This is an optimization exercise on Yosys and OpenROAD, whose aim is small area, a short achievable clock period and few clock cycles, not a production implementation. RTL that was checked went through simulation tests only; none was proved equivalent to the original. Some runs may be left out. An edit can pass the tests and still lose a function that they never use. For run 1, only the layout was checked, not whether the RTL still works.

## flow/design.v in outline (module list and top-level ports)
// module qdec_Arith_decoder: 145 lines
// module qdec_lps_tab: 1419 lines
// module qdec_nxt_lps_tab: 294 lines
module qdec_Arith_decoder (
    input  logic        clk,
    input  logic        rst_n,
    input  logic        arithInit,  
    input  logic        dec_run,    
    input  logic        EPMode,     
    input  logic [6:0]  ctxState,   
    output logic        dec_rdy,    
    output logic        ruiBin,
    output logic        ruiBin_vld,
    output logic [6:0]  ctxStateUpdate,
    input  logic [7:0]  bitstreamFetch,
    input  logic        bitstreamFetch_vld,
    output logic        bitstreamFetch_rdy
);
  // ...
==> flow/run.sh <==
#!/bin/bash
# synth_recipe.tcl (not shown) runs the flow's synth.tcl, then flattens the netlist and writes it again
# the make line also repeats each setting of config.mk as NAME=value (left out here)
make -C /OpenROAD-flow-scripts/flow DESIGN_CONFIG=/design/flow/config.mk WORK_HOME=/design/flow/orfs CLKGATE_MAP_FILE= SYNTH_SCRIPT=/design/flow/synth_recipe.tcl finish
==> flow/config.mk <==
export PLATFORM = sky130hd
export DESIGN_NAME = qdec_Arith_decoder
export DESIGN_NICKNAME = qdec_Arith_decoder
export VERILOG_FILES = /design/flow/design.v
export SDC_FILE = /design/flow/constraint.sdc
export NUM_CORES = 4
export LEC_CHECK = 0
export ABC_AREA = 1
export CAP_MARGIN = 20
export CORE_MARGIN = 2
export CORE_UTILIZATION = 50
export CTS_BUF_LIST = sky130_fd_sc_hd__clkbuf_4 sky130_fd_sc_hd__clkbuf_8
export SETUP_SLACK_MARGIN = 3.5
export SLEW_MARGIN = 20
==> flow/constraint.sdc <==
create_clock -name core_clock -period 8.0 [get_ports {clk}]
set_input_delay 1.6000 -clock core_clock [delete_from_list [all_inputs] [get_ports {clk}]]
set_output_delay 1.6000 -clock core_clock [all_outputs]
set_load 0.01 [all_outputs]
**Run 1: ports around the boundary**

Scale bar: 50 µm. Pins as bars across the die edge, other pins in gray.
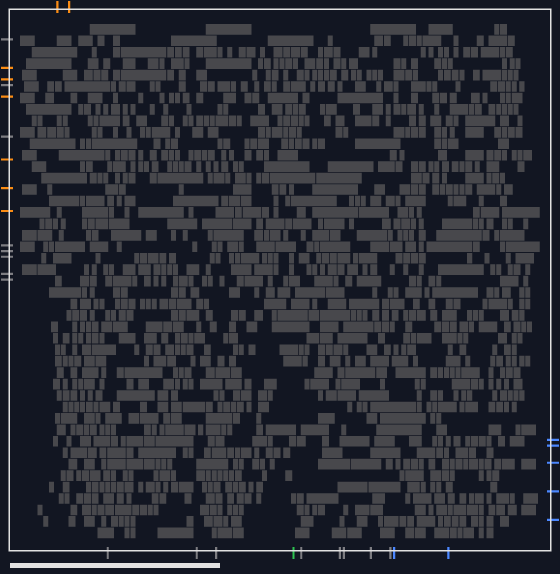
- orange: `bitstreamFetch` (pins 8; direction input; edge 6 left, 2 top)
- blue: `ctxStateUpdate` (pins 7; direction output; edge 5 right, 2 bottom)
- green: `EPMode` (pins 1; direction input; edge bottom)

**Run 1: M3 wires**

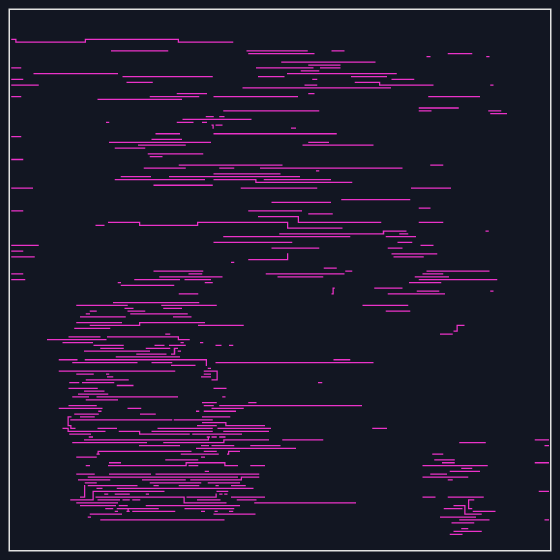
- share of all routed wire: 10%
- nets with wire on the layer: 214
- longest straight run: 37.3 µm
- wire length on this layer: 2,840 µm
- main direction: horizontal

**Run 1: the clock network**

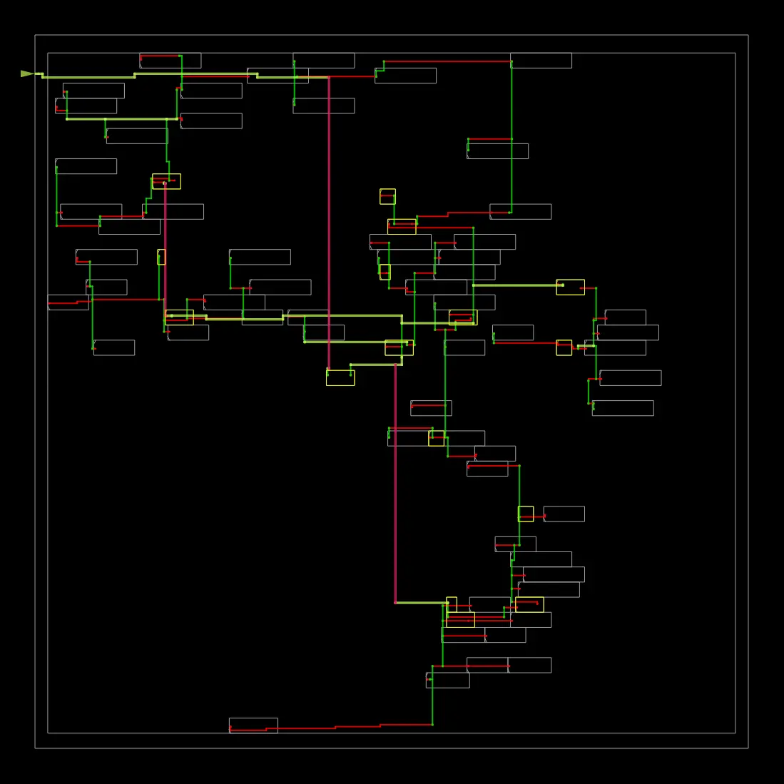
Worst-Skew Late Latency: 0.37 ns
Clock Sink Count: 60
number of buffers created by CTS: 9

**Run 1: nets reached from selected ports**

Scale bar: 50 µm.
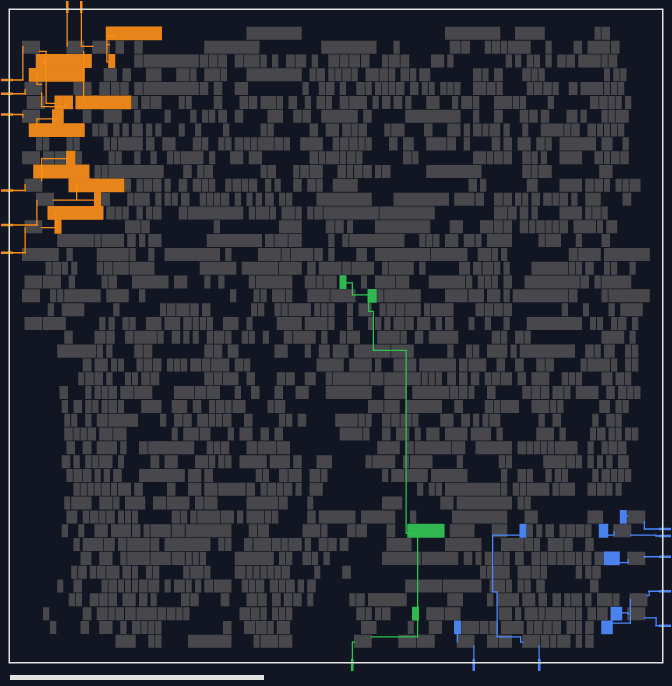
- orange: `bitstreamFetch` (direction input; edge 6 left, 2 top; end cells 15; buffers 8; wire 128 µm)
- green: `EPMode` (direction input; edge bottom; end cells 4; buffers 1; wire 97.2 µm)
- blue: `ctxStateUpdate` (direction output; edge 5 right, 2 bottom; end cells 7; buffers 7; wire 81.5 µm)

==> results.env, run 1 <==
RUN_STATUS='complete, no violations'
START_UTIL=0.511
SHARE_OF_SYNTHESIZED_AREA_OCCUPIED_BY_FLIP_FLOPS_AND_LATCHES=0.201
FINALHOLDVIOLCOUNT=0
PLACEMENTROWS=45
ROOT_BUFFER='clkbuf_8'
TIMING.SETUP.CRITICAL_PATH_CLASS='in -> reg'
DOMINANTREGCELLSYNTH='edfxtp_1'
HOLD_PATH_DEPTH=2
TIMING.FINAL.MAX_SLEW_VIOLATIONS=0
FINALCOREUTILIZATION=0.591
POST-SYNTH-TOP-COUNT-CELL='nand2_1'
YS_TOP_CELLS_BY_AREA='nand2_1, edfxtp_1, ha_1'
SYN_AREA_UM2=7730
REPORT.FINAL.SETUP_VIOL=0
TIMING.HOLD.WS_NS=0.600
FFS_W_ASYNC_S_R_SYNTH=0
HOLD_PATH.CLASS='reg -> reg'
CLOCK-SKEW-FINAL_NS=0.0186
DIE_HEIGHT_UM=128
HPWL_UM=20000
GRT_SETUP_UNREPAIRED='true'
GRT_OVERFLOW_TOTAL=0
MAXCAPVIOLATIONS=0
DRCVIOLATIONCOUNT=0
WORST-SLEW-PIN-TRANSITION_NS=1.08
DR.PASS1.ITERS=7
GRT_PASS1_WL_UM=42700
CLOCK_TREE_FROM_TRITONCTS='done'
CTS-HTREE-LEVELS=3
AREAGROWTHSYNTHTOFINISH_PCT=15.7
SYNTH_AREA_PER_CELL_UM2=6.14
SYNTH.LIB_CELLS_USED.DISTINCT=59
DR.FIRST_ITER.DRC_COUNT=1325
MIN_PERIOD_OVER_PERIOD=0.569
TOTALNEGATIVESETUPSLACK_NS=0
REG2REG_SETUP_SLACK_NS=3.49
YOSYS_REGISTER_BITS=60
AREA.SEQUENTIAL_UM2=1560
CLKSLEWWORSTSETUPHOLDPATHS_NS=0.07
DPL_CELL_AREA_UM2=8080
POSTROUTEANTENNANETS=0
WORSTREGTOREGCELLS=31
IO-PIN-COUNT=32
FINISH.NET_COUNT=1378
ROUTE.VIAS.TOTAL=9069
STARTPOINT_TYPE='primary input'
VIA_COUNT_OF_THE_FIRST_GLOBAL_ROUTING_PASS=8059
WORST_EP_REQUIRED_TIME_NS=8.31
GROUTE.USAGE.OVERALL=0.330
SYNTH_COMMONEST_CELLS='nand2_1, inv_1, nand3_1'
FINALWEIGHTEDCONGESTION=0.970
POST-SYNTH-TOP-AREA-CELL='nand2_1'
YOSYS_WARNINGS=1
SYNTH_TOP_AREA_SHARE=0.154
CTS.PATH.MAX_BUFFERS=2
DESIGN.CORE.AREA_UM2=15100
LAYOUT.FILLER_CELLS=1470
WORST_SETUP_PATH_END_KIND='flip-flop'
BUFFER_PORTS.INSERTED=31
DESIGN_AREA_UM2=8950
MULTI_INPUT_COMB_AREA_UM2=5700
WIRELENGTH_UM=27500
WORSTPATHMAXFANOUT=23
SYNTHESIS.NETS=1343
DIE_OUTLINE_AREA_UM2=16500
ACHIEVABLE-FREQUENCY_MHz=220
NUMBER_OF_ANTENNA_VIOLATIONS_AT_THE_FIRST_CHECK_IN_GLOBAL_ROUTING=0
SYNTH_ENABLE_FLOP_CELLS=35
CRIT_ARRIVAL_NS=4.86
AVGROUTEDWIREPERCELL_UM=18.5
MAXSLEWHEADROOM=0.281
SYNTH_CELLS=1260
ANTENNADIODECOUNT=0
DRT-VIAS-PER-INSTANCE=6.09
FINAL.MIN_CLOCK_PERIOD_NS=4.55
POST_ROUTE_CELLS_DRIVE_ABOVE_1_SHARE=0.146
LARGEST_REGISTER_FFS=16
DIE_WIDTH_UM=128
MAXIMUM_NUMBER_OF_PINS_ON_ONE_NET_BEFORE_GLOBAL_ROUTE_REPAIR=39
==> run 1: area by class of cell <==
cell class                 instances  area share
multi-input combinational        994       0.637
sequential                        60       0.174
timing repair buffer              77      0.0748
inverter                         152      0.0689
tap                              188      0.0263
clock buffer                       9      0.0138
clock inverter                     7     0.00489
timing repair inverter             1    0.000559
==> run 1: placed cells by master (no fill, tap or decap), types with 9 or more instances in the layout <==
cell type,n
a21oi_1,72
a31oi_1,9
buf_4,44
clkbuf_8,9
clkdlybuf4s50_1,27
clkinvlp_4,10
dfxtp_1,21
edfxtp_1,35
ha_1,52
inv_1,125
inv_2,12
nand2_1,304
nand2_2,16
nand3_1,128
nand3_2,11
nand4_1,12
nor2_1,102
nor3_1,17
o211ai_1,18
o21ai_0,121
or2_2,12
==> run 1: worst max-delay path: stages <==
cell,delay [ns]
dlygate4sd2_1,0.90
clkinvlp_4,0.64
a31oi_1,0.34
a21oi_1,0.11
nand2_1,0.10
nand3_1,0.11
nand2_2,0.13
inv_2,0.04
ha_1,0.33
nand2_1,0.09
nor2_1,0.05
a211oi_2,0.14
nor2_1,0.06
nor2_1,0.10
nand2_1,0.06
nand2_1,0.05
==> run 1: kinds of logic (layout without fill, tap and decap cells) <==
family | after synthesis | in the layout | synth area share
AND/OR/NAND/NOR | 636 | 638 | 0.366
AO/OA/AOI/OAI | 280 | 280 | 0.206
multiplexers | 4 | 4 | 0.00518
buffers and inverters | 208 | 246 | 0.107
XOR/XNOR | 10 | 10 | 0.0113
flip-flops | 60 | 60 | 0.201
adder cells (fa/ha/maj) | 62 | 62 | 0.103
==> run 1: through the flow <==
stage                     setup WS [ns]  instances
after detailed placement           2.47       1431
after global routing               3.21       1488
final                              3.45       1488
after global placement             2.38       1431
after floorplan                    3.70       1260
after CTS                          3.49       1467
==> run 1: layer usage <==
layer,vias to the layer above,part of all wire,GRT usage
li1,4328,-,-
met1,4048,0.44,0.483
met2,598,0.42,0.491
met3,95,0.10,0.0495
met4,0,0.041,0.124
met5,-,0,0
==> run 1: repair_timing <==
item,4_1_cts,5_1_grt
hold buffers,0,0
gates resized for setup,49,65
endpoints found under the setup margin,9,8
setup buffers,18,20
gates cloned,2,1
pin swaps,13,42
==> run 1 -> run 2 <==
--- a/flow/design.v
+++ b/flow/design.v
@@ -27,6 +27,8 @@
 logic [7:0]  binLps;
 logic [2:0]  binLpsBits;  
 logic        binRenorm;   
+logic [1:0]  binQMps;     
+logic [1:0]  binQLps;     
 logic [6:0]  resState;    
 logic [7:0]  byteBuf;
 logic        byteVld;
@@ -60,6 +62,7 @@
 logic [3:0]  bitsSum;
 logic [15:0] curDist;    
 logic [7:0]  curRange;
+logic [1:0]  curQ;       
 logic [2:0]  curBits;
 logic [14:0] fillBits;
 logic [15:0] curDistF;   
@@ -80,6 +83,7 @@
                             (binRenorm & (bitsNeeded == 3'd7)));
 assign curDist   = binVld ? distNext[23:8] : uiDist;
 assign curRange  = (binVld & !binEp) ? rangeNext[7:0] : uiRange;
+assign curQ      = !(binVld & !binEp) ? uiRange[7:6] : binBorrow ? binQLps : binQMps;
 assign curBits   = binVld ? bitsSum[2:0] : bitsNeeded;
 assign fillBits  = {7'h0, byteNext} << curBits;
 assign curDistF  = curDist & ~{9'h0, fillBits[14:8]};
@@ -90,7 +94,11 @@
 logic [2:0]  lpsBits;
 logic [9:0]  epHi;
 logic        borrow;
-qdec_lps_tab u_lps(.i({ctxState[6:1], curRange[7:6]}), .lps(uiLPS));
+qdec_lps_tab u_lps(.i({ctxState[6:1], curQ}), .lps(uiLPS));
+logic [8:0]  rangeNow;
+logic [7:0]  rangeLpsNow;
+assign rangeNow    = {1'b1, curRange} - {1'b0, uiLPS};
+assign rangeLpsNow = uiLPS << lpsBits;
 assign lpsBits = uiLPS[7] ? 3'd1 : uiLPS[6] ? 3'd2 : uiLPS[5] ? 3'd3 :
                  uiLPS[4] ? 3'd4 : uiLPS[3] ? 3'd5 : 3'd6;
 assign epHi   = curDistF[15:6];
@@ -130,7 +138,9 @@
     binBorrow <= borrow;
     binLps    <= uiLPS;
     binLpsBits <= lpsBits;
-    binRenorm <= (uiLPS > curRange);
+    binRenorm <= !rangeNow[8];
+    binQMps   <= rangeNow[8] ? rangeNow[7:6] : rangeNow[6:5];
+    binQLps   <= rangeLpsNow[7:6];
     resState  <= {ctxState[6:1], ctxState[0] & !EPMode};
 end
 logic [6:0] nxtMps;  
--- a/flow/config.mk
+++ b/flow/config.mk
@@ -9,6 +9,5 @@
 export CAP_MARGIN = 20
 export CORE_MARGIN = 2
 export CORE_UTILIZATION = 50
-export CTS_BUF_LIST = sky130_fd_sc_hd__clkbuf_4 sky130_fd_sc_hd__clkbuf_8
-export SETUP_SLACK_MARGIN = 3.5
+export SETUP_SLACK_MARGIN = 3
 export SLEW_MARGIN = 20
**Run 2: the clock network**

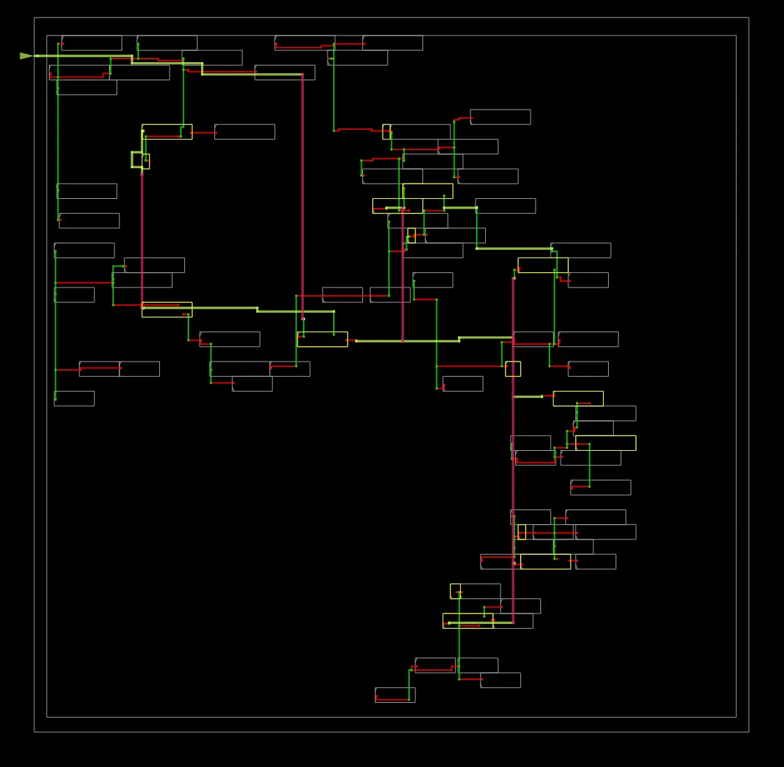
FFs & Latches: 64
worst setup skew after layout: 0.0104 ns
Clock Sink Count: 64
clock buffer instance count of the final layout: 12

**Run 2: ports around the boundary**

Scale bar: 50 µm. Pins as bars across the die edge, other pins in gray.
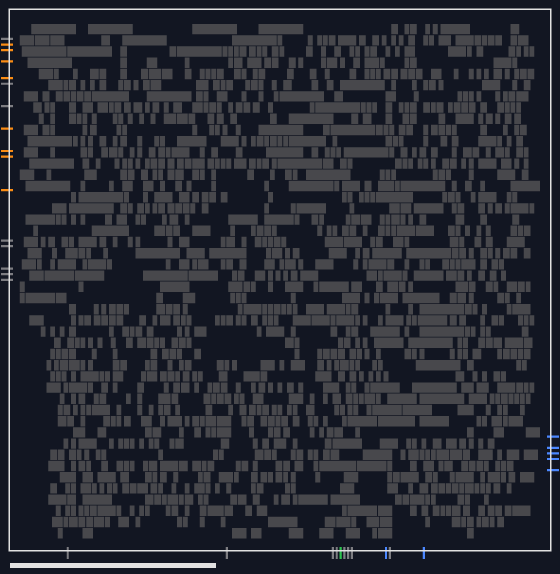
- blue: `ctxStateUpdate` (pins 7; direction output; edge 5 right, 2 bottom)
- green: `EPMode` (pins 1; direction input; edge bottom)
- orange: `bitstreamFetch` (pins 8; direction input; edge left)
- all pins by edge: 16 left, 11 bottom, 5 right

==> run 2 against run 1 <==
Global-route usage shrank 2.1 points. Via count up 1.3%. Worst hold slack got worse by 0.016 ns. Non-clock buffer count decreased by 31. First-iteration DRC count decreased by 13%. Critical path depth increased by 1. Final cell count increased by 6.0%. Final area is 1.0% lower. Utilization shrank 3.1 points. Wire length decreased by 2.0%.
==> results.env, run 2 <==
RUN_STATUS='complete, no violations'
IO-PIN-COUNT=32  # unchanged
POST_ROUTE_CELLS_DRIVE_ABOVE_1_SHARE=0.0610  # -0.0852
MIN_PERIOD_OVER_PERIOD=0.585  # +0.0156
SYN_AREA_UM2=8080  # +4.5%
SYNTH_TOP_AREA_SHARE=0.170  # +0.0156
WORSTREGTOREGCELLS=23  # -26%
STARTPOINT_TYPE='primary input'
REG2REG_SETUP_SLACK_NS=3.43  # -0.06 ns
FFS_W_ASYNC_S_R_SYNTH=0  # unchanged
CLOCK_TREE_FROM_TRITONCTS='done'
REPORT.FINAL.SETUP_VIOL=0  # unchanged
SYNTH_COMMONEST_CELLS='nand2_1, inv_1, o21ai_0'
DOMINANTREGCELLSYNTH='edfxtp_1'
DIE_OUTLINE_AREA_UM2=17200  # +4.4%
ACHIEVABLE-FREQUENCY_MHz=214  # -2.7%
SYNTH_CELLS=1351  # +7.2%
TIMING.FINAL.MAX_SLEW_VIOLATIONS=0  # unchanged
ROOT_BUFFER='clkbuf_16'
CTS.PATH.MAX_BUFFERS=2  # unchanged
ROUTE.VIAS.TOTAL=9183  # +1.3%
WORST_SETUP_PATH_END_KIND='flip-flop'
WL_MET2_UM=11400  # -1.2%
AREAGROWTHSYNTHTOFINISH_PCT=9.60
MOSTFREQUENTLAYOUTCELLS='nand2_1, inv_1, o21ai_0'
BUFFER_PORTS.INSERTED=31  # unchanged
MAXIMUM_NUMBER_OF_PINS_ON_ONE_NET_BEFORE_GLOBAL_ROUTE_REPAIR=36  # -7.7%
VIA_COUNT_OF_THE_FIRST_GLOBAL_ROUTING_PASS=8324  # +3.3%
TIMING.HOLD.WS_NS=0.584  # -0.0157 ns
WORST_EP_REQUIRED_TIME_NS=8.24  # -0.07 ns
YS_TOP_CELLS_BY_AREA='nand2_1, edfxtp_1, ha_1'
FINAL.MIN_CLOCK_PERIOD_NS=4.68  # +0.125 ns
PLACEMENTROWS=46  # +2.2%
ROUTE.MET3.WL_UM=2510  # -12%
START_UTIL=0.511  # about the same
DIE_WIDTH_UM=131  # +2.2%
HOLD_PATH_DEPTH=2  # unchanged
DRCVIOLATIONCOUNT=0  # unchanged
FINALHOLDVIOLCOUNT=0  # unchanged
LAYOUT.FILLER_CELLS=1663  # +13%
SYNTH.LIB_CELLS_USED.DISTINCT=49  # -17%
GRT_OVERFLOW_TOTAL=0  # unchanged
WORST-SLEW-PIN-TRANSITION_NS=0.945  # -0.134 ns
SYNTH_AREA_PER_CELL_UM2=5.98  # -2.5%
NUMBER_OF_ANTENNA_VIOLATIONS_AT_THE_FIRST_CHECK_IN_GLOBAL_ROUTING=1  # +1
YOSYS_WARNINGS=1  # unchanged
DESIGN.CORE.AREA_UM2=15800  # +4.5%
GRT_PASS1_WL_UM=43300  # +1.3%
TIMING.SETUP.CRITICAL_PATH_CLASS='in -> reg'
POSTROUTEANTENNANETS=0  # unchanged
DR.FIRST_ITER.DRC_COUNT=1156  # -13%
MAXSLEWHEADROOM=0.370  # +0.0892
FINALWEIGHTEDCONGESTION=1.05  # +8.8%
POST-SYNTH-TOP-AREA-CELL='nand2_1'
YOSYS_REGISTER_BITS=64  # +6.7%
MOSTFREQUENTLAYOUTCELL='nand2_1'
DETAIL_ROUTE.WIRELENGTH.MET1_UM=12100  # +0.67%
FINISH.NET_COUNT=1437  # +4.3%
CTS-HTREE-LEVELS=3  # unchanged
DIE_HEIGHT_UM=131  # +2.2%
CTS_BUFFERS=9  # unchanged
CLKSLEWWORSTSETUPHOLDPATHS_NS=0.06  # about the same
SYNTHESIS.NETS=1432  # +6.6%
SHARE_OF_SYNTHESIZED_AREA_OCCUPIED_BY_FLIP_FLOPS_AND_LATCHES=0.202  # +0.00124
AVGROUTEDWIREPERCELL_UM=17.1  # -7.6%
HOLD_PATH.CLASS='reg -> reg'
Testbench counts for the RTL of run 2, summed over its fixed seeds: cycles 32,096.
==> run 2: changes by cell type after synthesis, moves of 8 or more <==
cell	delta
inv_1	+27
o21ai_0	+14
a21oi_1	+8
nand2_1	+48
clkbuf_1	-9
==> run 2: area by class of cell <==
type / instances / area [µm²] / area share
diodes: 1 / 2.50 / 0.000283
clock buffers: 12 / 236 / 0.0267
clock inverters: 4 / 46.3 / 0.00523
inverters: 180 / 689 / 0.0778
multi-input cells: 1054 / 5550 / 0.626
flip-flops and latches: 64 / 1630 / 0.184
well taps: 216 / 270 / 0.0305
repair buffers: 46 / 430 / 0.0486
repair inverters: 1 / 5.00 / 0.000565
==> run 2: what timing repair did <==
action | in CTS | in global routing
setup buffers | 0 | 5
cloned | 0 | 1
endpoints found under the hold margin | 0 | 0
gates resized for setup | 1 | 8
endpoints found under the setup margin | 3 | 5
hold buffers | 0 | 0
pin swaps | 0 | 0
==> run 2: per-stage QoR <==
stage,instances,area (µm²),utilization,setup slack [ns]
finish,1578,8860,0.560,3.32
global route,1577,8850,0.559,3.03
floorplan,1351,8080,-,3.89
detailed placement,1555,8500,0.537,2.57
CTS,1571,8780,0.555,3.01
global placement,1555,8500,0.537,2.67
==> run 2: critical path: stages <==
cell	delay, ns
clkdlybuf4s50_1	0.50
inv_1	0.49
nand2_2	0.30
nand3_1	0.20
nor2_1	0.06
a21oi_1	0.18
nand2_1	0.09
nand3_1	0.07
nand3_1	0.13
a21oi_2	0.34
ha_1	0.32
a21oi_1	0.23
nand3_1	0.11
nand3_1	0.10
nand2_1	0.08
nand3_1	0.07
nand2_1	0.04
==> run 2: cells by family (layout without fill, tap and decap cells) <==
logic type,count (synthesis),count (layout),synth area share
AOI/OAI and AO/OA,299,299,0.206
xor gates and xnor gates,10,10,0.0108
buffers and inverters,233,243,0.113
and+or+nand+nor,682,682,0.368
muxes,3,3,0.00372
DFF,64,64,0.202
other,0,1,0
adders and majority gates,60,60,0.0957
==> run 2: per-layer routing <==
layer | vias to the layer above | global-route usage
met1 | 4086 | 0.431
met3 | 75 | 0.0633
met5 | - | 0
met4 | 0 | 0.123
li1 | 4543 | -
met2 | 479 | 0.468
==> run 2 -> run 3 <==
--- a/flow/config.mk
+++ b/flow/config.mk
@@ -9,5 +9,6 @@
 export CAP_MARGIN = 20
 export CORE_MARGIN = 2
 export CORE_UTILIZATION = 50
-export SETUP_SLACK_MARGIN = 3
+export CTS_BUF_LIST = sky130_fd_sc_hd__clkbuf_4 sky130_fd_sc_hd__clkbuf_8
+export SETUP_SLACK_MARGIN = 4
 export SLEW_MARGIN = 20
==> run 3 against run 2 <==
Via count is 2.1% higher. Sequential share of layout area shrank 0.66 points. Global-route usage up 0.60 points. Clock-buffer cell count shrank 1. Critical endpoint is now binBorrow.
==> results.env, run 3 <==
MOSTFREQUENTLAYOUTCELL='nand2_1'
GRT_PASS1_WL_UM=43800  # +1.1%
CRIT_ARRIVAL_NS=4.28
DETAIL_ROUTE.WIRELENGTH.MET1_UM=12500  # +4.0%
WORST_EP_REQUIRED_TIME_NS=8.29  # +0.05 ns
WORSTPATHMAXFANOUT=13
DR.PASS1.ITERS=6
FINALHOLDVIOLCOUNT=0  # unchanged
FINALWORSTSETUPSLACK_NS=4.02  # +0.695 ns
WL_MET2_UM=12000  # +5.0%
ROOT_BUFFER='clkbuf_8'
WORST-SLEW-PIN-TRANSITION_NS=0.954  # +0.00940 ns
CTS_BUFFERS=9  # unchanged
ACHIEVABLE-FREQUENCY_MHz=251  # +17%
MIN_PERIOD_OVER_PERIOD=0.498  # -0.0869
SYN_AREA_UM2=8080  # unchanged
HOLD_PATH.CLASS='reg -> reg'
MAXCAPVIOLATIONS=0
PLACEMENTROWS=46  # unchanged
CTS-HTREE-LEVELS=3  # unchanged
CLKSLEWWORSTSETUPHOLDPATHS_NS=0.07  # about the same
SYNTH_TOP_AREA_SHARE=0.170  # unchanged
REPORT.FINAL.SETUP_VIOL=0  # unchanged
HOLD_PATH_DEPTH=2  # unchanged
DIE_OUTLINE_AREA_UM2=17200  # unchanged
TOPROUTINGLAYERUSED='met4'
SHARE_OF_SYNTHESIZED_AREA_OCCUPIED_BY_FLIP_FLOPS_AND_LATCHES=0.202  # unchanged
WORSTREGTOREGCELLS=24  # +4.3%
IO-PIN-COUNT=32  # unchanged
SYNTH_AREA_PER_CELL_UM2=5.98  # unchanged
ROUTE.VIAS.TOTAL=9372  # +2.1%
TIMING.SETUP.CRITICAL_PATH_CLASS='in -> reg'
YS_TOP_CELLS_BY_AREA='nand2_1, edfxtp_1, ha_1'
TIMING.FINAL.MAX_SLEW_VIOLATIONS=0  # unchanged
SYNTHESIS.NETS=1432  # unchanged
HPWL_UM=20600
YOSYS_WARNINGS=1  # unchanged
REG2REG_SETUP_SLACK_NS=4.22  # +0.79 ns
SYNTH.LIB_CELLS_USED.DISTINCT=49  # unchanged
ROUTE.MET3.WL_UM=2720  # +8.1%
FINAL.MIN_CLOCK_PERIOD_NS=3.98  # -0.695 ns
AREAGROWTHSYNTHTOFINISH_PCT=15.5
POST-SYNTH-TOP-COUNT-CELL='nand2_1'
DPL_CELL_AREA_UM2=8510  # about the same
CTS_SINKS=64  # unchanged
CTS.PATH.MAX_BUFFERS=2  # unchanged
CLOCK_TREE_FROM_TRITONCTS='done'
MAXIMUM_NUMBER_OF_PINS_ON_ONE_NET_BEFORE_GLOBAL_ROUTE_REPAIR=36  # unchanged
DIE_HEIGHT_UM=131  # unchanged
FINAL_CELLS=1604  # +1.6%
POST-SYNTH-TOP-AREA-CELL='nand2_1'
RUN_STATUS='complete, no violations'
DP.CELLS=1555  # unchanged
FINISH.NET_COUNT=1464  # +1.9%
DESIGN_AREA_UM2=9340  # +5.4%
FINALWEIGHTEDCONGESTION=0.997  # -5.5%
POSTROUTEANTENNANETS=0  # unchanged
AVGROUTEDWIREPERCELL_UM=17.5  # +2.7%
PLACE_WORST_SETUP_SLACK_NS=2.66  # +0.0939 ns
POST_ROUTE_CELLS_DRIVE_ABOVE_1_SHARE=0.122  # +0.0615
SYNTH_CELLS=1351  # unchanged
DESIGN.CORE.AREA_UM2=15800  # unchanged
MOSTFREQUENTLAYOUTCELLS='nand2_1, inv_1, nand3_1'
START_UTIL=0.511  # unchanged
DR.FIRST_ITER.DRC_COUNT=1076  # -6.9%
YOSYS_REGISTER_BITS=64  # unchanged
BUFFER_PORTS.INSERTED=31  # unchanged
NUMBER_OF_ANTENNA_VIOLATIONS_AT_THE_FIRST_CHECK_IN_GLOBAL_ROUTING=0  # -1
SYNTH_ENABLE_FLOP_CELLS=35
ANTENNADIODECOUNT=0  # -1
VIA_COUNT_OF_THE_FIRST_GLOBAL_ROUTING_PASS=8423  # +1.2%
DIE_WIDTH_UM=131  # unchanged
SYNTH_COMMONEST_CELLS='nand2_1, inv_1, o21ai_0'
FFS_W_ASYNC_S_R_SYNTH=0  # unchanged
CLOCK-SKEW-FINAL_NS=0.0148  # +0.00443 ns
LAYOUT.FILLER_CELLS=1608  # -3.3%
FINALCOREUTILIZATION=0.590  # +0.0302
STARTPOINT_TYPE='primary input'
TOTALNEGATIVESETUPSLACK_NS=0
WORST_SETUP_PATH_END_KIND='flip-flop'
DOMINANTREGCELLSYNTH='edfxtp_1'
DRCVIOLATIONCOUNT=0  # unchanged
DRT-VIAS-PER-INSTANCE=5.84
GRT_OVERFLOW_TOTAL=0  # unchanged
MAXSLEWHEADROOM=0.364  # -0.00627
==> run 3: cell counts after synthesis <==
No cell type changed its count.
==> run 3: what timing repair did <==
item                       4_1_cts  5_1_grt
cloned                           2        2
hold buffers                     0        0
setup buffers                   16       13
setup endpoints to repair       19       14
gates resized for setup         71       59
pin swaps                        6        8
==> run 3: cell type report <==
class / instances / area [µm²] / area share
well taps: 216 / 270 / 0.0290
repair buffers: 73 / 733 / 0.0785
clock buffers: 11 / 145 / 0.0155
repair inverters: 1 / 7.51 / 0.000804
flip-flops and latches: 64 / 1660 / 0.178
multi-input cells: 1054 / 5770 / 0.618
inverters: 180 / 721 / 0.0772
clock inverters: 5 / 32.5 / 0.00348
==> run 3: cell families after synthesis <==
kind of cell	synth area share
adders and majority gates	0.0957
DFF	0.202
muxes	0.00372
buffers and inverters	0.113
and+or+nand+nor	0.368
AOI/OAI and AO/OA	0.206
xor gates and xnor gates	0.0108
==> run 3: per-stage QoR <==
stage                     hold slack [ns]
final                               0.599
after global routing                0.657
after CTS                           0.593
after detailed placement            0.581
after global placement              0.572
after floorplan                     0.526
==> run 3: metal layers <==
metal  up-vias  GRT usage
li1       4598          -
met1      4160      0.449
met2       531      0.479
met3        83     0.0586
met4         0      0.108
met5         -          0
==> run 3: worst max-delay path, stage by stage <==
cell and delay, ns:
buf_6 0.17, inv_4 0.10, ha_1 0.26, nor2_4 0.20, inv_2 0.06, nand2_2 0.10
nand2_2 0.08, nand2_1 0.08, nand4_1 0.08, nand3_1 0.10, nand3_1 0.17, a21oi_4 0.30
ha_1 0.28, a21oi_1 0.14, nor3_1 0.06, a211oi_1 0.21, nor2_1 0.08, nor2_1 0.09
nand3_1 0.07, nand2_1 0.06
**Run 3: nets reached from selected ports**

Scale bar: 50 µm.
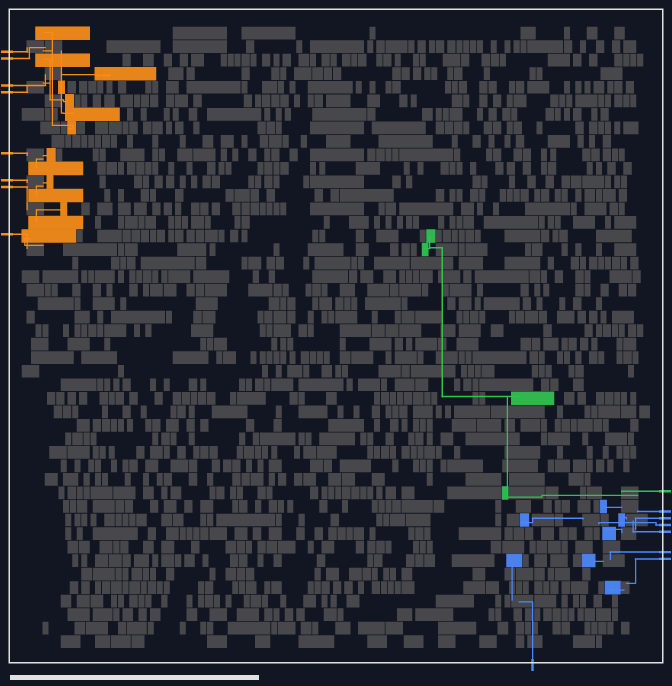
- orange: `bitstreamFetch` (direction input; edge left; end cells 15; buffers 8; wire 136 µm)
- green: `EPMode` (direction input; edge right; end cells 4; buffers 1; wire 107 µm)
- blue: `ctxStateUpdate` (direction output; edge 6 right, 1 bottom; end cells 7; buffers 7; wire 105 µm)

**Run 3: met2 routing**

Scale bar: 50 µm.
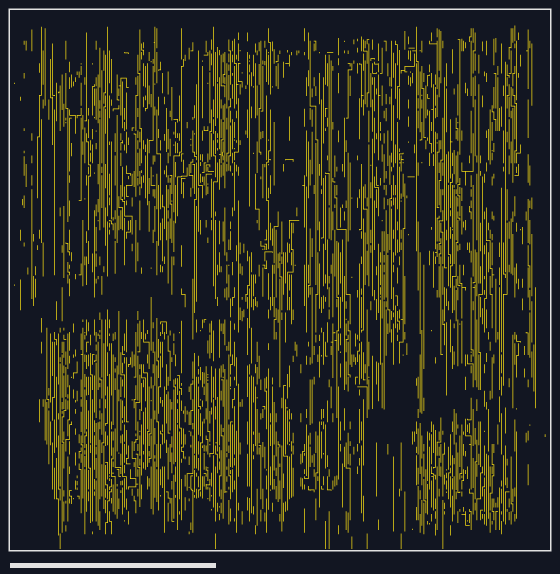
- main direction: vertical
- longest straight run: 51.0 µm
- nets with wire on the layer: 1,132

==> run 3 -> run 4 <==
--- a/flow/config.mk
+++ b/flow/config.mk
@@ -10,5 +10,5 @@
 export CORE_MARGIN = 2
 export CORE_UTILIZATION = 50
 export CTS_BUF_LIST = sky130_fd_sc_hd__clkbuf_4 sky130_fd_sc_hd__clkbuf_8
-export SETUP_SLACK_MARGIN = 4
+export SETUP_SLACK_MARGIN = 3.5
 export SLEW_MARGIN = 20
**Run 4: signal routing as the flow saved it**

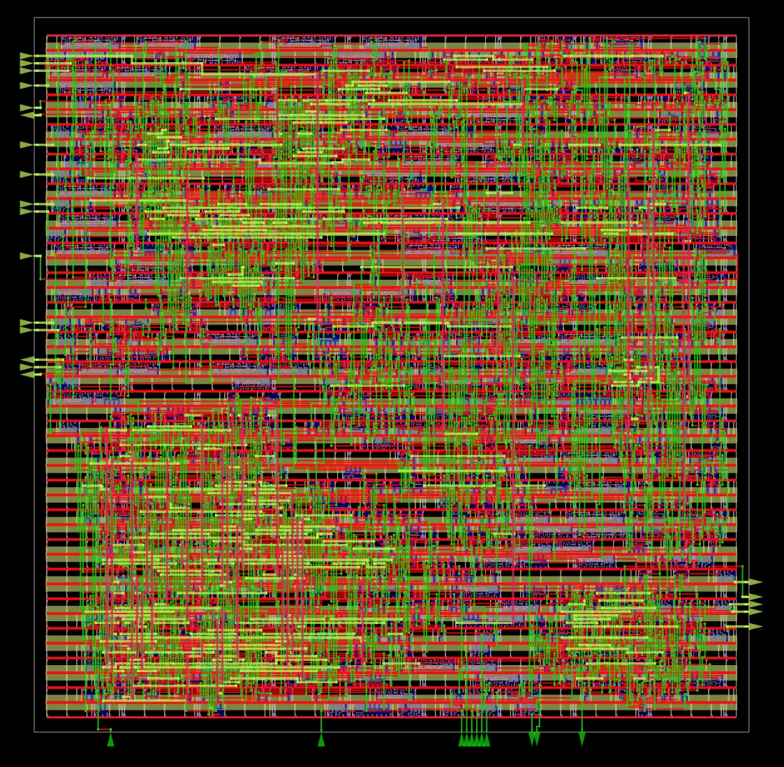
Via Count: 9,286
top layer reached by signal wires: met4
GRT Util Overall: 0.312

==> run 4 against run 3 <==
Synthesized area is the same. Global-route usage shrank 0.28 points. Die area is the same. Worst hold slack lost 0.014 ns. Utilization shrank 2.5 points. Clock-buffer cell count grew 1. Wire length shrank 3.3%.
==> results.env, run 4 <==
FFS_W_ASYNC_S_R_SYNTH=0  # unchanged
AVGROUTEDWIREPERCELL_UM=17.1  # -2.4%
NUMBER_OF_ANTENNA_VIOLATIONS_AT_THE_FIRST_CHECK_IN_GLOBAL_ROUTING=0  # unchanged
PLACEMENTROWS=46  # unchanged
MOSTFREQUENTLAYOUTCELLS='nand2_1, inv_1, o21ai_0'
IO-PIN-COUNT=32  # unchanged
MULTI_INPUT_COMB_AREA_UM2=5590  # -3.1%
FINALHOLDVIOLCOUNT=0  # unchanged
DR.FIRST_ITER.DRC_COUNT=1065  # -1.0%
DRT-VIAS-PER-INSTANCE=5.84  # about the same
SYNTH_COMMONEST_CELLS='nand2_1, inv_1, o21ai_0'
CLOCK-SKEW-FINAL_NS=0.0180  # +0.00321 ns
SYNTH_TOP_AREA_SHARE=0.170  # unchanged
ROUTE.MET3.WL_UM=2360  # -13%
YOSYS_WARNINGS=1  # unchanged
TIMING.FINAL.MAX_SLEW_VIOLATIONS=0  # unchanged
POST_ROUTE_CELLS_DRIVE_ABOVE_1_SHARE=0.0822  # -0.0402
SYNTH-COMPOUND-AREA-SHARE=0.206  # unchanged
POST_SYNTH_FA_HA_MAJ_AREA_FRACTION=0.0957  # unchanged
WORST_EP_REQUIRED_TIME_NS=8.27  # -0.02 ns
REPORT.FINAL.SETUP_VIOL=0  # unchanged
AREAGROWTHSYNTHTOFINISH_PCT=10.7
CTS_SINKS=64  # unchanged
SYNTH_SIMPLE_GATE_AREA_SHARE=0.368  # unchanged
CLOCK_TREE_FROM_TRITONCTS='done'
DIE_HEIGHT_UM=131  # unchanged
WORST-SLEW-PIN-TRANSITION_NS=0.956  # +0.00208 ns
WORSTPATHMAXFANOUT=32  # +19
CRITPATHMAXSTAGEDELAY_NS=0.50  # +0.20 ns
SYN_AREA_UM2=8080  # unchanged
FINAL.MIN_CLOCK_PERIOD_NS=4.32  # +0.342 ns
CRITICAL-PATH-SLOWEST-CELL='clkdlybuf4s50_1'
MOSTFREQUENTLAYOUTCELL='nand2_1'
CTS.PATH.MAX_BUFFERS=2  # unchanged
MIN_PERIOD_OVER_PERIOD=0.540  # +0.0427
DESIGN_AREA_UM2=8940  # -4.2%
DESIGN.CORE.AREA_UM2=15800  # unchanged
FINALCOREUTILIZATION=0.565  # -0.0247
CRIT_ARRIVAL_NS=4.59  # +0.31 ns
WORSTREGTOREGCELLS=24  # unchanged
DR.PASS1.ITERS=6  # unchanged
DP.CELLS=1555  # unchanged
DRCVIOLATIONCOUNT=0  # unchanged
SYNTH_ENABLE_FLOP_CELLS=35  # unchanged
SYNTH-XOR-AREA-SHARE=0.0108  # unchanged
HPWL_UM=20600  # +0.13%
YS_TOP_CELLS_BY_AREA='nand2_1, edfxtp_1, ha_1'
CRIT_CHAIN='clkdlybuf4s50_1 -> buf_12 -> clkinvlp_4 -> buf_4 -> buf_6 -> nand3_1 -> nand2_1 -> a21oi_1 -> nand3_1 -> nand3_1 -> nand3_1 -> nand2_2 -> inv_2 -> ha_1 -> nand2_1 -> a21oi_1 -> a211oi_1 -> nand3b_1 -> nand3_1 -> nand2_1'
SYNTH_AREA_PER_CELL_UM2=5.98  # unchanged
DIE_OUTLINE_AREA_UM2=17200  # unchanged
DPL_CELL_AREA_UM2=8500  # about the same
CRITICAL_PATH_DEPTH=20  # unchanged
TIMING.SETUP.CRITICAL_PATH_CLASS='in -> reg'
COMBINATIONAL_FAMILY_WITH_THE_MOST_AREA_AFTER_SYNTHESIS='simple AND/OR/NAND/NOR gates'
SYNTH.LIB_CELLS_USED.DISTINCT=49  # unchanged
GRT_PASS1_WL_UM=43700  # -0.22%
ROOT_BUFFER='clkbuf_8'
LAYOUT.FILLER_CELLS=1662  # +3.4%
START_UTIL=0.511  # unchanged
MAXIMUM_NUMBER_OF_PINS_ON_ONE_NET_BEFORE_GLOBAL_ROUTE_REPAIR=36  # unchanged
ANTENNADIODECOUNT=0  # unchanged
FINALWEIGHTEDCONGESTION=1.05  # +5.9%
STARTPOINT_TYPE='primary input'
YOSYS_REGISTER_BITS=64  # unchanged
SHARE_OF_SYNTHESIZED_AREA_OCCUPIED_BY_FLIP_FLOPS_AND_LATCHES=0.202  # unchanged
WL_MET2_UM=11400  # -4.6%
MAXCAPVIOLATIONS=0  # unchanged
TOTALNEGATIVESETUPSLACK_NS=0  # unchanged
POST-SYNTH-TOP-AREA-CELL='nand2_1'
CTS_BUFFERS=9  # unchanged
MUXSHAREOFSYNTHAREA=0.00372  # unchanged
SYNTH_CELLS=1351  # unchanged
RUN_STATUS='complete, no violations'
FINAL_CELLS=1590  # -0.87%
CTS.HOLD.BUFFERS_ADDED=0  # unchanged
PATH_BUF_INV=6  # +3
DOMINANTREGCELLSYNTH='edfxtp_1'
**Run 4: ports around the boundary**

Scale bar: 50 µm. Pins as bars across the die edge, other pins in gray.
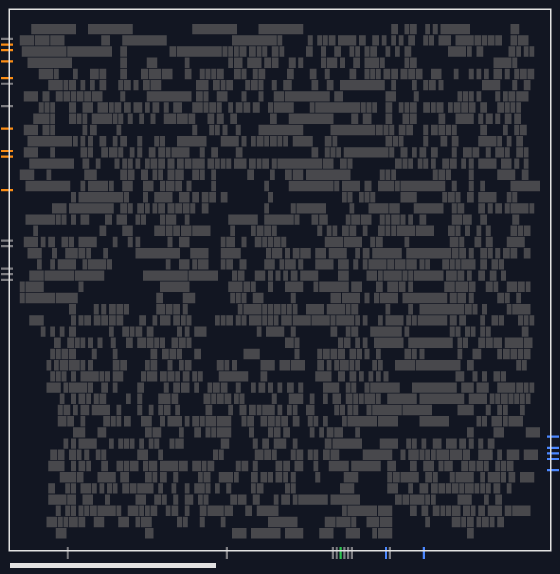
- orange: `bitstreamFetch` (pins 8; direction input; edge left)
- green: `EPMode` (pins 1; direction input; edge bottom)
- blue: `ctxStateUpdate` (pins 7; direction output; edge 5 right, 2 bottom)
- all pins by edge: 16 left, 11 bottom, 5 right

-- run 4: cell counts after synthesis --
Identical to the previous run, type by type.
-- run 4: routing by layer --
metal | vias to the layer above | GRT usage
li1 | 4563 | -
met1 | 4134 | 0.439
met2 | 493 | 0.470
met3 | 96 | 0.0594
met4 | 0 | 0.129
met5 | - | 0
-- run 4: what timing repair did --
| item | in CTS | in global routing |
|---|---|---|
| gates resized for setup | 11 | 30 |
| setup endpoints to repair | 6 | 8 |
| setup buffers | 8 | 10 |
| cloned | 1 | 0 |
| pin swaps | 0 | 2 |
-- run 4: cell families after synthesis --
| logic type | Yosys count |
|---|---|
| AND/OR/NAND/NOR | 682 |
| AO/OA/AOI/OAI | 299 |
| buffers and inverters | 233 |
| flip-flops | 64 |
| adder cells (fa/ha/maj) | 60 |
| XOR/XNOR | 10 |
| multiplexers | 3 |
-- run 4: area by class of cell --
cell class,instances,area share
multi-input combinational,1054,0.625
timing repair buffer,59,0.0621
clock buffer,12,0.0164
clock inverter,4,0.00518
inverter,180,0.0779
sequential,64,0.183
timing repair inverter,1,0.000560
tap,216,0.0302
-- run 4: worst register-to-register path, delay by kind of cell, from the launching register on --
kind | cells | cell delay [ns]
fa+ha+maj | 2 | 0.67
flops | 1 | 0.34
buf+inv | 4 | 0.57
compound gates | 4 | 0.80
simple gates | 14 | 1.76
-- run 4: stage by stage --
| step | hold WS [ns] | setup slack, ns |
|---|---|---|
| after floorplan | 0.526 | 3.89 |
| after global placement | 0.574 | 2.67 |
| after detailed placement | 0.581 | 2.57 |
| after CTS | 0.591 | 3.51 |
| after global routing | 0.598 | 3.47 |
| final | 0.586 | 3.68 |
==> run 4 -> run 5 <==
--- a/flow/design.v
+++ b/flow/design.v
@@ -27,7 +27,7 @@
 logic [7:0]  binLps;
 logic [2:0]  binLpsBits;  
 logic        binRenorm;   
-logic [1:0]  binQMps;     
+logic [2:0]  binRmHi;     
 logic [1:0]  binQLps;     
 logic [6:0]  resState;    
 logic [7:0]  byteBuf;
@@ -83,7 +83,8 @@
                             (binRenorm & (bitsNeeded == 3'd7)));
 assign curDist   = binVld ? distNext[23:8] : uiDist;
 assign curRange  = (binVld & !binEp) ? rangeNext[7:0] : uiRange;
-assign curQ      = !(binVld & !binEp) ? uiRange[7:6] : binBorrow ? binQLps : binQMps;
+assign curQ      = !(binVld & !binEp) ? uiRange[7:6] : binBorrow ? binQLps :
+                   binRenorm ? binRmHi[1:0] : binRmHi[2:1];
 assign curBits   = binVld ? bitsSum[2:0] : bitsNeeded;
 assign fillBits  = {7'h0, byteNext} << curBits;
 assign curDistF  = curDist & ~{9'h0, fillBits[14:8]};
@@ -139,7 +140,7 @@
     binLps    <= uiLPS;
     binLpsBits <= lpsBits;
     binRenorm <= !rangeNow[8];
-    binQMps   <= rangeNow[8] ? rangeNow[7:6] : rangeNow[6:5];
+    binRmHi   <= rangeNow[7:5];
     binQLps   <= rangeLpsNow[7:6];
     resState  <= {ctxState[6:1], ctxState[0] & !EPMode};
 end
--- a/flow/config.mk
+++ b/flow/config.mk
@@ -10,5 +10,6 @@
 export CORE_MARGIN = 2
 export CORE_UTILIZATION = 50
 export CTS_BUF_LIST = sky130_fd_sc_hd__clkbuf_4 sky130_fd_sc_hd__clkbuf_8
-export SETUP_SLACK_MARGIN = 3.5
+export PLACE_DENSITY = 0.7
+export SETUP_SLACK_MARGIN = 4
 export SLEW_MARGIN = 20
==> run 5 against run 4 <==
Still clean. Worst setup slack improved by 0.41 ns. Sequential cell count rose by 1. Sequential share of layout area about the same. Synthesized cell count decreased by 0.22%. Die area grew 0.18%. Global-route usage shrank 0.97 points. Final cell count increased by 0.13%. Critical path depth unchanged. Register-to-register slack better by 0.43 ns. Critical path type unchanged. Critical endpoint is now binBorrow. Largest cell class unchanged. Highest routed layer unchanged.
==> results.env, run 5 <==
RUN_STATUS='complete, no violations'
WIRELENGTH_UM=27100
REG2REG_SETUP_SLACK_NS=4.23
WORST-SLEW-PIN-TRANSITION_NS=0.907  # -0.0497 ns
WORST_SETUP_PATH_END_KIND='flip-flop'
WORSTPATHMAXFANOUT=9  # -72%
GRT_PASS1_WL_UM=42400  # -3.1%
CTS.HOLD.BUFFERS_ADDED=0  # unchanged
ANTENNADIODECOUNT=0  # unchanged
REPORT.FINAL.SETUP_VIOL=0  # unchanged
DRT-VIAS-PER-INSTANCE=5.85  # +0.24%
CRIT_ARRIVAL_NS=4.22  # -0.37 ns
CTS.PATH.MAX_BUFFERS=2  # unchanged
VIA_COUNT_OF_THE_FIRST_GLOBAL_ROUTING_PASS=8215
YOSYS_WARNINGS=1  # unchanged
MIN_PERIOD_OVER_PERIOD=0.489  # -0.0516
SYN_AREA_UM2=8100  # +0.19%
AREA.SEQUENTIAL_UM2=1670
ROUTE.VIAS.TOTAL=9320  # +0.37%
MULTI_INPUT_COMB_AREA_UM2=5680  # +1.6%
CTS-HTREE-LEVELS=3
FFS_W_ASYNC_S_R_SYNTH=0  # unchanged
GRT_SETUP_UNREPAIRED='true'
SYNTH.LIB_CELLS_USED.DISTINCT=56  # +14%
SYNTH_TOP_AREA_SHARE=0.175  # +0.00525
FINAL.MIN_CLOCK_PERIOD_NS=3.91  # -0.413 ns
FINALWEIGHTEDCONGESTION=0.989  # -6.2%
CTS_BUFFERS=9  # unchanged
CPMOSTUSEDCELL='nand2_1'
MAXCAPVIOLATIONS=0  # unchanged
TIMING.FINAL.MAX_SLEW_VIOLATIONS=0  # unchanged
DESIGN.CORE.AREA_UM2=15800  # unchanged
FINISH.NET_COUNT=1452
STARTPOINT_TYPE='primary input'
WORST_EP_REQUIRED_TIME_NS=8.31  # +0.04 ns
DR.PASS1.ITERS=6  # unchanged
POST_ROUTE_CELLS_DRIVE_ABOVE_1_SHARE=0.114  # +0.0319
POST-SYNTH-TOP-AREA-CELL='nand2_1'
SYNTH_CELLS=1348  # -0.22%
SYNTH_AREA_PER_CELL_UM2=6.01  # +0.41%
CRITICAL-PATH-SLOWEST-CELL='o31ai_1'
PLACEMENTROWS=46  # unchanged
MAXSLEWHEADROOM=0.395
POST-SYNTH-TOP-COUNT-CELL='nand2_1'
DIE_WIDTH_UM=131
HOLD_PATH_DEPTH=2
SYNTH_COMMONEST_CELLS='nand2_1, inv_1, o21ai_0'
DIE_HEIGHT_UM=131  # about the same
IO-PIN-COUNT=32  # unchanged
TIMING.SETUP.CRITICAL_PATH_CLASS='in -> reg'
GRT_OVERFLOW_TOTAL=0
MAXIMUM_NUMBER_OF_PINS_ON_ONE_NET_BEFORE_GLOBAL_ROUTE_REPAIR=36  # unchanged
CRIT_CHAIN='clkbuf_2 -> buf_12 -> clkinvlp_4 -> buf_4 -> o31ai_1 -> nand2_1 -> nand2_1 -> nand2_1 -> nor2_2 -> nor2_2 -> a21oi_2 -> buf_4 -> ha_1 -> a21oi_2 -> nor3_1 -> a211oi_1 -> nor2_1 -> nor2_1 -> nand3_1 -> nand2_1'
START_UTIL=0.512  # +0.000949
DR.FIRST_ITER.DRC_COUNT=1321  # +24%
POSTROUTEANTENNANETS=0
DIE_OUTLINE_AREA_UM2=17200  # +0.18%
DRCVIOLATIONCOUNT=0  # unchanged
LARGEST_REGISTER_FFS=16
HOLD_PATH.CLASS='reg -> reg'
GROUTE.USAGE.OVERALL=0.303  # -0.00966
FINALHOLDVIOLCOUNT=0  # unchanged
CLKSLEWWORSTSETUPHOLDPATHS_NS=0.07
SYNTH_ENABLE_FLOP_CELLS=35  # unchanged
SYNTHESIS.NETS=1429
WORST_SKEW_PAIR.LATE_LATENCY_NS=0.37
SHARE_OF_SYNTHESIZED_AREA_OCCUPIED_BY_FLIP_FLOPS_AND_LATCHES=0.204  # +0.00210
MOSTFREQUENTLAYOUTCELL='nand2_1'
ROOT_BUFFER='clkbuf_8'
WORSTREGTOREGCELLS=30  # +25%
ACHIEVABLE-FREQUENCY_MHz=256
NUMBER_OF_ANTENNA_VIOLATIONS_AT_THE_FIRST_CHECK_IN_GLOBAL_ROUTING=0  # unchanged
CRITPATHMAXSTAGEDELAY_NS=0.25  # -0.25 ns
YS_TOP_CELLS_BY_AREA='nand2_1, edfxtp_1, ha_1'
YOSYS_REGISTER_BITS=65  # +1.6%
TOTALNEGATIVESETUPSLACK_NS=0  # unchanged
DOMINANTREGCELLSYNTH='edfxtp_1'
MOSTFREQUENTLAYOUTCELLS='nand2_1, inv_1, o21ai_0'
HPWL_UM=19700  # -4.7%
AVGROUTEDWIREPERCELL_UM=17.0  # -0.48%
AREAGROWTHSYNTHTOFINISH_PCT=13.5
CLOCK_TREE_FROM_TRITONCTS='done'
BUFFER_PORTS.INSERTED=31
LAYOUT.FILLER_CELLS=1615  # -2.8%
Testbench counts for the RTL of run 5, summed over its fixed seeds: cycles 32,096.
==> run 5: worst max-delay path: cells and delay by family <==
family | cells | cell delay, ns
compound gates | 4 | 0.74
fa+ha+maj | 1 | 0.24
buf+inv | 5 | 0.83
simple gates | 10 | 0.79
==> run 5: cell type report <==
type	instances	share of cell area
clock buffers	12	0.0159
clock inverters	4	0.00218
inverters	182	0.0776
multi-input cells	1047	0.618
flip-flops and latches	65	0.182
well taps	216	0.0294
repair buffers	64	0.0728
repair inverters	2	0.00163
==> run 5: cells by family (layout without fill, tap and decap cells) <==
| group | Yosys count | after routing | synth area share |
|---|---|---|---|
| AO/OA/AOI/OAI | 299 | 299 | 0.205 |
| XOR/XNOR | 13 | 13 | 0.0141 |
| adder cells (fa/ha/maj) | 60 | 60 | 0.0955 |
| buffers and inverters | 236 | 264 | 0.115 |
| flip-flops | 65 | 65 | 0.204 |
| multiplexers | 3 | 3 | 0.00386 |
| AND/OR/NAND/NOR | 672 | 672 | 0.363 |
==> run 5: per-layer routing <==
metal,GRT usage,up-vias,wire (µm)
met5,0,-,0
met4,0.107,0,910
met3,0.0502,84,2540
met2,0.474,532,11700
met1,0.421,4162,12000
li1,-,4542,-
==> run 5: what timing repair did <==
item / in CTS / in global routing
cloned: 4 / 1
pin swaps: 2 / 6
gates resized for setup: 61 / 57
hold endpoints to repair: 0 / 0
buffers inserted: 12 / 9
endpoints found under the setup margin: 20 / 14
==> run 5: per-stage QoR <==
stage | setup WS (ns) | instances | util | hold WS [ns] | area [µm²]
floorplan | 4.04 | 1348 | - | 0.526 | 8100
global placement | 2.62 | 1550 | 0.537 | 0.572 | 8510
detailed placement | 2.59 | 1550 | 0.537 | 0.569 | 8510
CTS | 4.00 | 1582 | 0.566 | 0.587 | 8960
global route | 3.93 | 1592 | 0.581 | 0.654 | 9190
finish | 4.09 | 1592 | 0.581 | 0.586 | 9190
**Run 5: signal routing as the flow saved it**

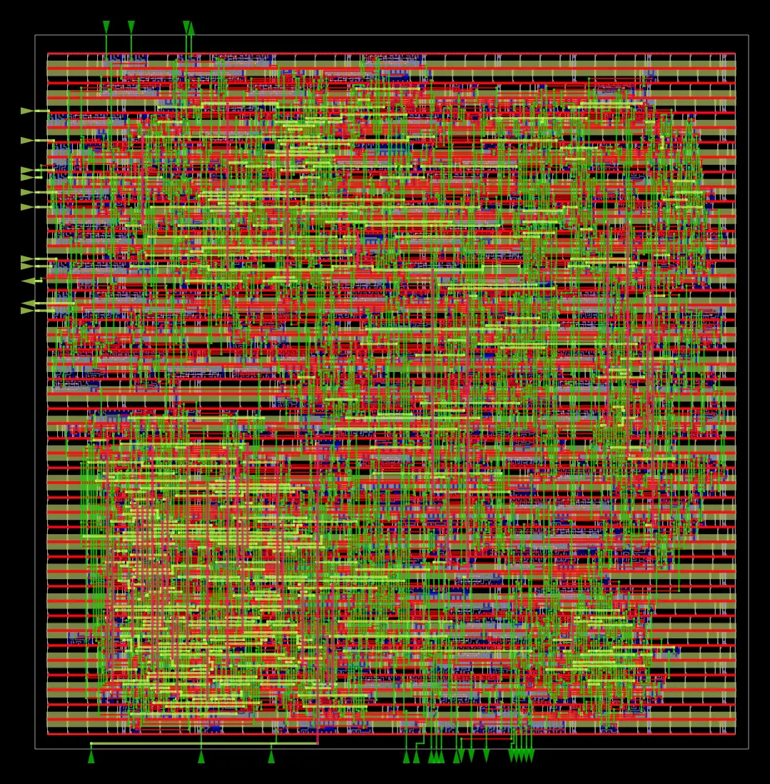
met3 wire length: 2540 µm
Routed met2 length: 11,700 µm
length of routed wiring on met1: 12,000 µm

**Run 5: the clock network**

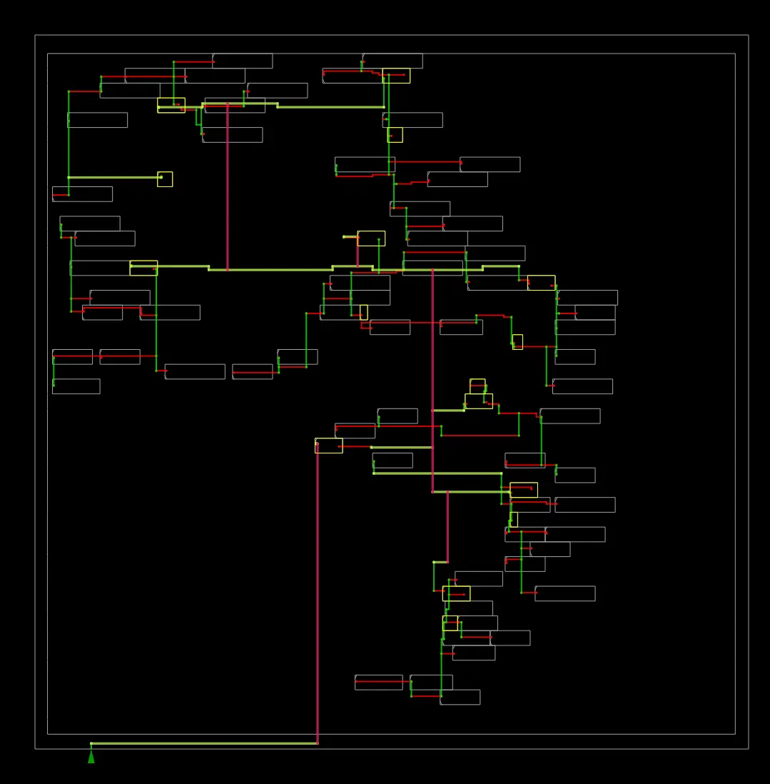
Clock Sink Count: 65
worst setup skew after layout: 0.0112 ns
FFs & Latches: 65

==> run 5 -> run 6 <==
--- a/flow/config.mk
+++ b/flow/config.mk
@@ -10,6 +10,5 @@
 export CORE_MARGIN = 2
 export CORE_UTILIZATION = 50
 export CTS_BUF_LIST = sky130_fd_sc_hd__clkbuf_4 sky130_fd_sc_hd__clkbuf_8
-export PLACE_DENSITY = 0.7
 export SETUP_SLACK_MARGIN = 4
 export SLEW_MARGIN = 20
**Run 6: met2 routing**

Scale bar: 50 µm.
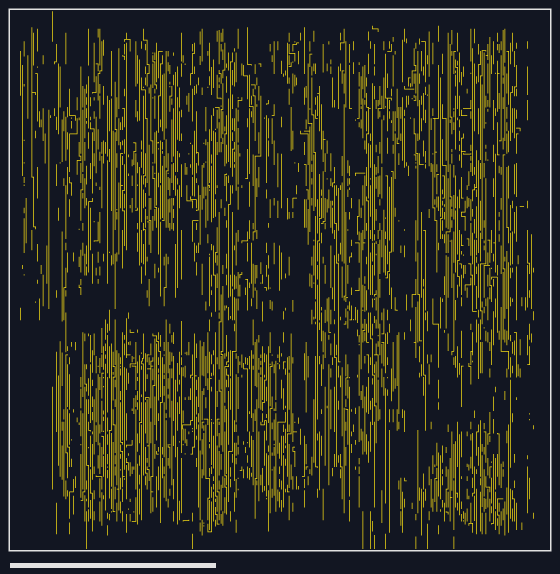
- nets with wire on the layer: 1,113
- main direction: vertical
- longest straight run: 50.3 µm

==> run 6 against run 5 <==
Critical path depth shrank 16. Global-route usage is 0.78 points higher. Non-clock buffer count is 4 higher. Worst setup slack gained 0.0045 ns. First-iteration DRC count decreased by 18%. Largest cell class unchanged. Synthesized cell count unchanged. Synthesized area unchanged. Still clean on timing, DRC and antenna. Utilization rose by 0.48 points. Sequential cell count unchanged.
==> results.env, run 6 <==
LAYOUT.FILLER_CELLS=1640  # +1.5%
POST-SYNTH-TOP-AREA-CELL='nand2_1'
CTS_SINKS=65  # unchanged
POST_ROUTE_CELLS_DRIVE_ABOVE_1_SHARE=0.120  # +0.00564
BUFFER_PORTS.INSERTED=31  # unchanged
GRT_OVERFLOW_TOTAL=0  # unchanged
CRITICAL-PATH-TOP-DELAY-FAMILY='buffers and inverters'
YS_TOP_CELLS_BY_AREA='nand2_1, edfxtp_1, ha_1'
SYNTHESIS.NETS=1429  # unchanged
POSTROUTEANTENNANETS=0  # unchanged
DRT-VIAS-PER-INSTANCE=5.79  # -1.1%
WORSTREGTOREGCELLS=24  # -20%
ROOT_BUFFER='clkbuf_8'
SYNTH_COMMONEST_CELLS='nand2_1, inv_1, o21ai_0'
STARTPOINT_TYPE='primary input'
NUMBER_OF_ANTENNA_VIOLATIONS_AT_THE_FIRST_CHECK_IN_GLOBAL_ROUTING=1  # +1
POST-SYNTH-TOP-COUNT-CELL='nand2_1'
HPWL_UM=20600  # +4.7%
LARGEST_REGISTER_FFS=16  # unchanged
SYNTH_CELLS=1348  # unchanged
FINALWEIGHTEDCONGESTION=1.00  # +1.5%
HOLD_PATH_DEPTH=2  # unchanged
WORST_EP_REQUIRED_TIME_NS=6.40  # -1.91 ns
CTS.PATH.MAX_BUFFERS=2  # unchanged
PATH_BUF_INV=2  # -3
CTS_BUFFERS=9  # unchanged
REPORT.FINAL.SETUP_VIOL=0  # unchanged
HOLD_PATH.CLASS='reg -> reg'
AREA.SEQUENTIAL_UM2=1670  # -0.15%
GRT_PASS1_WL_UM=43200  # +2.0%
CTS.HOLD.BUFFERS_ADDED=0  # unchanged
WORST_SKEW_PAIR.LATE_LATENCY_NS=0.36  # about the same
ROUTE.VIAS.TOTAL=9232  # -0.94%
GRT_SETUP_UNREPAIRED='true'
DRCVIOLATIONCOUNT=0  # unchanged
FINISH.NET_COUNT=1454  # +0.14%
SYNTH.LIB_CELLS_USED.DISTINCT=56  # unchanged
WIRELENGTH_UM=27600  # +1.7%
PLACE_WORST_SETUP_SLACK_NS=2.37  # -0.217 ns
DESIGN_AREA_UM2=9270  # +0.83%
CRIT_ARRIVAL_NS=2.31  # -1.91 ns
SYNTH_TOP_AREA_SHARE=0.175  # unchanged
DOMINANTREGCELLSYNTH='edfxtp_1'
CTS-HTREE-LEVELS=3  # unchanged
TIMING.FINAL.MAX_SLEW_VIOLATIONS=0  # unchanged
YOSYS_WARNINGS=1  # unchanged
DIE_HEIGHT_UM=131  # unchanged
FINALWORSTSETUPSLACK_NS=4.09  # +0.00451 ns
START_UTIL=0.512  # unchanged
DIE_WIDTH_UM=131  # unchanged
RUN_STATUS='complete, no violations'
WORST-SLEW-PIN-TRANSITION_NS=0.908  # +0.00162 ns
CRIT_CHAIN='dlygate4sd2_1 -> nor2_4 -> nor2_2 -> clkdlybuf4s15_2'
IO-PIN-COUNT=32  # unchanged
FFS_W_ASYNC_S_R_SYNTH=0  # unchanged
MOSTFREQUENTLAYOUTCELLS='nand2_1, inv_1, o21ai_0'
MAXSLEWHEADROOM=0.395  # -0.000414
DR.FIRST_ITER.DRC_COUNT=1078  # -18%
CLKSLEWWORSTSETUPHOLDPATHS_NS=0.08  # about the same
MOSTFREQUENTLAYOUTCELL='nand2_1'
WORSTPATHMAXFANOUT=5  # -4
DIE_OUTLINE_AREA_UM2=17200  # unchanged
DPL_CELL_AREA_UM2=8510  # about the same
GROUTE.USAGE.OVERALL=0.310  # +0.00776
TOTALNEGATIVESETUPSLACK_NS=0  # unchanged
CLOCK_TREE_FROM_TRITONCTS='done'
YOSYS_REGISTER_BITS=65  # unchanged
PLACEMENTROWS=46  # unchanged
CLOCK-SKEW-FINAL_NS=0.0145  # +0.00322 ns
MAXCAPVIOLATIONS=0  # unchanged
CRITICAL_PATH_DEPTH=4  # -80%
TIMING.SETUP.CRITICAL_PATH_CLASS='in -> out'
ANTENNADIODECOUNT=0  # unchanged
FINAL.MIN_CLOCK_PERIOD_NS=3.91  # -0.00451 ns
VIA_COUNT_OF_THE_FIRST_GLOBAL_ROUTING_PASS=8328  # +1.4%
MULTI_INPUT_COMB_AREA_UM2=5730  # +0.77%
SYN_AREA_UM2=8100  # unchanged
MIN_PERIOD_OVER_PERIOD=0.488  # -0.000564
CRITICAL-PATH-SLOWEST-CELL='dlygate4sd2_1'
AREAGROWTHSYNTHTOFINISH_PCT=14.4
MAXIMUM_NUMBER_OF_PINS_ON_ONE_NET_BEFORE_GLOBAL_ROUTE_REPAIR=33  # -8.3%
SYNTH_ENABLE_FLOP_CELLS=35  # unchanged
CRITPATHMAXSTAGEDELAY_NS=0.27  # +0.02 ns
SHARE_OF_SYNTHESIZED_AREA_OCCUPIED_BY_FLIP_FLOPS_AND_LATCHES=0.204  # unchanged
WORST_SETUP_PATH_END_KIND='output port'
TIMING.HOLD.WS_NS=0.600  # +0.0136 ns
AVGROUTEDWIREPERCELL_UM=17.3  # +1.6%
SYNTH_AREA_PER_CELL_UM2=6.01  # unchanged
REG2REG_SETUP_SLACK_NS=4.26  # +0.03 ns
FINALHOLDVIOLCOUNT=0  # unchanged
DR.PASS1.ITERS=7  # +1
DESIGN.CORE.AREA_UM2=15800  # unchanged
ACHIEVABLE-FREQUENCY_MHz=256  # +0.12%
**Run 6: nets reached from selected ports**

Scale bar: 50 µm.
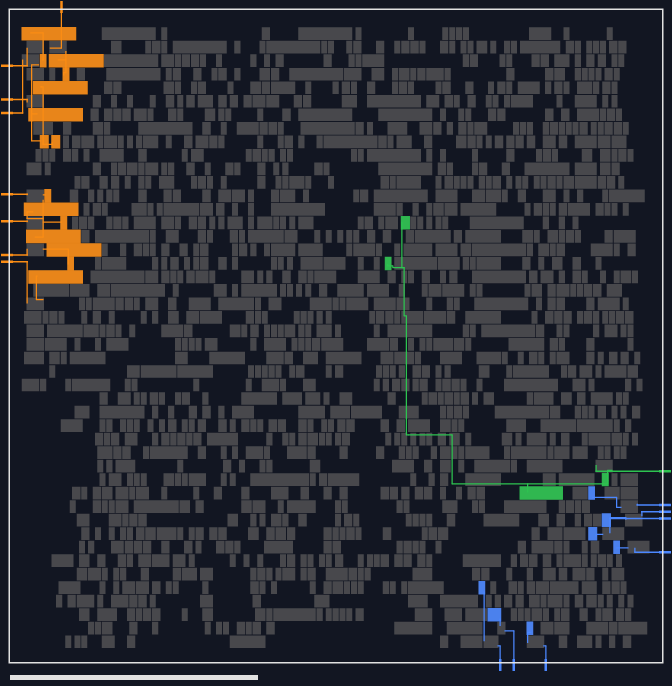
- green: `EPMode` (direction input; edge right; end cells 4; buffers 1; wire 118 µm)
- blue: `ctxStateUpdate` (direction output; edge 4 right, 3 bottom; end cells 7; buffers 7; wire 73.0 µm)
- orange: `bitstreamFetch` (direction input; edge 7 left, 1 top; end cells 15; buffers 8; wire 137 µm)

==> run 6: cells by family (layout without fill, tap and decap cells) <==
kind of cell | Yosys count | after routing | synth area share
and+or+nand+nor | 672 | 672 | 0.363
AOI/OAI and AO/OA | 299 | 299 | 0.205
buffers and inverters | 236 | 266 | 0.115
DFF | 65 | 65 | 0.204
adders and majority gates | 60 | 60 | 0.0955
xor gates and xnor gates | 13 | 13 | 0.0141
muxes | 3 | 3 | 0.00386
==> run 6: area by class of cell <==
class / instances / area share
multi-input combinational: 1047 / 0.618
clock inverter: 6 / 0.00446
timing repair buffer: 68 / 0.0747
inverter: 182 / 0.0793
tap: 216 / 0.0292
sequential: 65 / 0.180
clock buffer: 10 / 0.0142
==> run 6: layer usage <==
layer | track usage | vias up | part of all wire | wire (µm)
li1 | - | 4551 | - | -
met1 | 0.449 | 4136 | 0.45 | 12500
met2 | 0.465 | 469 | 0.42 | 11500
met3 | 0.0606 | 74 | 0.10 | 2820
met4 | 0.0978 | 2 | 0.028 | 766
met5 | 0 | - | 0.00054 | 15
==> run 6: worst reg2reg max path: stages, from the launching register on <==
cell and delay [ns]:
dfxtp_4 0.38, buf_12 0.15, o21ai_0 0.28, ha_1 0.35, nand2_1 0.13, nor2_1 0.07
nor2_1 0.12, nand2_1 0.06, nand2_1 0.06, nand3_1 0.08, o21ai_0 0.10, inv_1 0.07
nand2_1 0.08, nand3_1 0.11, a21oi_1 0.17, a21oi_1 0.06, mux2_2 0.35, ha_1 0.32
inv_1 0.06, o31ai_1 0.26, nand4_1 0.12, nand2_1 0.08, inv_1 0.04, nand3_1 0.06
nand2_1 0.06
==> run 6: per-stage QoR <==
stage                      util  std cells
after floorplan               -       1348
after global placement    0.538       1551
after detailed placement  0.538       1551
after CTS                 0.566       1580
after global routing      0.585       1594
final                     0.585       1594
==> run 6: repair_timing <==
item	in CTS	in global routing
pin swaps	3	6
gates cloned	1	1
endpoints found under the setup margin	24	18
gates resized for setup	66	66
setup buffers	12	13
endpoints found under the hold margin	0	0
==> run 6 -> run 7 <==
--- a/flow/config.mk
+++ b/flow/config.mk
@@ -10,5 +10,5 @@
 export CORE_MARGIN = 2
 export CORE_UTILIZATION = 50
 export CTS_BUF_LIST = sky130_fd_sc_hd__clkbuf_4 sky130_fd_sc_hd__clkbuf_8
-export SETUP_SLACK_MARGIN = 4
+export SETUP_SLACK_MARGIN = 4.1
 export SLEW_MARGIN = 20
**Run 7: M3 wires**

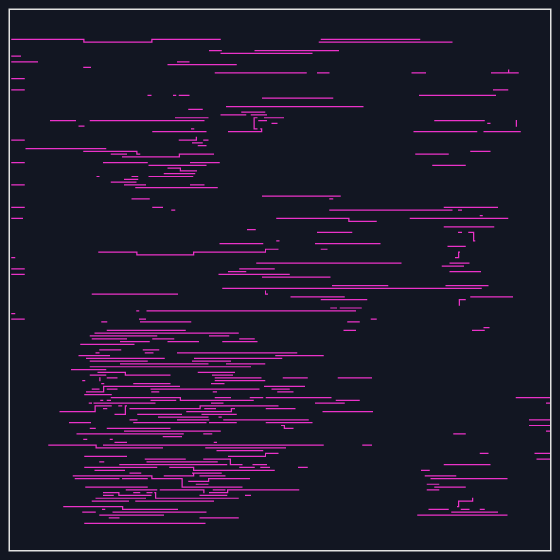
- wire length on this layer: 2,790 µm
- main direction: horizontal

**Run 7: signal routing as the flow saved it**

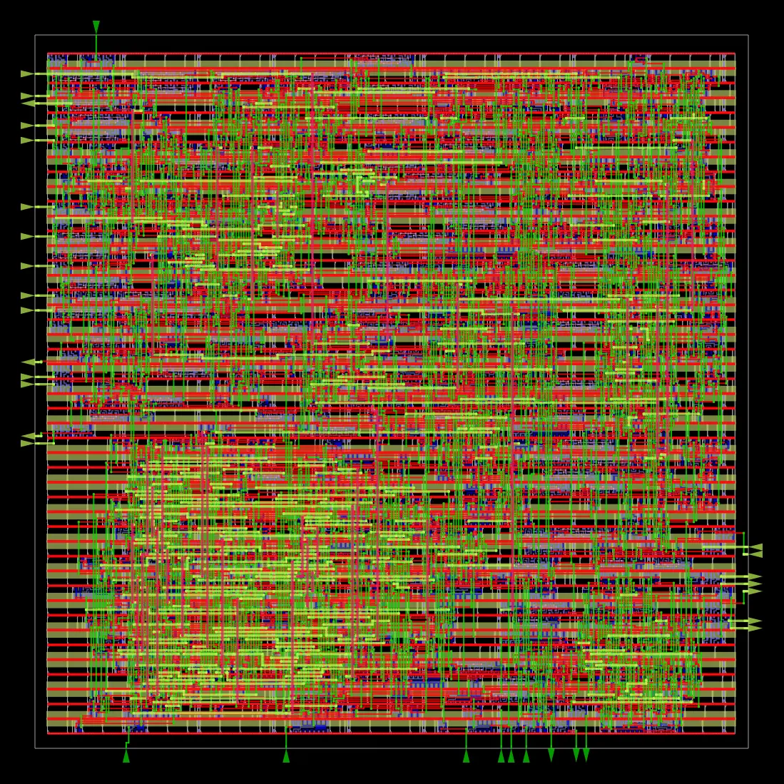
drt wl/cell: 17.4 µm
GRT Util Overall: 0.311
total routed wirelength: 27,900 µm
met3 wire length: 2790 µm

==> run 7 against run 6 <==
Worst hold slack better by 0.0063 ns. Still clean on timing, DRC and antenna. Register-to-register slack lost 0.04 ns. Non-clock buffer count up 7. Utilization up 0.90 points. Global-route usage about the same. Wire length rose by 1.0%. Synthesized area stayed put. First-iteration DRC count is 1.0% lower. Clock skew about the same. Critical endpoint is now ctxStateUpdate[5]. Die area is the same.
==> results.env, run 7 <==
GRT_PASS1_WL_UM=43400  # +0.34%
BUFFER_PORTS.INSERTED=31  # unchanged
DIE_HEIGHT_UM=131  # unchanged
DPL_CELL_AREA_UM2=8520  # +0.10%
DRCVIOLATIONCOUNT=0  # unchanged
CLOCK-SKEW-FINAL_NS=0.0148  # +0.000357 ns
CRIT_ARRIVAL_NS=2.33  # +0.02 ns
CTS.HOLD.BUFFERS_ADDED=0  # unchanged
SYNTH_COMMONEST_CELLS='nand2_1, inv_1, o21ai_0'
TIMING.SETUP.CRITICAL_PATH_CLASS='reg -> out'
REPORT.FINAL.SETUP_VIOL=0  # unchanged
GRT_SETUP_UNREPAIRED='true'
RUN_STATUS='complete, no violations'
CTS.PATH.MAX_BUFFERS=2  # unchanged
MOSTFREQUENTLAYOUTCELL='nand2_1'
REG2REG_SETUP_SLACK_NS=4.22  # -0.04 ns
POST-SYNTH-TOP-COUNT-CELL='nand2_1'
MIN_PERIOD_OVER_PERIOD=0.491  # +0.00308
AREAGROWTHSYNTHTOFINISH_PCT=16.2
SYNTHESIS.NETS=1429  # unchanged
WORST-SLEW-PIN-TRANSITION_NS=0.880  # -0.0280 ns
DESIGN.CORE.AREA_UM2=15800  # unchanged
FINAL.MIN_CLOCK_PERIOD_NS=3.93  # +0.0246 ns
ROUTE.VIAS.TOTAL=9411  # +1.9%
CLOCK_TREE_FROM_TRITONCTS='done'
YS_TOP_CELLS_BY_AREA='nand2_1, edfxtp_1, ha_1'
NUMBER_OF_ANTENNA_VIOLATIONS_AT_THE_FIRST_CHECK_IN_GLOBAL_ROUTING=0  # -1
CTS_BUFFERS=9  # unchanged
SYNTH.LIB_CELLS_USED.DISTINCT=56  # unchanged
HOLD_PATH.CLASS='reg -> reg'
FINALWORSTSETUPSLACK_NS=4.07  # -0.0246 ns
VIA_COUNT_OF_THE_FIRST_GLOBAL_ROUTING_PASS=8365  # +0.44%
WORST_SKEW_PAIR.LATE_LATENCY_NS=0.37  # about the same
FINAL_CELLS=1602  # +0.50%
FINALWEIGHTEDCONGESTION=1.03  # +2.9%
LARGEST_REGISTER_FFS=16  # unchanged
IO-PIN-COUNT=32  # unchanged
MAXIMUM_NUMBER_OF_PINS_ON_ONE_NET_BEFORE_GLOBAL_ROUTE_REPAIR=36  # +9.1%
FINALCOREUTILIZATION=0.594  # +0.00901
DR.FIRST_ITER.DRC_COUNT=1067  # -1.0%
DIE_OUTLINE_AREA_UM2=17200  # unchanged
TOTALNEGATIVESETUPSLACK_NS=0  # unchanged
FINALHOLDVIOLCOUNT=0  # unchanged
DR.PASS1.ITERS=6  # -1
SYNTH_ENABLE_FLOP_CELLS=35  # unchanged
POST-SYNTH-TOP-AREA-CELL='nand2_1'
ROOT_BUFFER='clkbuf_8'
POSTROUTEANTENNANETS=0  # unchanged
MAXCAPVIOLATIONS=0  # unchanged
MULTI_INPUT_COMB_AREA_UM2=5740  # +0.20%
WORST_EP_REQUIRED_TIME_NS=6.40  # about the same
DOMINANTREGCELLSYNTH='edfxtp_1'
WORST_SETUP_PATH_END_KIND='output port'
STARTPOINT_TYPE='flip-flop'
DP.CELLS=1550  # -0.064%
YOSYS_WARNINGS=1  # unchanged
WORSTPATHMAXFANOUT=8  # +3
ANTENNADIODECOUNT=0  # unchanged
LAYOUT.FILLER_CELLS=1578  # -3.8%
PLACE_WORST_SETUP_SLACK_NS=2.44  # +0.0676 ns
MAXSLEWHEADROOM=0.413  # +0.0180
ACHIEVABLE-FREQUENCY_MHz=254  # -0.63%
PLACEMENTROWS=46  # unchanged
DRT-VIAS-PER-INSTANCE=5.87  # +1.4%
SHARE_OF_SYNTHESIZED_AREA_OCCUPIED_BY_FLIP_FLOPS_AND_LATCHES=0.204  # unchanged
FFS_W_ASYNC_S_R_SYNTH=0  # unchanged
POST_ROUTE_CELLS_DRIVE_ABOVE_1_SHARE=0.128  # +0.00797
TIMING.FINAL.MAX_SLEW_VIOLATIONS=0  # unchanged
GRT_OVERFLOW_TOTAL=0  # unchanged
START_UTIL=0.512  # unchanged
DIE_WIDTH_UM=131  # unchanged
CLKSLEWWORSTSETUPHOLDPATHS_NS=0.09  # about the same
SYNTH_TOP_AREA_SHARE=0.175  # unchanged
CTS_SINKS=65  # unchanged
CTS-HTREE-LEVELS=3  # unchanged
FINISH.NET_COUNT=1462  # +0.55%
SYNTH_AREA_PER_CELL_UM2=6.01  # unchanged
HOLD_PATH_DEPTH=2  # unchanged
YOSYS_REGISTER_BITS=65  # unchanged
DESIGN_AREA_UM2=9410  # +1.5%
HPWL_UM=20300  # -1.5%
WORSTREGTOREGCELLS=27  # +13%
AREA.SEQUENTIAL_UM2=1680  # +0.37%
SYNTH_CELLS=1348  # unchanged
MOSTFREQUENTLAYOUTCELLS='nand2_1, inv_1, o21ai_0'
SYN_AREA_UM2=8100  # unchanged
-- run 7: what timing repair did --
action,CTS,global route
gates cloned,2,1
buffers inserted,16,17
gates resized for setup,67,60
pin swaps,3,6
endpoints found under the setup margin,25,20
-- run 7: area by class of cell --
type | count | area share
multi-input cells | 1047 | 0.610
flip-flops and latches | 65 | 0.178
repair buffers | 75 | 0.0783
inverters | 182 | 0.0778
well taps | 216 | 0.0287
clock buffers | 10 | 0.0146
clock inverters | 6 | 0.0120
repair inverters | 1 | 0.000532
-- run 7: metal layers --
metal | track usage | part of all wire | wire length (µm) | up-vias
met2 | 0.467 | 0.42 | 11800 | 541
met5 | 0 | 0 | 0 | -
li1 | - | - | - | 4571
met3 | 0.0610 | 0.10 | 2790 | 82
met4 | 0.107 | 0.030 | 844 | 0
met1 | 0.445 | 0.44 | 12400 | 4217
-- run 7: critical path, stage by stage, from the launching register on --
cell             delay (ns)
dfxtp_2                0.42
inv_1                  0.16
nor3_2                 0.32
nand3_1                0.15
o21ai_0                0.12
o21ai_0                0.14
o21ai_0                0.09
clkdlybuf4s50_1        0.55
-- run 7: cell families (layout without fill, tap and decap cells) --
family / Yosys count / in the layout / share of synthesized area
adders and majority gates: 60 / 60 / 0.0955
and+or+nand+nor: 672 / 672 / 0.363
muxes: 3 / 3 / 0.00386
buffers and inverters: 236 / 274 / 0.115
AOI/OAI and AO/OA: 299 / 299 / 0.205
DFF: 65 / 65 / 0.204
xor gates and xnor gates: 13 / 13 / 0.0141
-- run 7: through the flow --
stage	hold WS, ns
floorplan	0.526
finish	0.606
global route	0.632
global placement	0.564
CTS	0.612
detailed placement	0.592
==> run 7 -> run 8 <==
--- a/flow/config.mk
+++ b/flow/config.mk
@@ -10,5 +10,5 @@
 export CORE_MARGIN = 2
 export CORE_UTILIZATION = 50
 export CTS_BUF_LIST = sky130_fd_sc_hd__clkbuf_4 sky130_fd_sc_hd__clkbuf_8
-export SETUP_SLACK_MARGIN = 4.1
+export SETUP_SLACK_MARGIN = 4.25
 export SLEW_MARGIN = 20
**Run 8: met2 routing**

Scale bar: 50 µm.
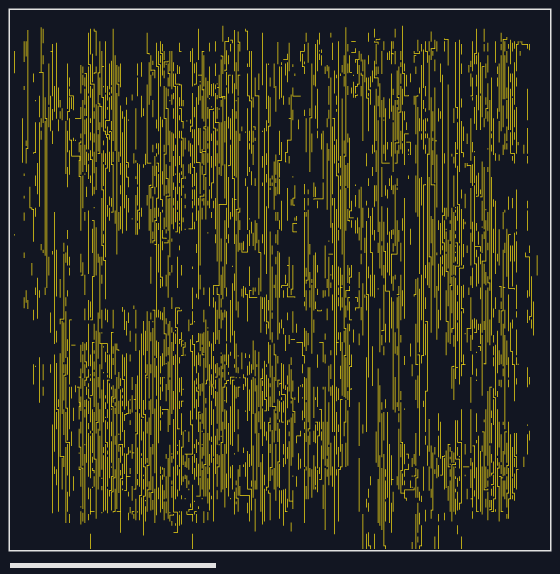
- nets with wire on the layer: 1,152
- longest straight run: 56.8 µm
- share of all routed wire: 43%
- wire length on this layer: 12,300 µm
- main direction: vertical

**Run 8: M3 wires**

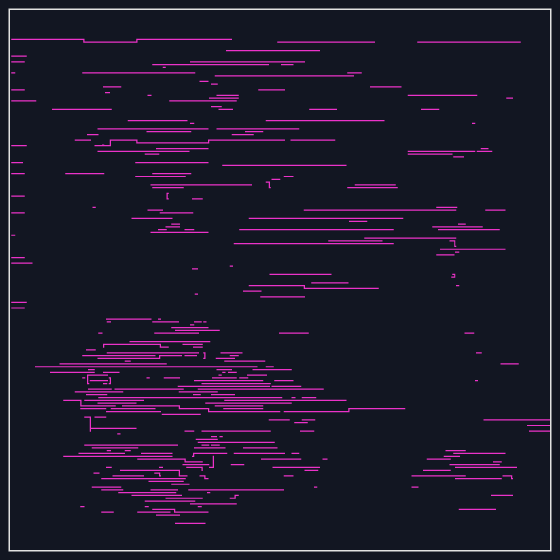
- share of all routed wire: 8.6%
- nets with wire on the layer: 188
- wire length on this layer: 2,500 µm
- longest straight run: 53.8 µm
- main direction: horizontal

==> run 8 against run 7 <==
Via count is 0.67% higher. Utilization is 2.0 points higher. Largest cell class unchanged. Critical path type unchanged.
==> results.env, run 8 <==
RUN_STATUS='complete, no violations'
PLACEMENTROWS=46  # unchanged
WORSTPATHMAXFANOUT=6  # -2
DR.PASS1.ITERS=6  # unchanged
DIE_HEIGHT_UM=131  # unchanged
HOLD_PATH.CLASS='reg -> reg'
MAXCAPVIOLATIONS=0  # unchanged
TOTALNEGATIVESETUPSLACK_NS=0  # unchanged
BUFFER_PORTS.INSERTED=31  # unchanged
CLOCK_TREE_FROM_TRITONCTS='done'
FINALCOREUTILIZATION=0.614  # +0.0195
DRCVIOLATIONCOUNT=0  # unchanged
WIRELENGTH_UM=28900  # +3.7%
CTS-HTREE-LEVELS=3  # unchanged
AREAGROWTHSYNTHTOFINISH_PCT=20.0
POST-SYNTH-TOP-AREA-CELL='nand2_1'
FFS_W_ASYNC_S_R_SYNTH=0  # unchanged
MOSTFREQUENTLAYOUTCELLS='nand2_1, inv_1, o21ai_0'
SYNTH_TOP_AREA_SHARE=0.175  # unchanged
WORST_EP_REQUIRED_TIME_NS=6.40  # about the same
DR.FIRST_ITER.DRC_COUNT=893  # -16%
LAYOUT.FILLER_CELLS=1569  # -0.57%
GRT_PASS1_WL_UM=43500  # +0.26%
AVGROUTEDWIREPERCELL_UM=17.8  # +2.5%
ROUTE.VIAS.TOTAL=9474  # +0.67%
START_UTIL=0.512  # unchanged
YOSYS_WARNINGS=1  # unchanged
CRIT_ARRIVAL_NS=2.06  # -0.27 ns
WORST-SLEW-PIN-TRANSITION_NS=0.905  # +0.0247 ns
TIMING.SETUP.CRITICAL_PATH_CLASS='reg -> out'
DOMINANTREGCELLSYNTH='edfxtp_1'
HPWL_UM=20300  # +0.23%
REG2REG_SETUP_SLACK_NS=4.38  # +0.16 ns
IO-PIN-COUNT=32  # unchanged
CLOCK-SKEW-FINAL_NS=0.0202  # +0.00537 ns
SHARE_OF_SYNTHESIZED_AREA_OCCUPIED_BY_FLIP_FLOPS_AND_LATCHES=0.204  # unchanged
DP.CELLS=1550  # unchanged
GRT_OVERFLOW_TOTAL=0  # unchanged
SYNTH_CELLS=1348  # unchanged
REPORT.FINAL.SETUP_VIOL=0  # unchanged
WORST_SKEW_PAIR.LATE_LATENCY_NS=0.38  # about the same
CTS_BUFFERS=9  # unchanged
SYNTH_AREA_PER_CELL_UM2=6.01  # unchanged
MAXIMUM_NUMBER_OF_PINS_ON_ONE_NET_BEFORE_GLOBAL_ROUTE_REPAIR=33  # -8.3%
DRT-VIAS-PER-INSTANCE=5.84  # -0.57%
SYNTH.LIB_CELLS_USED.DISTINCT=56  # unchanged
FINAL_CELLS=1622  # +1.2%
DESIGN.CORE.AREA_UM2=15800  # unchanged
VIA_COUNT_OF_THE_FIRST_GLOBAL_ROUTING_PASS=8290  # -0.90%
ACHIEVABLE-FREQUENCY_MHz=273  # +7.5%
ROOT_BUFFER='clkbuf_8'
NUMBER_OF_ANTENNA_VIOLATIONS_AT_THE_FIRST_CHECK_IN_GLOBAL_ROUTING=0  # unchanged
FINALWEIGHTEDCONGESTION=1.03  # -0.45%
CTS.PATH.MAX_BUFFERS=2  # unchanged
MAXSLEWHEADROOM=0.397  # -0.0158
POSTROUTEANTENNANETS=0  # unchanged
YS_TOP_CELLS_BY_AREA='nand2_1, edfxtp_1, ha_1'
POST-SYNTH-TOP-COUNT-CELL='nand2_1'
GROUTE.USAGE.OVERALL=0.313  # +0.00214
YOSYS_REGISTER_BITS=65  # unchanged
TIMING.FINAL.MAX_SLEW_VIOLATIONS=0  # unchanged
ANTENNADIODECOUNT=0  # unchanged
SYN_AREA_UM2=8100  # unchanged
WORST_SETUP_PATH_END_KIND='output port'
DIE_OUTLINE_AREA_UM2=17200  # unchanged
SYNTHESIS.NETS=1429  # unchanged
LARGEST_REGISTER_FFS=16  # unchanged
POST_ROUTE_CELLS_DRIVE_ABOVE_1_SHARE=0.161  # +0.0330
CLKSLEWWORSTSETUPHOLDPATHS_NS=0.09  # about the same
CTS_SINKS=65  # unchanged
FINAL.MIN_CLOCK_PERIOD_NS=3.66  # -0.273 ns
GRT_SETUP_UNREPAIRED='true'
FINISH.NET_COUNT=1482  # +1.4%
STARTPOINT_TYPE='flip-flop'
SYNTH_COMMONEST_CELLS='nand2_1, inv_1, o21ai_0'
MOSTFREQUENTLAYOUTCELL='nand2_1'
FINALHOLDVIOLCOUNT=0  # unchanged
MIN_PERIOD_OVER_PERIOD=0.457  # -0.0342
WORSTREGTOREGCELLS=28  # +3.7%
DIE_WIDTH_UM=131  # unchanged
SYNTH_ENABLE_FLOP_CELLS=35  # unchanged
HOLD_PATH_DEPTH=2  # unchanged
## run 8: routing by layer
layer	share of wire	GRT usage	up-vias	wire length, µm
met2	0.43	0.475	495	12300
met5	0	0	-	0
met3	0.086	0.0613	93	2500
li1	-	-	4590	-
met1	0.45	0.440	4296	13000
met4	0.038	0.117	0	1100
## run 8: worst max-delay path, stage by stage, from the launching register on
cell and delay, ns:
dfxtp_4 0.39, inv_4 0.07, ha_2 0.21, o21ai_2 0.12, nand2_1 0.11, nand2_2 0.10
inv_1 0.06, nor3_2 0.13, nand3_1 0.09, nand4_1 0.09, nand2_1 0.07, o31ai_1 0.07
buf_2 0.17
## run 8: cells by family after synthesis
kind of cell / Yosys count / synth area share
AO/OA/AOI/OAI: 299 / 0.205
buffers and inverters: 236 / 0.115
multiplexers: 3 / 0.00386
adder cells (fa/ha/maj): 60 / 0.0955
AND/OR/NAND/NOR: 672 / 0.363
XOR/XNOR: 13 / 0.0141
flip-flops: 65 / 0.204
## run 8: cell type report
class,count,area [µm²],area share
Tap cell,216,270,0.0278
Multi-Input combinational cell,1047,5910,0.608
Timing Repair inverter,1,5.00,0.000515
Clock inverter,3,17.5,0.00180
Inverter,182,748,0.0770
Clock buffer,13,166,0.0171
Timing Repair Buffer,95,918,0.0945
Sequential cell,65,1680,0.173
## run 8: timing repair
action,4_1_cts,5_1_grt
gates cloned,2,4
setup endpoints to repair,27,18
pin swaps,3,19
setup buffers,14,36
hold buffers,0,0
gates resized for setup,94,91
## run 8: through the flow
stage          hold slack, ns  setup WS [ns]  cell area [µm²]
2_1_floorplan           0.526           4.26             8190
3_3_place_gp            0.570           2.64             8570
3_5_place_dp            0.603           2.53             8570
4_1_cts                 0.623           4.17             9070
5_1_grt                 0.653           4.16             9720
6_report                0.612           4.34             9720
==> run 8 -> run 9 <==
==> flow/flow/run.sh (new file) <==
#!/bin/bash
# The standard layout (standard.sh, unchanged synthesis and flow steps), with one
# difference: the buffers ORFS puts on the input and output ports are buf_4 cells instead
# of the delay cells buffer_ports picks by default. ORFS's output goes to standard.log.
set -euo pipefail
export BUFFER_PORTS_ARGS="-buffer_cell sky130_fd_sc_hd__buf_4"
bash standard.sh > standard.log 2>&1
==> flow/standard.sh (new file) <==
#!/bin/bash
# synth_recipe.tcl (not shown) runs the flow's synth.tcl, then flattens the netlist and writes it again
# the make line also repeats each setting of config.mk as NAME=value (left out here)
make -C /OpenROAD-flow-scripts/flow DESIGN_CONFIG=/design/flow/config.mk WORK_HOME=/design/flow/orfs CLKGATE_MAP_FILE= SYNTH_SCRIPT=/design/flow/synth_recipe.tcl "${@:-finish}"
--- a/flow/config.mk
+++ b/flow/config.mk
@@ -10,5 +10,5 @@
 export CORE_MARGIN = 2
 export CORE_UTILIZATION = 50
 export CTS_BUF_LIST = sky130_fd_sc_hd__clkbuf_4 sky130_fd_sc_hd__clkbuf_8
-export SETUP_SLACK_MARGIN = 4.25
+export SETUP_SLACK_MARGIN = 4
 export SLEW_MARGIN = 20
removed: flow/run.sh
**Run 9: nets reached from selected ports**

Scale bar: 50 µm.
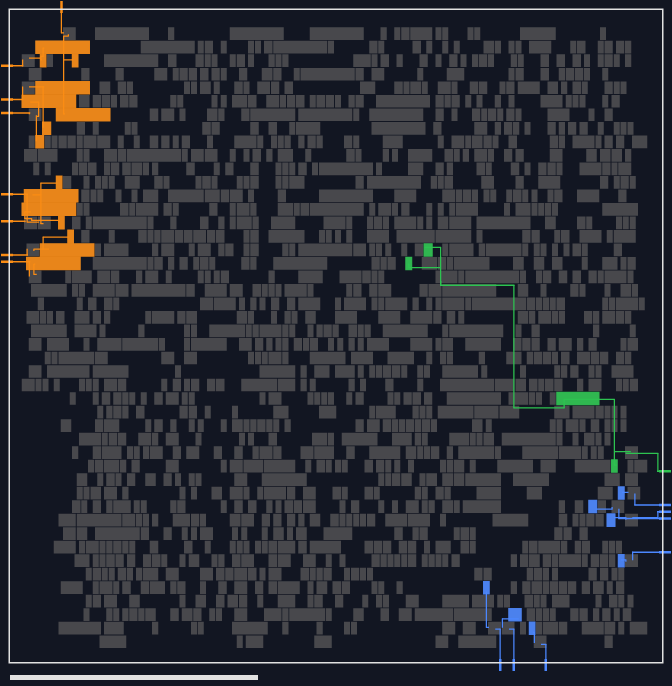
- orange: `bitstreamFetch` (direction input; edge 7 left, 1 top; end cells 15; buffers 8; wire 123 µm)
- blue: `ctxStateUpdate` (direction output; edge 4 right, 3 bottom; end cells 7; buffers 7; wire 74.1 µm)
- green: `EPMode` (direction input; edge right; end cells 4; buffers 1; wire 107 µm)

==> run 9 against run 8 <==
Register-to-register slack lost 0.06 ns. Sequential cell count unchanged. Final area decreased by 5.6%. First-iteration DRC count is 12% higher. Highest routed layer unchanged.
==> results.env, run 9 <==
POST_ROUTE_CELLS_DRIVE_ABOVE_1_SHARE=0.133  # -0.0275
SHARE_OF_SYNTHESIZED_AREA_OCCUPIED_BY_FLIP_FLOPS_AND_LATCHES=0.204  # unchanged
WORST_SKEW_PAIR.LATE_LATENCY_NS=0.37  # about the same
SYNTH_AREA_PER_CELL_UM2=6.01  # unchanged
DETAIL_ROUTE.WIRELENGTH.MET1_UM=12800  # -1.7%
CLOCK_TREE_FROM_TRITONCTS='done'
SYN_AREA_UM2=8100  # unchanged
DR.PASS1.ITERS=5  # -1
FINALCOREUTILIZATION=0.580  # -0.0343
AVGROUTEDWIREPERCELL_UM=17.1  # -4.1%
WORST_EP_REQUIRED_TIME_NS=8.31  # +1.91 ns
TIMING.SETUP.CRITICAL_PATH_CLASS='in -> reg'
MUXSHAREOFSYNTHAREA=0.00386  # unchanged
DR.FIRST_ITER.DRC_COUNT=1001  # +12%
MAXCAPVIOLATIONS=0  # unchanged
LARGEST_REGISTER_FFS=16  # unchanged
DOMINANTREGCELLSYNTH='edfxtp_1'
FINAL_CELLS=1597  # -1.5%
FINALHOLDVIOLCOUNT=0  # unchanged
CTS.HOLD.BUFFERS_ADDED=0  # unchanged
ACHIEVABLE-FREQUENCY_MHz=260  # -4.9%
NUMBER_OF_ANTENNA_VIOLATIONS_AT_THE_FIRST_CHECK_IN_GLOBAL_ROUTING=0  # unchanged
SYNTH-COMPOUND-AREA-SHARE=0.205  # unchanged
REPORT.FINAL.SETUP_VIOL=0  # unchanged
POST_SYNTH_FA_HA_MAJ_AREA_FRACTION=0.0955  # unchanged
TOTALNEGATIVESETUPSLACK_NS=0  # unchanged
DPL_CELL_AREA_UM2=8410  # -1.9%
DESIGN_AREA_UM2=9180  # -5.6%
WORSTREGTOREGCELLS=27  # -3.6%
GRT_PASS1_WL_UM=43300  # -0.40%
RUN_STATUS='complete, no violations'
MOSTFREQUENTLAYOUTCELLS='nand2_1, inv_1, o21ai_0'
GROUTE.USAGE.OVERALL=0.309  # -0.00399
DESIGN.CORE.AREA_UM2=15800  # unchanged
WORSTPATHMAXFANOUT=13  # +7
SYNTH_CELLS=1348  # unchanged
POSTROUTEANTENNANETS=0  # unchanged
FINALWEIGHTEDCONGESTION=1.07  # +3.8%
MIN_PERIOD_OVER_PERIOD=0.480  # +0.0233
WIRELENGTH_UM=27300  # -5.6%
DRT-VIAS-PER-INSTANCE=5.74  # -1.7%
SYNTH_ENABLE_FLOP_CELLS=35  # unchanged
PLACEMENTROWS=46  # unchanged
START_UTIL=0.512  # unchanged
YOSYS_REGISTER_BITS=65  # unchanged
ROOT_BUFFER='clkbuf_8'
STARTPOINT_TYPE='primary input'
DIE_WIDTH_UM=131  # unchanged
CLOCK-SKEW-FINAL_NS=0.0165  # -0.00369 ns
DRCVIOLATIONCOUNT=0  # unchanged
FINAL.MIN_CLOCK_PERIOD_NS=3.84  # +0.187 ns
SYNTH.LIB_CELLS_USED.DISTINCT=56  # unchanged
POST-SYNTH-TOP-COUNT-CELL='nand2_1'
FINISH.NET_COUNT=1457  # -1.7%
COMBINATIONAL_FAMILY_WITH_THE_MOST_AREA_AFTER_SYNTHESIS='simple AND/OR/NAND/NOR gates'
CTS_SINKS=65  # unchanged
HOLD_PATH_DEPTH=2  # unchanged
WORST-SLEW-PIN-TRANSITION_NS=0.887  # -0.0183 ns
CLKSLEWWORSTSETUPHOLDPATHS_NS=0.08  # about the same
MAXSLEWHEADROOM=0.409  # +0.0122
MOSTFREQUENTLAYOUTCELL='nand2_1'
MAXIMUM_NUMBER_OF_PINS_ON_ONE_NET_BEFORE_GLOBAL_ROUTE_REPAIR=38  # +15%
CTS.PATH.MAX_BUFFERS=2  # unchanged
ROUTE.MET3.WL_UM=2540  # +1.5%
FFS_W_ASYNC_S_R_SYNTH=0  # unchanged
ROUTE.VIAS.TOTAL=9167  # -3.2%
SYNTHESIS.NETS=1429  # unchanged
TIMING.FINAL.MAX_SLEW_VIOLATIONS=0  # unchanged
SYNTH_SIMPLE_GATE_AREA_SHARE=0.363  # unchanged
IO-PIN-COUNT=32  # unchanged
POST-SYNTH-TOP-AREA-CELL='nand2_1'
CRIT_ARRIVAL_NS=4.15  # +2.09 ns
GRT_SETUP_UNREPAIRED='true'
AREAGROWTHSYNTHTOFINISH_PCT=13.3
BUFFER_PORTS.INSERTED=31  # unchanged
SYNTH_TOP_AREA_SHARE=0.175  # unchanged
REG2REG_SETUP_SLACK_NS=4.32  # -0.06 ns
HOLD_PATH.CLASS='reg -> reg'
WORST_SETUP_PATH_END_KIND='flip-flop'
TOPROUTINGLAYERUSED='met4'
CTS-HTREE-LEVELS=3  # unchanged
SYNTH-XOR-AREA-SHARE=0.0141  # unchanged
HPWL_UM=20500  # +0.71%
CTS_BUFFERS=9  # unchanged
ANTENNADIODECOUNT=0  # unchanged
WL_MET2_UM=11300  # -8.1%
YS_TOP_CELLS_BY_AREA='nand2_1, edfxtp_1, ha_1'
DIE_HEIGHT_UM=131  # unchanged
DP.CELLS=1548  # -0.13%
DIE_OUTLINE_AREA_UM2=17200  # unchanged
YOSYS_WARNINGS=1  # unchanged
SYNTH_COMMONEST_CELLS='nand2_1, inv_1, o21ai_0'
VIA_COUNT_OF_THE_FIRST_GLOBAL_ROUTING_PASS=8196  # -1.1%
GRT_OVERFLOW_TOTAL=0  # unchanged
**Run 9: met2 routing**

Scale bar: 50 µm.
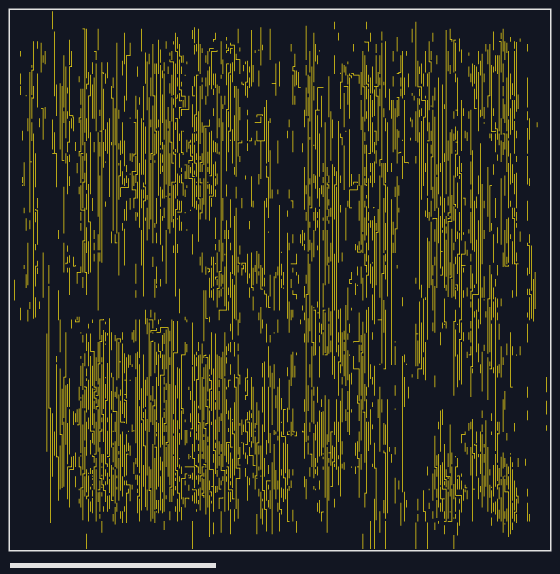
- main direction: vertical
- wire length on this layer: 11,300 µm
- longest straight run: 51.0 µm
- nets with wire on the layer: 1,109
- share of all routed wire: 42%

## run 9: cell counts after synthesis
No cell type changed its count.
## run 9: routing by layer
layer	vias to the layer above	track usage
met3	83	0.0594
met2	458	0.466
met4	0	0.0803
met1	4079	0.451
met5	-	0
li1	4547	-
## run 9: timing repair
item,CTS,global route
gates resized for setup,16,66
buffers inserted,4,26
endpoints found under the setup margin,9,16
cloned,1,2
endpoints found under the hold margin,0,0
pin swaps,1,8
## run 9: layout make-up
class	count	area [µm²]
tap	216	270
fill	1620	6650
multi-input combinational	1047	5700
timing repair inverter	2	12.5
timing repair buffer	69	588
sequential	65	1670
inverter	182	717
clock buffer	11	139
clock inverter	5	80.1
## run 9: stage by stage
stage / hold WS, ns / worst slack [ns]
2_1_floorplan: 0.526 / 4.04
3_3_place_gp: 0.572 / 3.28
3_5_place_dp: 0.566 / 3.39
4_1_cts: 0.587 / 4.00
5_1_grt: 0.663 / 3.95
6_report: 0.577 / 4.16
## run 9: critical path: stages
cell and delay (ns):
buf_8 0.15, inv_6 0.09, ha_4 0.17, nor2_2 0.21, nand2_1 0.12, inv_1 0.08
nor2_1 0.04, a21oi_1 0.16, a21oi_1 0.08, nand2_1 0.13, nand3_1 0.12, nand2_2 0.10
inv_2 0.07, ha_1 0.32, nand2_1 0.09, nor2_1 0.05, a211oi_2 0.25, buf_4 0.15
nand3_1 0.06, nand2_1 0.07
## run 9: logic make-up after synthesis
kind of cell	count (synthesis)
buffers and inverters	236
and+or+nand+nor	672
DFF	65
adders and majority gates	60
xor gates and xnor gates	13
muxes	3
AOI/OAI and AO/OA	299
==> run 9 -> run 10 <==
--- a/flow/config.mk
+++ b/flow/config.mk
@@ -10,5 +10,5 @@
 export CORE_MARGIN = 2
 export CORE_UTILIZATION = 50
 export CTS_BUF_LIST = sky130_fd_sc_hd__clkbuf_4 sky130_fd_sc_hd__clkbuf_8
-export SETUP_SLACK_MARGIN = 4
+export SETUP_SLACK_MARGIN = 4.5
 export SLEW_MARGIN = 20
==> run 10 against run 9 <==
Sequential share of layout area down 2.0 points. Sequential cell count unchanged. Highest routed layer unchanged. Critical path depth down 4. Synthesized area unchanged. Critical path type unchanged. Largest cell class unchanged.
==> results.env, run 10 <==
RUN_STATUS='complete, no violations'
TIMING.FINAL.MAX_SLEW_VIOLATIONS=0  # unchanged
POST_SYNTH_FA_HA_MAJ_AREA_FRACTION=0.0955  # unchanged
TIMING.SETUP.CRITICAL_PATH_CLASS='in -> reg'
YOSYS_WARNINGS=1  # unchanged
WORST_SETUP_PATH_END_KIND='flip-flop'
COMBINATIONAL_FAMILY_WITH_THE_MOST_AREA_AFTER_SYNTHESIS='simple AND/OR/NAND/NOR gates'
HOLD_PATH.CLASS='reg -> reg'
WORSTPATHMAXFANOUT=8  # -5
DR.FIRST_ITER.DRC_COUNT=1263  # +26%
ANTENNADIODECOUNT=0  # unchanged
CTS.PATH.MAX_BUFFERS=2  # unchanged
SYNTHESIS.NETS=1429  # unchanged
PLACEMENTROWS=46  # unchanged
CRIT_ARRIVAL_NS=3.90  # -0.25 ns
BUFFER_PORTS.INSERTED=31  # unchanged
FINALHOLDVIOLCOUNT=0  # unchanged
WORST-SLEW-PIN-TRANSITION_NS=0.890  # +0.00301 ns
STARTPOINT_TYPE='primary input'
MOSTFREQUENTLAYOUTCELL='nand2_1'
PATH_BUF_INV=3  # -2
REG2REG_SETUP_SLACK_NS=4.39  # +0.07 ns
CRIT_CHAIN='buf_16 -> buf_12 -> nand3_2 -> nand3_1 -> and3_1 -> o21ai_0 -> nand2_1 -> nand3_1 -> a21oi_4 -> buf_6 -> ha_4 -> a21oi_4 -> nor2_1 -> nor2_1 -> o21ai_1 -> xor2_1'
SYNTH.LIB_CELLS_USED.DISTINCT=56  # unchanged
LARGEST_REGISTER_FFS=16  # unchanged
SYNTH_CELLS=1348  # unchanged
MIN_PERIOD_OVER_PERIOD=0.457  # -0.0231
SYNTH_AREA_PER_CELL_UM2=6.01  # unchanged
IO-PIN-COUNT=32  # unchanged
CTS_SINKS=65  # unchanged
FINALWEIGHTEDCONGESTION=1.01  # -5.1%
SYNTH-XOR-AREA-SHARE=0.0141  # unchanged
CRITPATHMAXSTAGEDELAY_NS=0.27  # -0.05 ns
POST-SYNTH-TOP-AREA-CELL='nand2_1'
DOMINANTREGCELLSYNTH='edfxtp_1'
GRT_SETUP_UNREPAIRED='true'
AVGROUTEDWIREPERCELL_UM=18.4  # +7.7%
DR.PASS1.ITERS=6  # +1
CTS-HTREE-LEVELS=3  # unchanged
START_UTIL=0.512  # unchanged
TOTALNEGATIVESETUPSLACK_NS=0  # unchanged
MOSTFREQUENTLAYOUTCELLS='nand2_1, inv_1, nand3_1'
HPWL_UM=20500  # -0.11%
REPORT.FINAL.SETUP_VIOL=0  # unchanged
CRITICAL-PATH-TOP-DELAY-FAMILY='simple AND/OR/NAND/NOR gates'
DIE_WIDTH_UM=131  # unchanged
FINISH.NET_COUNT=1518  # +4.2%
SYNTH_SIMPLE_GATE_AREA_SHARE=0.363  # unchanged
GRT_OVERFLOW_TOTAL=0  # unchanged
MAXIMUM_NUMBER_OF_PINS_ON_ONE_NET_BEFORE_GLOBAL_ROUTE_REPAIR=38  # unchanged
WORSTREGTOREGCELLS=24  # -11%
ROOT_BUFFER='clkbuf_8'
DESIGN.CORE.AREA_UM2=15800  # unchanged
MAXCAPVIOLATIONS=0  # unchanged
CTS_BUFFERS=9  # unchanged
DRT-VIAS-PER-INSTANCE=5.91  # +3.0%
MUXSHAREOFSYNTHAREA=0.00386  # unchanged
FINAL.MIN_CLOCK_PERIOD_NS=3.66  # -0.185 ns
POST-SYNTH-TOP-COUNT-CELL='nand2_1'
CRITICAL-PATH-SLOWEST-CELL='a21oi_4'
GRT_PASS1_WL_UM=45000  # +4.0%
ACHIEVABLE-FREQUENCY_MHz=273  # +5.1%
SYNTH-COMPOUND-AREA-SHARE=0.205  # unchanged
SHARE_OF_SYNTHESIZED_AREA_OCCUPIED_BY_FLIP_FLOPS_AND_LATCHES=0.204  # unchanged
WORST_SKEW_PAIR.LATE_LATENCY_NS=0.37  # about the same
SYN_AREA_UM2=8100  # unchanged
SYNTH_COMMONEST_CELLS='nand2_1, inv_1, o21ai_0'
NUMBER_OF_ANTENNA_VIOLATIONS_AT_THE_FIRST_CHECK_IN_GLOBAL_ROUTING=0  # unchanged
SYNTH_ENABLE_FLOP_CELLS=35  # unchanged
WORST_EP_REQUIRED_TIME_NS=8.25  # -0.06 ns
SYNTH_TOP_AREA_SHARE=0.175  # unchanged
HOLD_PATH_DEPTH=2  # unchanged
VIA_COUNT_OF_THE_FIRST_GLOBAL_ROUTING_PASS=8387  # +2.3%
POSTROUTEANTENNANETS=0  # unchanged
CLOCK_TREE_FROM_TRITONCTS='done'
YS_TOP_CELLS_BY_AREA='nand2_1, edfxtp_1, ha_1'
YOSYS_REGISTER_BITS=65  # unchanged
DIE_HEIGHT_UM=131  # unchanged
LAYOUT.FILLER_CELLS=1444  # -11%
DRCVIOLATIONCOUNT=0  # unchanged
CLKSLEWWORSTSETUPHOLDPATHS_NS=0.07  # about the same
FFS_W_ASYNC_S_R_SYNTH=0  # unchanged
DIE_OUTLINE_AREA_UM2=17200  # unchanged
POST_ROUTE_CELLS_DRIVE_ABOVE_1_SHARE=0.229  # +0.0956
AREAGROWTHSYNTHTOFINISH_PCT=28.4
CRITICAL_PATH_DEPTH=16  # -20%
MAXSLEWHEADROOM=0.406  # -0.00266
## run 10: final cells by class
cell class / count / area, µm² / area share
multi-input combinational: 1047 / 6230 / 0.599
clock inverter: 6 / 91.3 / 0.00879
timing repair buffer: 131 / 1230 / 0.118
timing repair inverter: 1 / 5.00 / 0.000482
clock buffer: 10 / 131 / 0.0126
sequential: 65 / 1690 / 0.162
tap: 216 / 270 / 0.0260
inverter: 182 / 753 / 0.0725
## run 10: timing repair
item | 4_1_cts | 5_1_grt
setup buffers | 52 | 38
hold buffers | 0 | 0
endpoints found under the setup margin | 25 | 21
pin swaps | 33 | 53
cloned | 4 | 1
gates resized for setup | 132 | 103
## run 10: through the flow
stage / setup WS [ns] / utilization / hold slack, ns / area (µm²) / cells
3_3_place_gp: 3.47 / 0.538 / 0.573 / 8510 / 1547
2_1_floorplan: 4.27 / - / 0.526 / 8240 / 1348
3_5_place_dp: 3.46 / 0.538 / 0.581 / 8510 / 1547
4_1_cts: 4.34 / 0.613 / 0.599 / 9710 / 1619
5_1_grt: 4.22 / 0.657 / 0.646 / 10400 / 1658
6_report: 4.34 / 0.657 / 0.595 / 10400 / 1658
## run 10: tightest hold or removal path, stage by stage (launching register included)
cell,delay (ns)
dfxtp_1,0.34
o21ai_0,0.17
nor2_1,0.04
## run 10: layer usage
metal | GRT usage | wire length [µm] | up-vias
met4 | 0.104 | 1210 | 0
met2 | 0.495 | 13300 | 625
li1 | - | - | 4671
met1 | 0.457 | 12800 | 4380
met5 | 0 | 0 | -
met3 | 0.0652 | 3250 | 130
## run 10: cells by family after synthesis
logic type | count (synthesis)
muxes | 3
buffers and inverters | 236
DFF | 65
xor gates and xnor gates | 13
and+or+nand+nor | 672
AOI/OAI and AO/OA | 299
adders and majority gates | 60
**Run 10: the clock network**

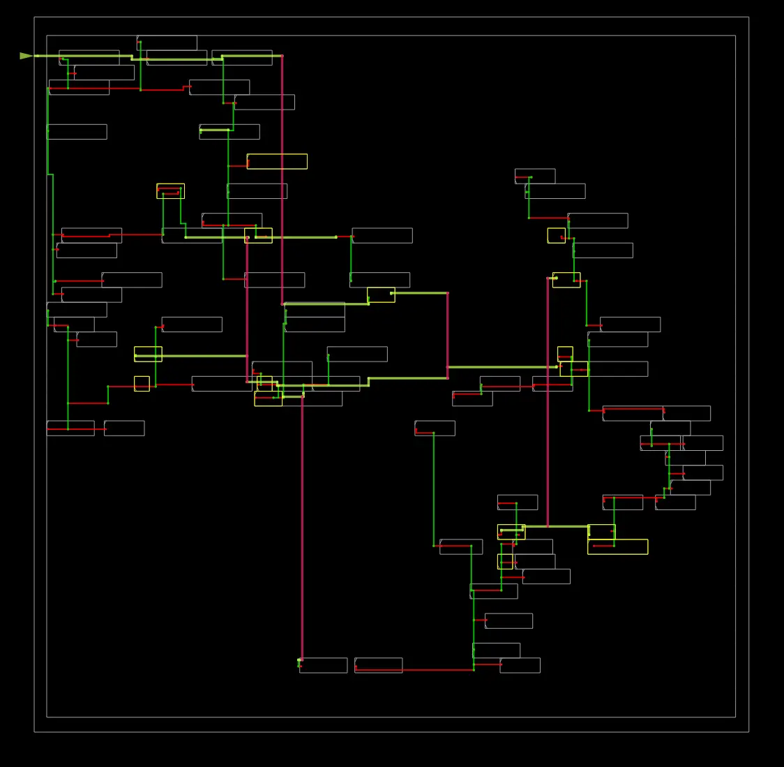
worst setup skew after layout: 0.0144 ns
clock buffer instance count of the final layout: 10

**Run 10: signal routing as the flow saved it**

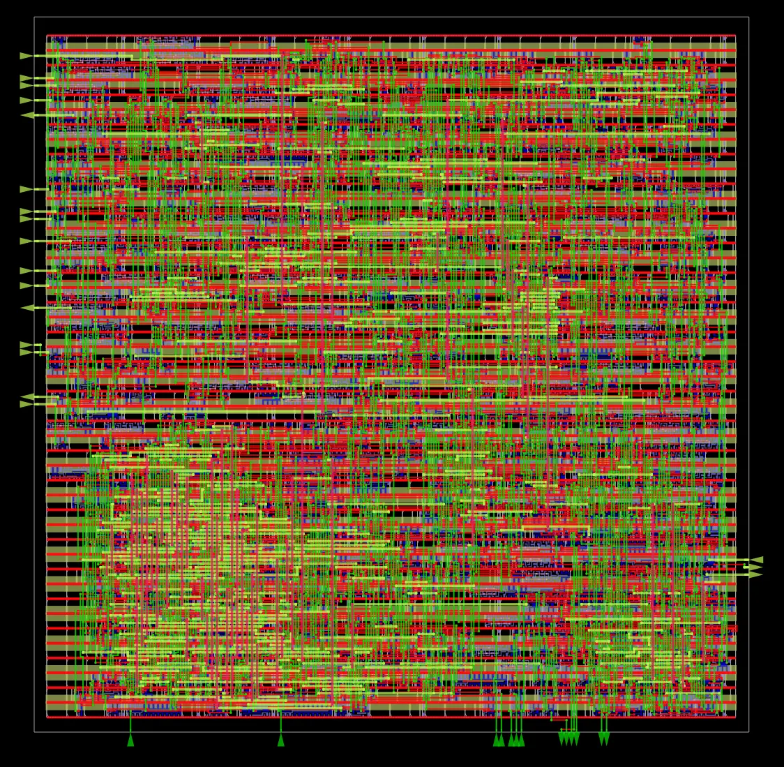
total routed wirelength: 30,500 µm
Routed met2 length: 13,300 µm
Via Count: 9,806
GRT Util Overall: 0.323
length of routed wiring on met1: 12,800 µm

==> run 10 -> run 11 <==
--- a/flow/config.mk
+++ b/flow/config.mk
@@ -10,5 +10,5 @@
 export CORE_MARGIN = 2
 export CORE_UTILIZATION = 50
 export CTS_BUF_LIST = sky130_fd_sc_hd__clkbuf_4 sky130_fd_sc_hd__clkbuf_8
-export SETUP_SLACK_MARGIN = 4.5
+export SETUP_SLACK_MARGIN = 4.25
 export SLEW_MARGIN = 20
**Run 11: nets reached from selected ports**

Scale bar: 50 µm.
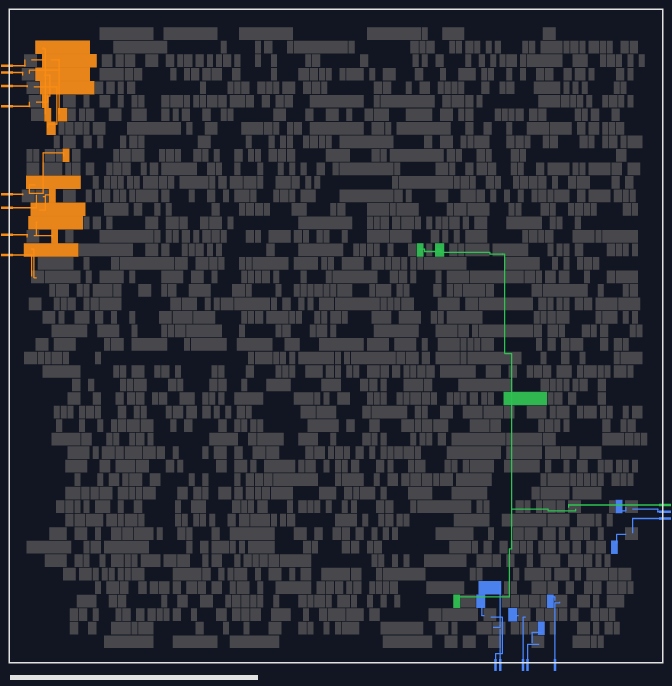
- green: `EPMode` (direction input; edge right; end cells 4; buffers 1; wire 134 µm)
- orange: `bitstreamFetch` (direction input; edge left; end cells 15; buffers 8; wire 133 µm)
- blue: `ctxStateUpdate` (direction output; edge 5 bottom, 2 right; end cells 7; buffers 7; wire 84.7 µm)

==> run 11 against run 10 <==
Final area shrank 6.6%. Register-to-register slack about the same. Synthesized area did not move. Fmax down 1.7%. Largest cell class unchanged. Highest routed layer unchanged. Die area is the same.
==> results.env, run 11 <==
MAXIMUM_NUMBER_OF_PINS_ON_ONE_NET_BEFORE_GLOBAL_ROUTE_REPAIR=38  # unchanged
YS_TOP_CELLS_BY_AREA='nand2_1, edfxtp_1, ha_1'
MIN_PERIOD_OVER_PERIOD=0.465  # +0.00792
DESIGN.CORE.AREA_UM2=15800  # unchanged
WORST-SLEW-PIN-TRANSITION_NS=0.902  # +0.0127 ns
TIMING.SETUP.CRITICAL_PATH_CLASS='in -> out'
TOTALNEGATIVESETUPSLACK_NS=0  # unchanged
GROUTE.USAGE.OVERALL=0.312  # -0.0110
SHARE_OF_SYNTHESIZED_AREA_OCCUPIED_BY_FLIP_FLOPS_AND_LATCHES=0.204  # unchanged
FINALHOLDVIOLCOUNT=0  # unchanged
SYNTH_COMMONEST_CELLS='nand2_1, inv_1, o21ai_0'
CTS_SINKS=65  # unchanged
WORSTREGTOREGCELLS=24  # unchanged
CTS.PATH.MAX_BUFFERS=2  # unchanged
DR.FIRST_ITER.DRC_COUNT=1236  # -2.1%
REPORT.FINAL.SETUP_VIOL=0  # unchanged
DRCVIOLATIONCOUNT=0  # unchanged
WORSTPATHMAXFANOUT=5  # -3
SYNTH_ENABLE_FLOP_CELLS=35  # unchanged
BUFFER_PORTS.INSERTED=31  # unchanged
MOSTFREQUENTLAYOUTCELL='nand2_1'
MAXCAPVIOLATIONS=0  # unchanged
ROUTE.MET3.WL_UM=2910  # -10%
SYNTH_AREA_PER_CELL_UM2=6.01  # unchanged
ROOT_BUFFER='clkbuf_8'
CLKSLEWWORSTSETUPHOLDPATHS_NS=0.07  # about the same
WORST_SKEW_PAIR.LATE_LATENCY_NS=0.37  # about the same
FINISH.NET_COUNT=1484  # -2.2%
FFS_W_ASYNC_S_R_SYNTH=0  # unchanged
CTS_BUFFERS=9  # unchanged
WORST_EP_REQUIRED_TIME_NS=6.40  # -1.85 ns
RUN_STATUS='complete, no violations'
FINAL.MIN_CLOCK_PERIOD_NS=3.72  # +0.0634 ns
TOPROUTINGLAYERUSED='met4'
GRT_PASS1_WL_UM=43200  # -4.0%
MAXSLEWHEADROOM=0.398  # -0.00782
GRT_SETUP_UNREPAIRED='true'
DR.PASS1.ITERS=6  # unchanged
MOSTFREQUENTLAYOUTCELLS='nand2_1, inv_1, o21ai_0'
YOSYS_REGISTER_BITS=65  # unchanged
HPWL_UM=20500  # about the same
WIRELENGTH_UM=29000  # -5.0%
IO-PIN-COUNT=32  # unchanged
CLOCK-SKEW-FINAL_NS=0.0145  # +0.0000727 ns
POST_ROUTE_CELLS_DRIVE_ABOVE_1_SHARE=0.181  # -0.0477
AVGROUTEDWIREPERCELL_UM=17.9  # -3.0%
FINAL_CELLS=1624  # -2.1%
ACHIEVABLE-FREQUENCY_MHz=269  # -1.7%
PLACEMENTROWS=46  # unchanged
DPL_CELL_AREA_UM2=8480  # -0.40%
SYNTH_TOP_AREA_SHARE=0.175  # unchanged
SYNTH.LIB_CELLS_USED.DISTINCT=56  # unchanged
TIMING.HOLD.WS_NS=0.603  # +0.00723 ns
DETAIL_ROUTE.WIRELENGTH.MET1_UM=12800  # -0.27%
DIE_WIDTH_UM=131  # unchanged
REG2REG_SETUP_SLACK_NS=4.38  # about the same
POSTROUTEANTENNANETS=0  # unchanged
HOLD_PATH.CLASS='reg -> reg'
AREAGROWTHSYNTHTOFINISH_PCT=19.9
STARTPOINT_TYPE='primary input'
DIE_HEIGHT_UM=131  # unchanged
WL_MET2_UM=12400  # -6.4%
CRIT_ARRIVAL_NS=2.12  # -1.78 ns
POST-SYNTH-TOP-COUNT-CELL='nand2_1'
ANTENNADIODECOUNT=0  # unchanged
DP.CELLS=1548  # +0.065%
GRT_OVERFLOW_TOTAL=0  # unchanged
LARGEST_REGISTER_FFS=16  # unchanged
START_UTIL=0.512  # unchanged
ROUTE.VIAS.TOTAL=9513  # -3.0%
VIA_COUNT_OF_THE_FIRST_GLOBAL_ROUTING_PASS=8074  # -3.7%
POST-SYNTH-TOP-AREA-CELL='nand2_1'
DIE_OUTLINE_AREA_UM2=17200  # unchanged
CLOCK_TREE_FROM_TRITONCTS='done'
DRT-VIAS-PER-INSTANCE=5.86  # -0.96%
SYN_AREA_UM2=8100  # unchanged
NUMBER_OF_ANTENNA_VIOLATIONS_AT_THE_FIRST_CHECK_IN_GLOBAL_ROUTING=0  # unchanged
DESIGN_AREA_UM2=9710  # -6.6%
SYNTHESIS.NETS=1429  # unchanged
CTS-HTREE-LEVELS=3  # unchanged
HOLD_PATH_DEPTH=2  # unchanged
WORST_SETUP_PATH_END_KIND='output port'
DOMINANTREGCELLSYNTH='edfxtp_1'
SYNTH_CELLS=1348  # unchanged
FINALWEIGHTEDCONGESTION=1.02  # +0.85%
TIMING.FINAL.MAX_SLEW_VIOLATIONS=0  # unchanged
YOSYS_WARNINGS=1  # unchanged
**Run 11: ports around the boundary**

Scale bar: 50 µm. Pins as bars across the die edge, other pins in gray.
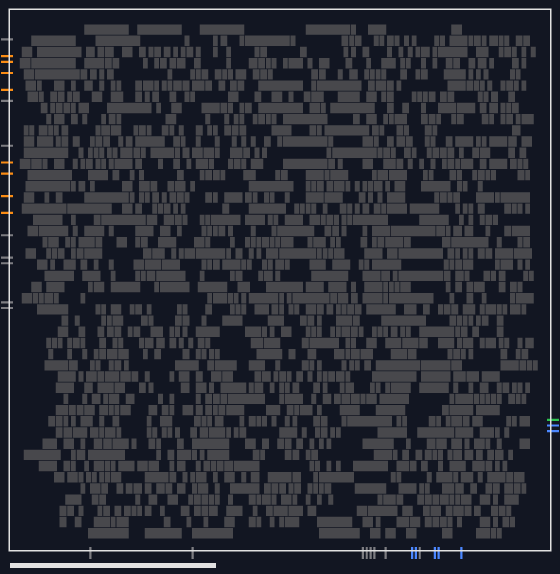
- blue: `ctxStateUpdate` (pins 7; direction output; edge 5 bottom, 2 right)
- green: `EPMode` (pins 1; direction input; edge right)
- orange: `bitstreamFetch` (pins 8; direction input; edge left)

[run 11: metal layers]
| layer | GRT usage | vias up |
|---|---|---|
| met1 | 0.460 | 4281 |
| met4 | 0.0936 | 0 |
| met2 | 0.468 | 548 |
| li1 | - | 4601 |
| met3 | 0.0502 | 83 |
| met5 | 0 | - |
[run 11: kinds of logic (layout without fill, tap and decap cells)]
| family | after synthesis | in the layout | share of synthesized area |
|---|---|---|---|
| buffers and inverters | 236 | 296 | 0.115 |
| DFF | 65 | 65 | 0.204 |
| adders and majority gates | 60 | 60 | 0.0955 |
| AOI/OAI and AO/OA | 299 | 299 | 0.205 |
| and+or+nand+nor | 672 | 672 | 0.363 |
| xor gates and xnor gates | 13 | 13 | 0.0141 |
| muxes | 3 | 3 | 0.00386 |
[run 11: cell type report]
class / instances / area (µm²)
sequential: 65 / 1670
inverter: 182 / 741
fill: 1597 / 6120
tap: 216 / 270
clock buffer: 11 / 145
clock inverter: 5 / 56.3
multi-input combinational: 1047 / 5930
timing repair buffer: 96 / 880
timing repair inverter: 2 / 11.3
[run 11: critical path, stage by stage]
cell and delay [ns]:
buf_4 0.12, nor2_4 0.19, nor2_2 0.07, buf_4 0.14
[run 11: what timing repair did]
item | in CTS | in global routing
pin swaps | 3 | 32
hold buffers | 0 | 0
gates cloned | 2 | 5
setup endpoints to repair | 20 | 15
gates resized for setup | 47 | 101
buffers inserted | 19 | 34
[run 11: stage by stage]
| stage | util | worst slack (ns) |
|---|---|---|
| 3_3_place_gp | 0.536 | 3.49 |
| 6_report | 0.614 | 4.28 |
| 2_1_floorplan | - | 4.26 |
| 4_1_cts | 0.566 | 4.20 |
| 5_1_grt | 0.614 | 4.15 |
| 3_5_place_dp | 0.536 | 3.49 |

what the ideal ports hide:
Ports are ideal in the flow. The routed layouts listed here were re-timed in OpenROAD. Step 1 (the two cells are an assumption about what drives the block):
set clk [get_ports {clk}]
set_driving_cell -lib_cell sky130_fd_sc_hd__clkbuf_16 $clk
set_driving_cell -lib_cell sky130_fd_sc_hd__buf_2 [delete_from_list [all_inputs] $clk]
Step 2 moves the port delays by t, midway between the first and last clock arrival at a register: inputs arrive t later, outputs are due t later. That takes back most of the time a late clock gives input paths. a / b / c = ideal ports / drivers / drivers and shift; a / b = the first two.
run | shift t [ns] | setup WS [ns] | pins driven straight from the clock port
run 1 | 0.397 | 3.448 / 3.470 / 3.073 | 1
run 2 | 0.376 | 3.323 / 3.336 / 2.961 | 1
run 3 | 0.390 | 4.019 / 4.016 / 3.627 | 1
run 4 | 0.396 | 3.677 / 3.644 / 3.295 | 1
run 5 | 0.401 | 4.090 / 4.080 / 3.699 | 1
run 6 | 0.391 | 4.095 / 4.079 / 3.762 | 1
run 7 | 0.396 | 4.070 / 4.033 / 3.779 | 1
run 8 | 0.411 | 4.344 / 4.306 / 3.920 | 1
run 9 | 0.397 | 4.157 / 4.138 / 3.749 | 1
run 10 | 0.400 | 4.342 / 4.286 / 3.886 | 1
run 11 | 0.405 | 4.278 / 4.216 / 3.811 | 1
After both steps setup and hold are still met in every run listed. The setup slack of run 11, which loses most, moves by -0.062 ns with the drivers and by -0.467 ns with both steps.
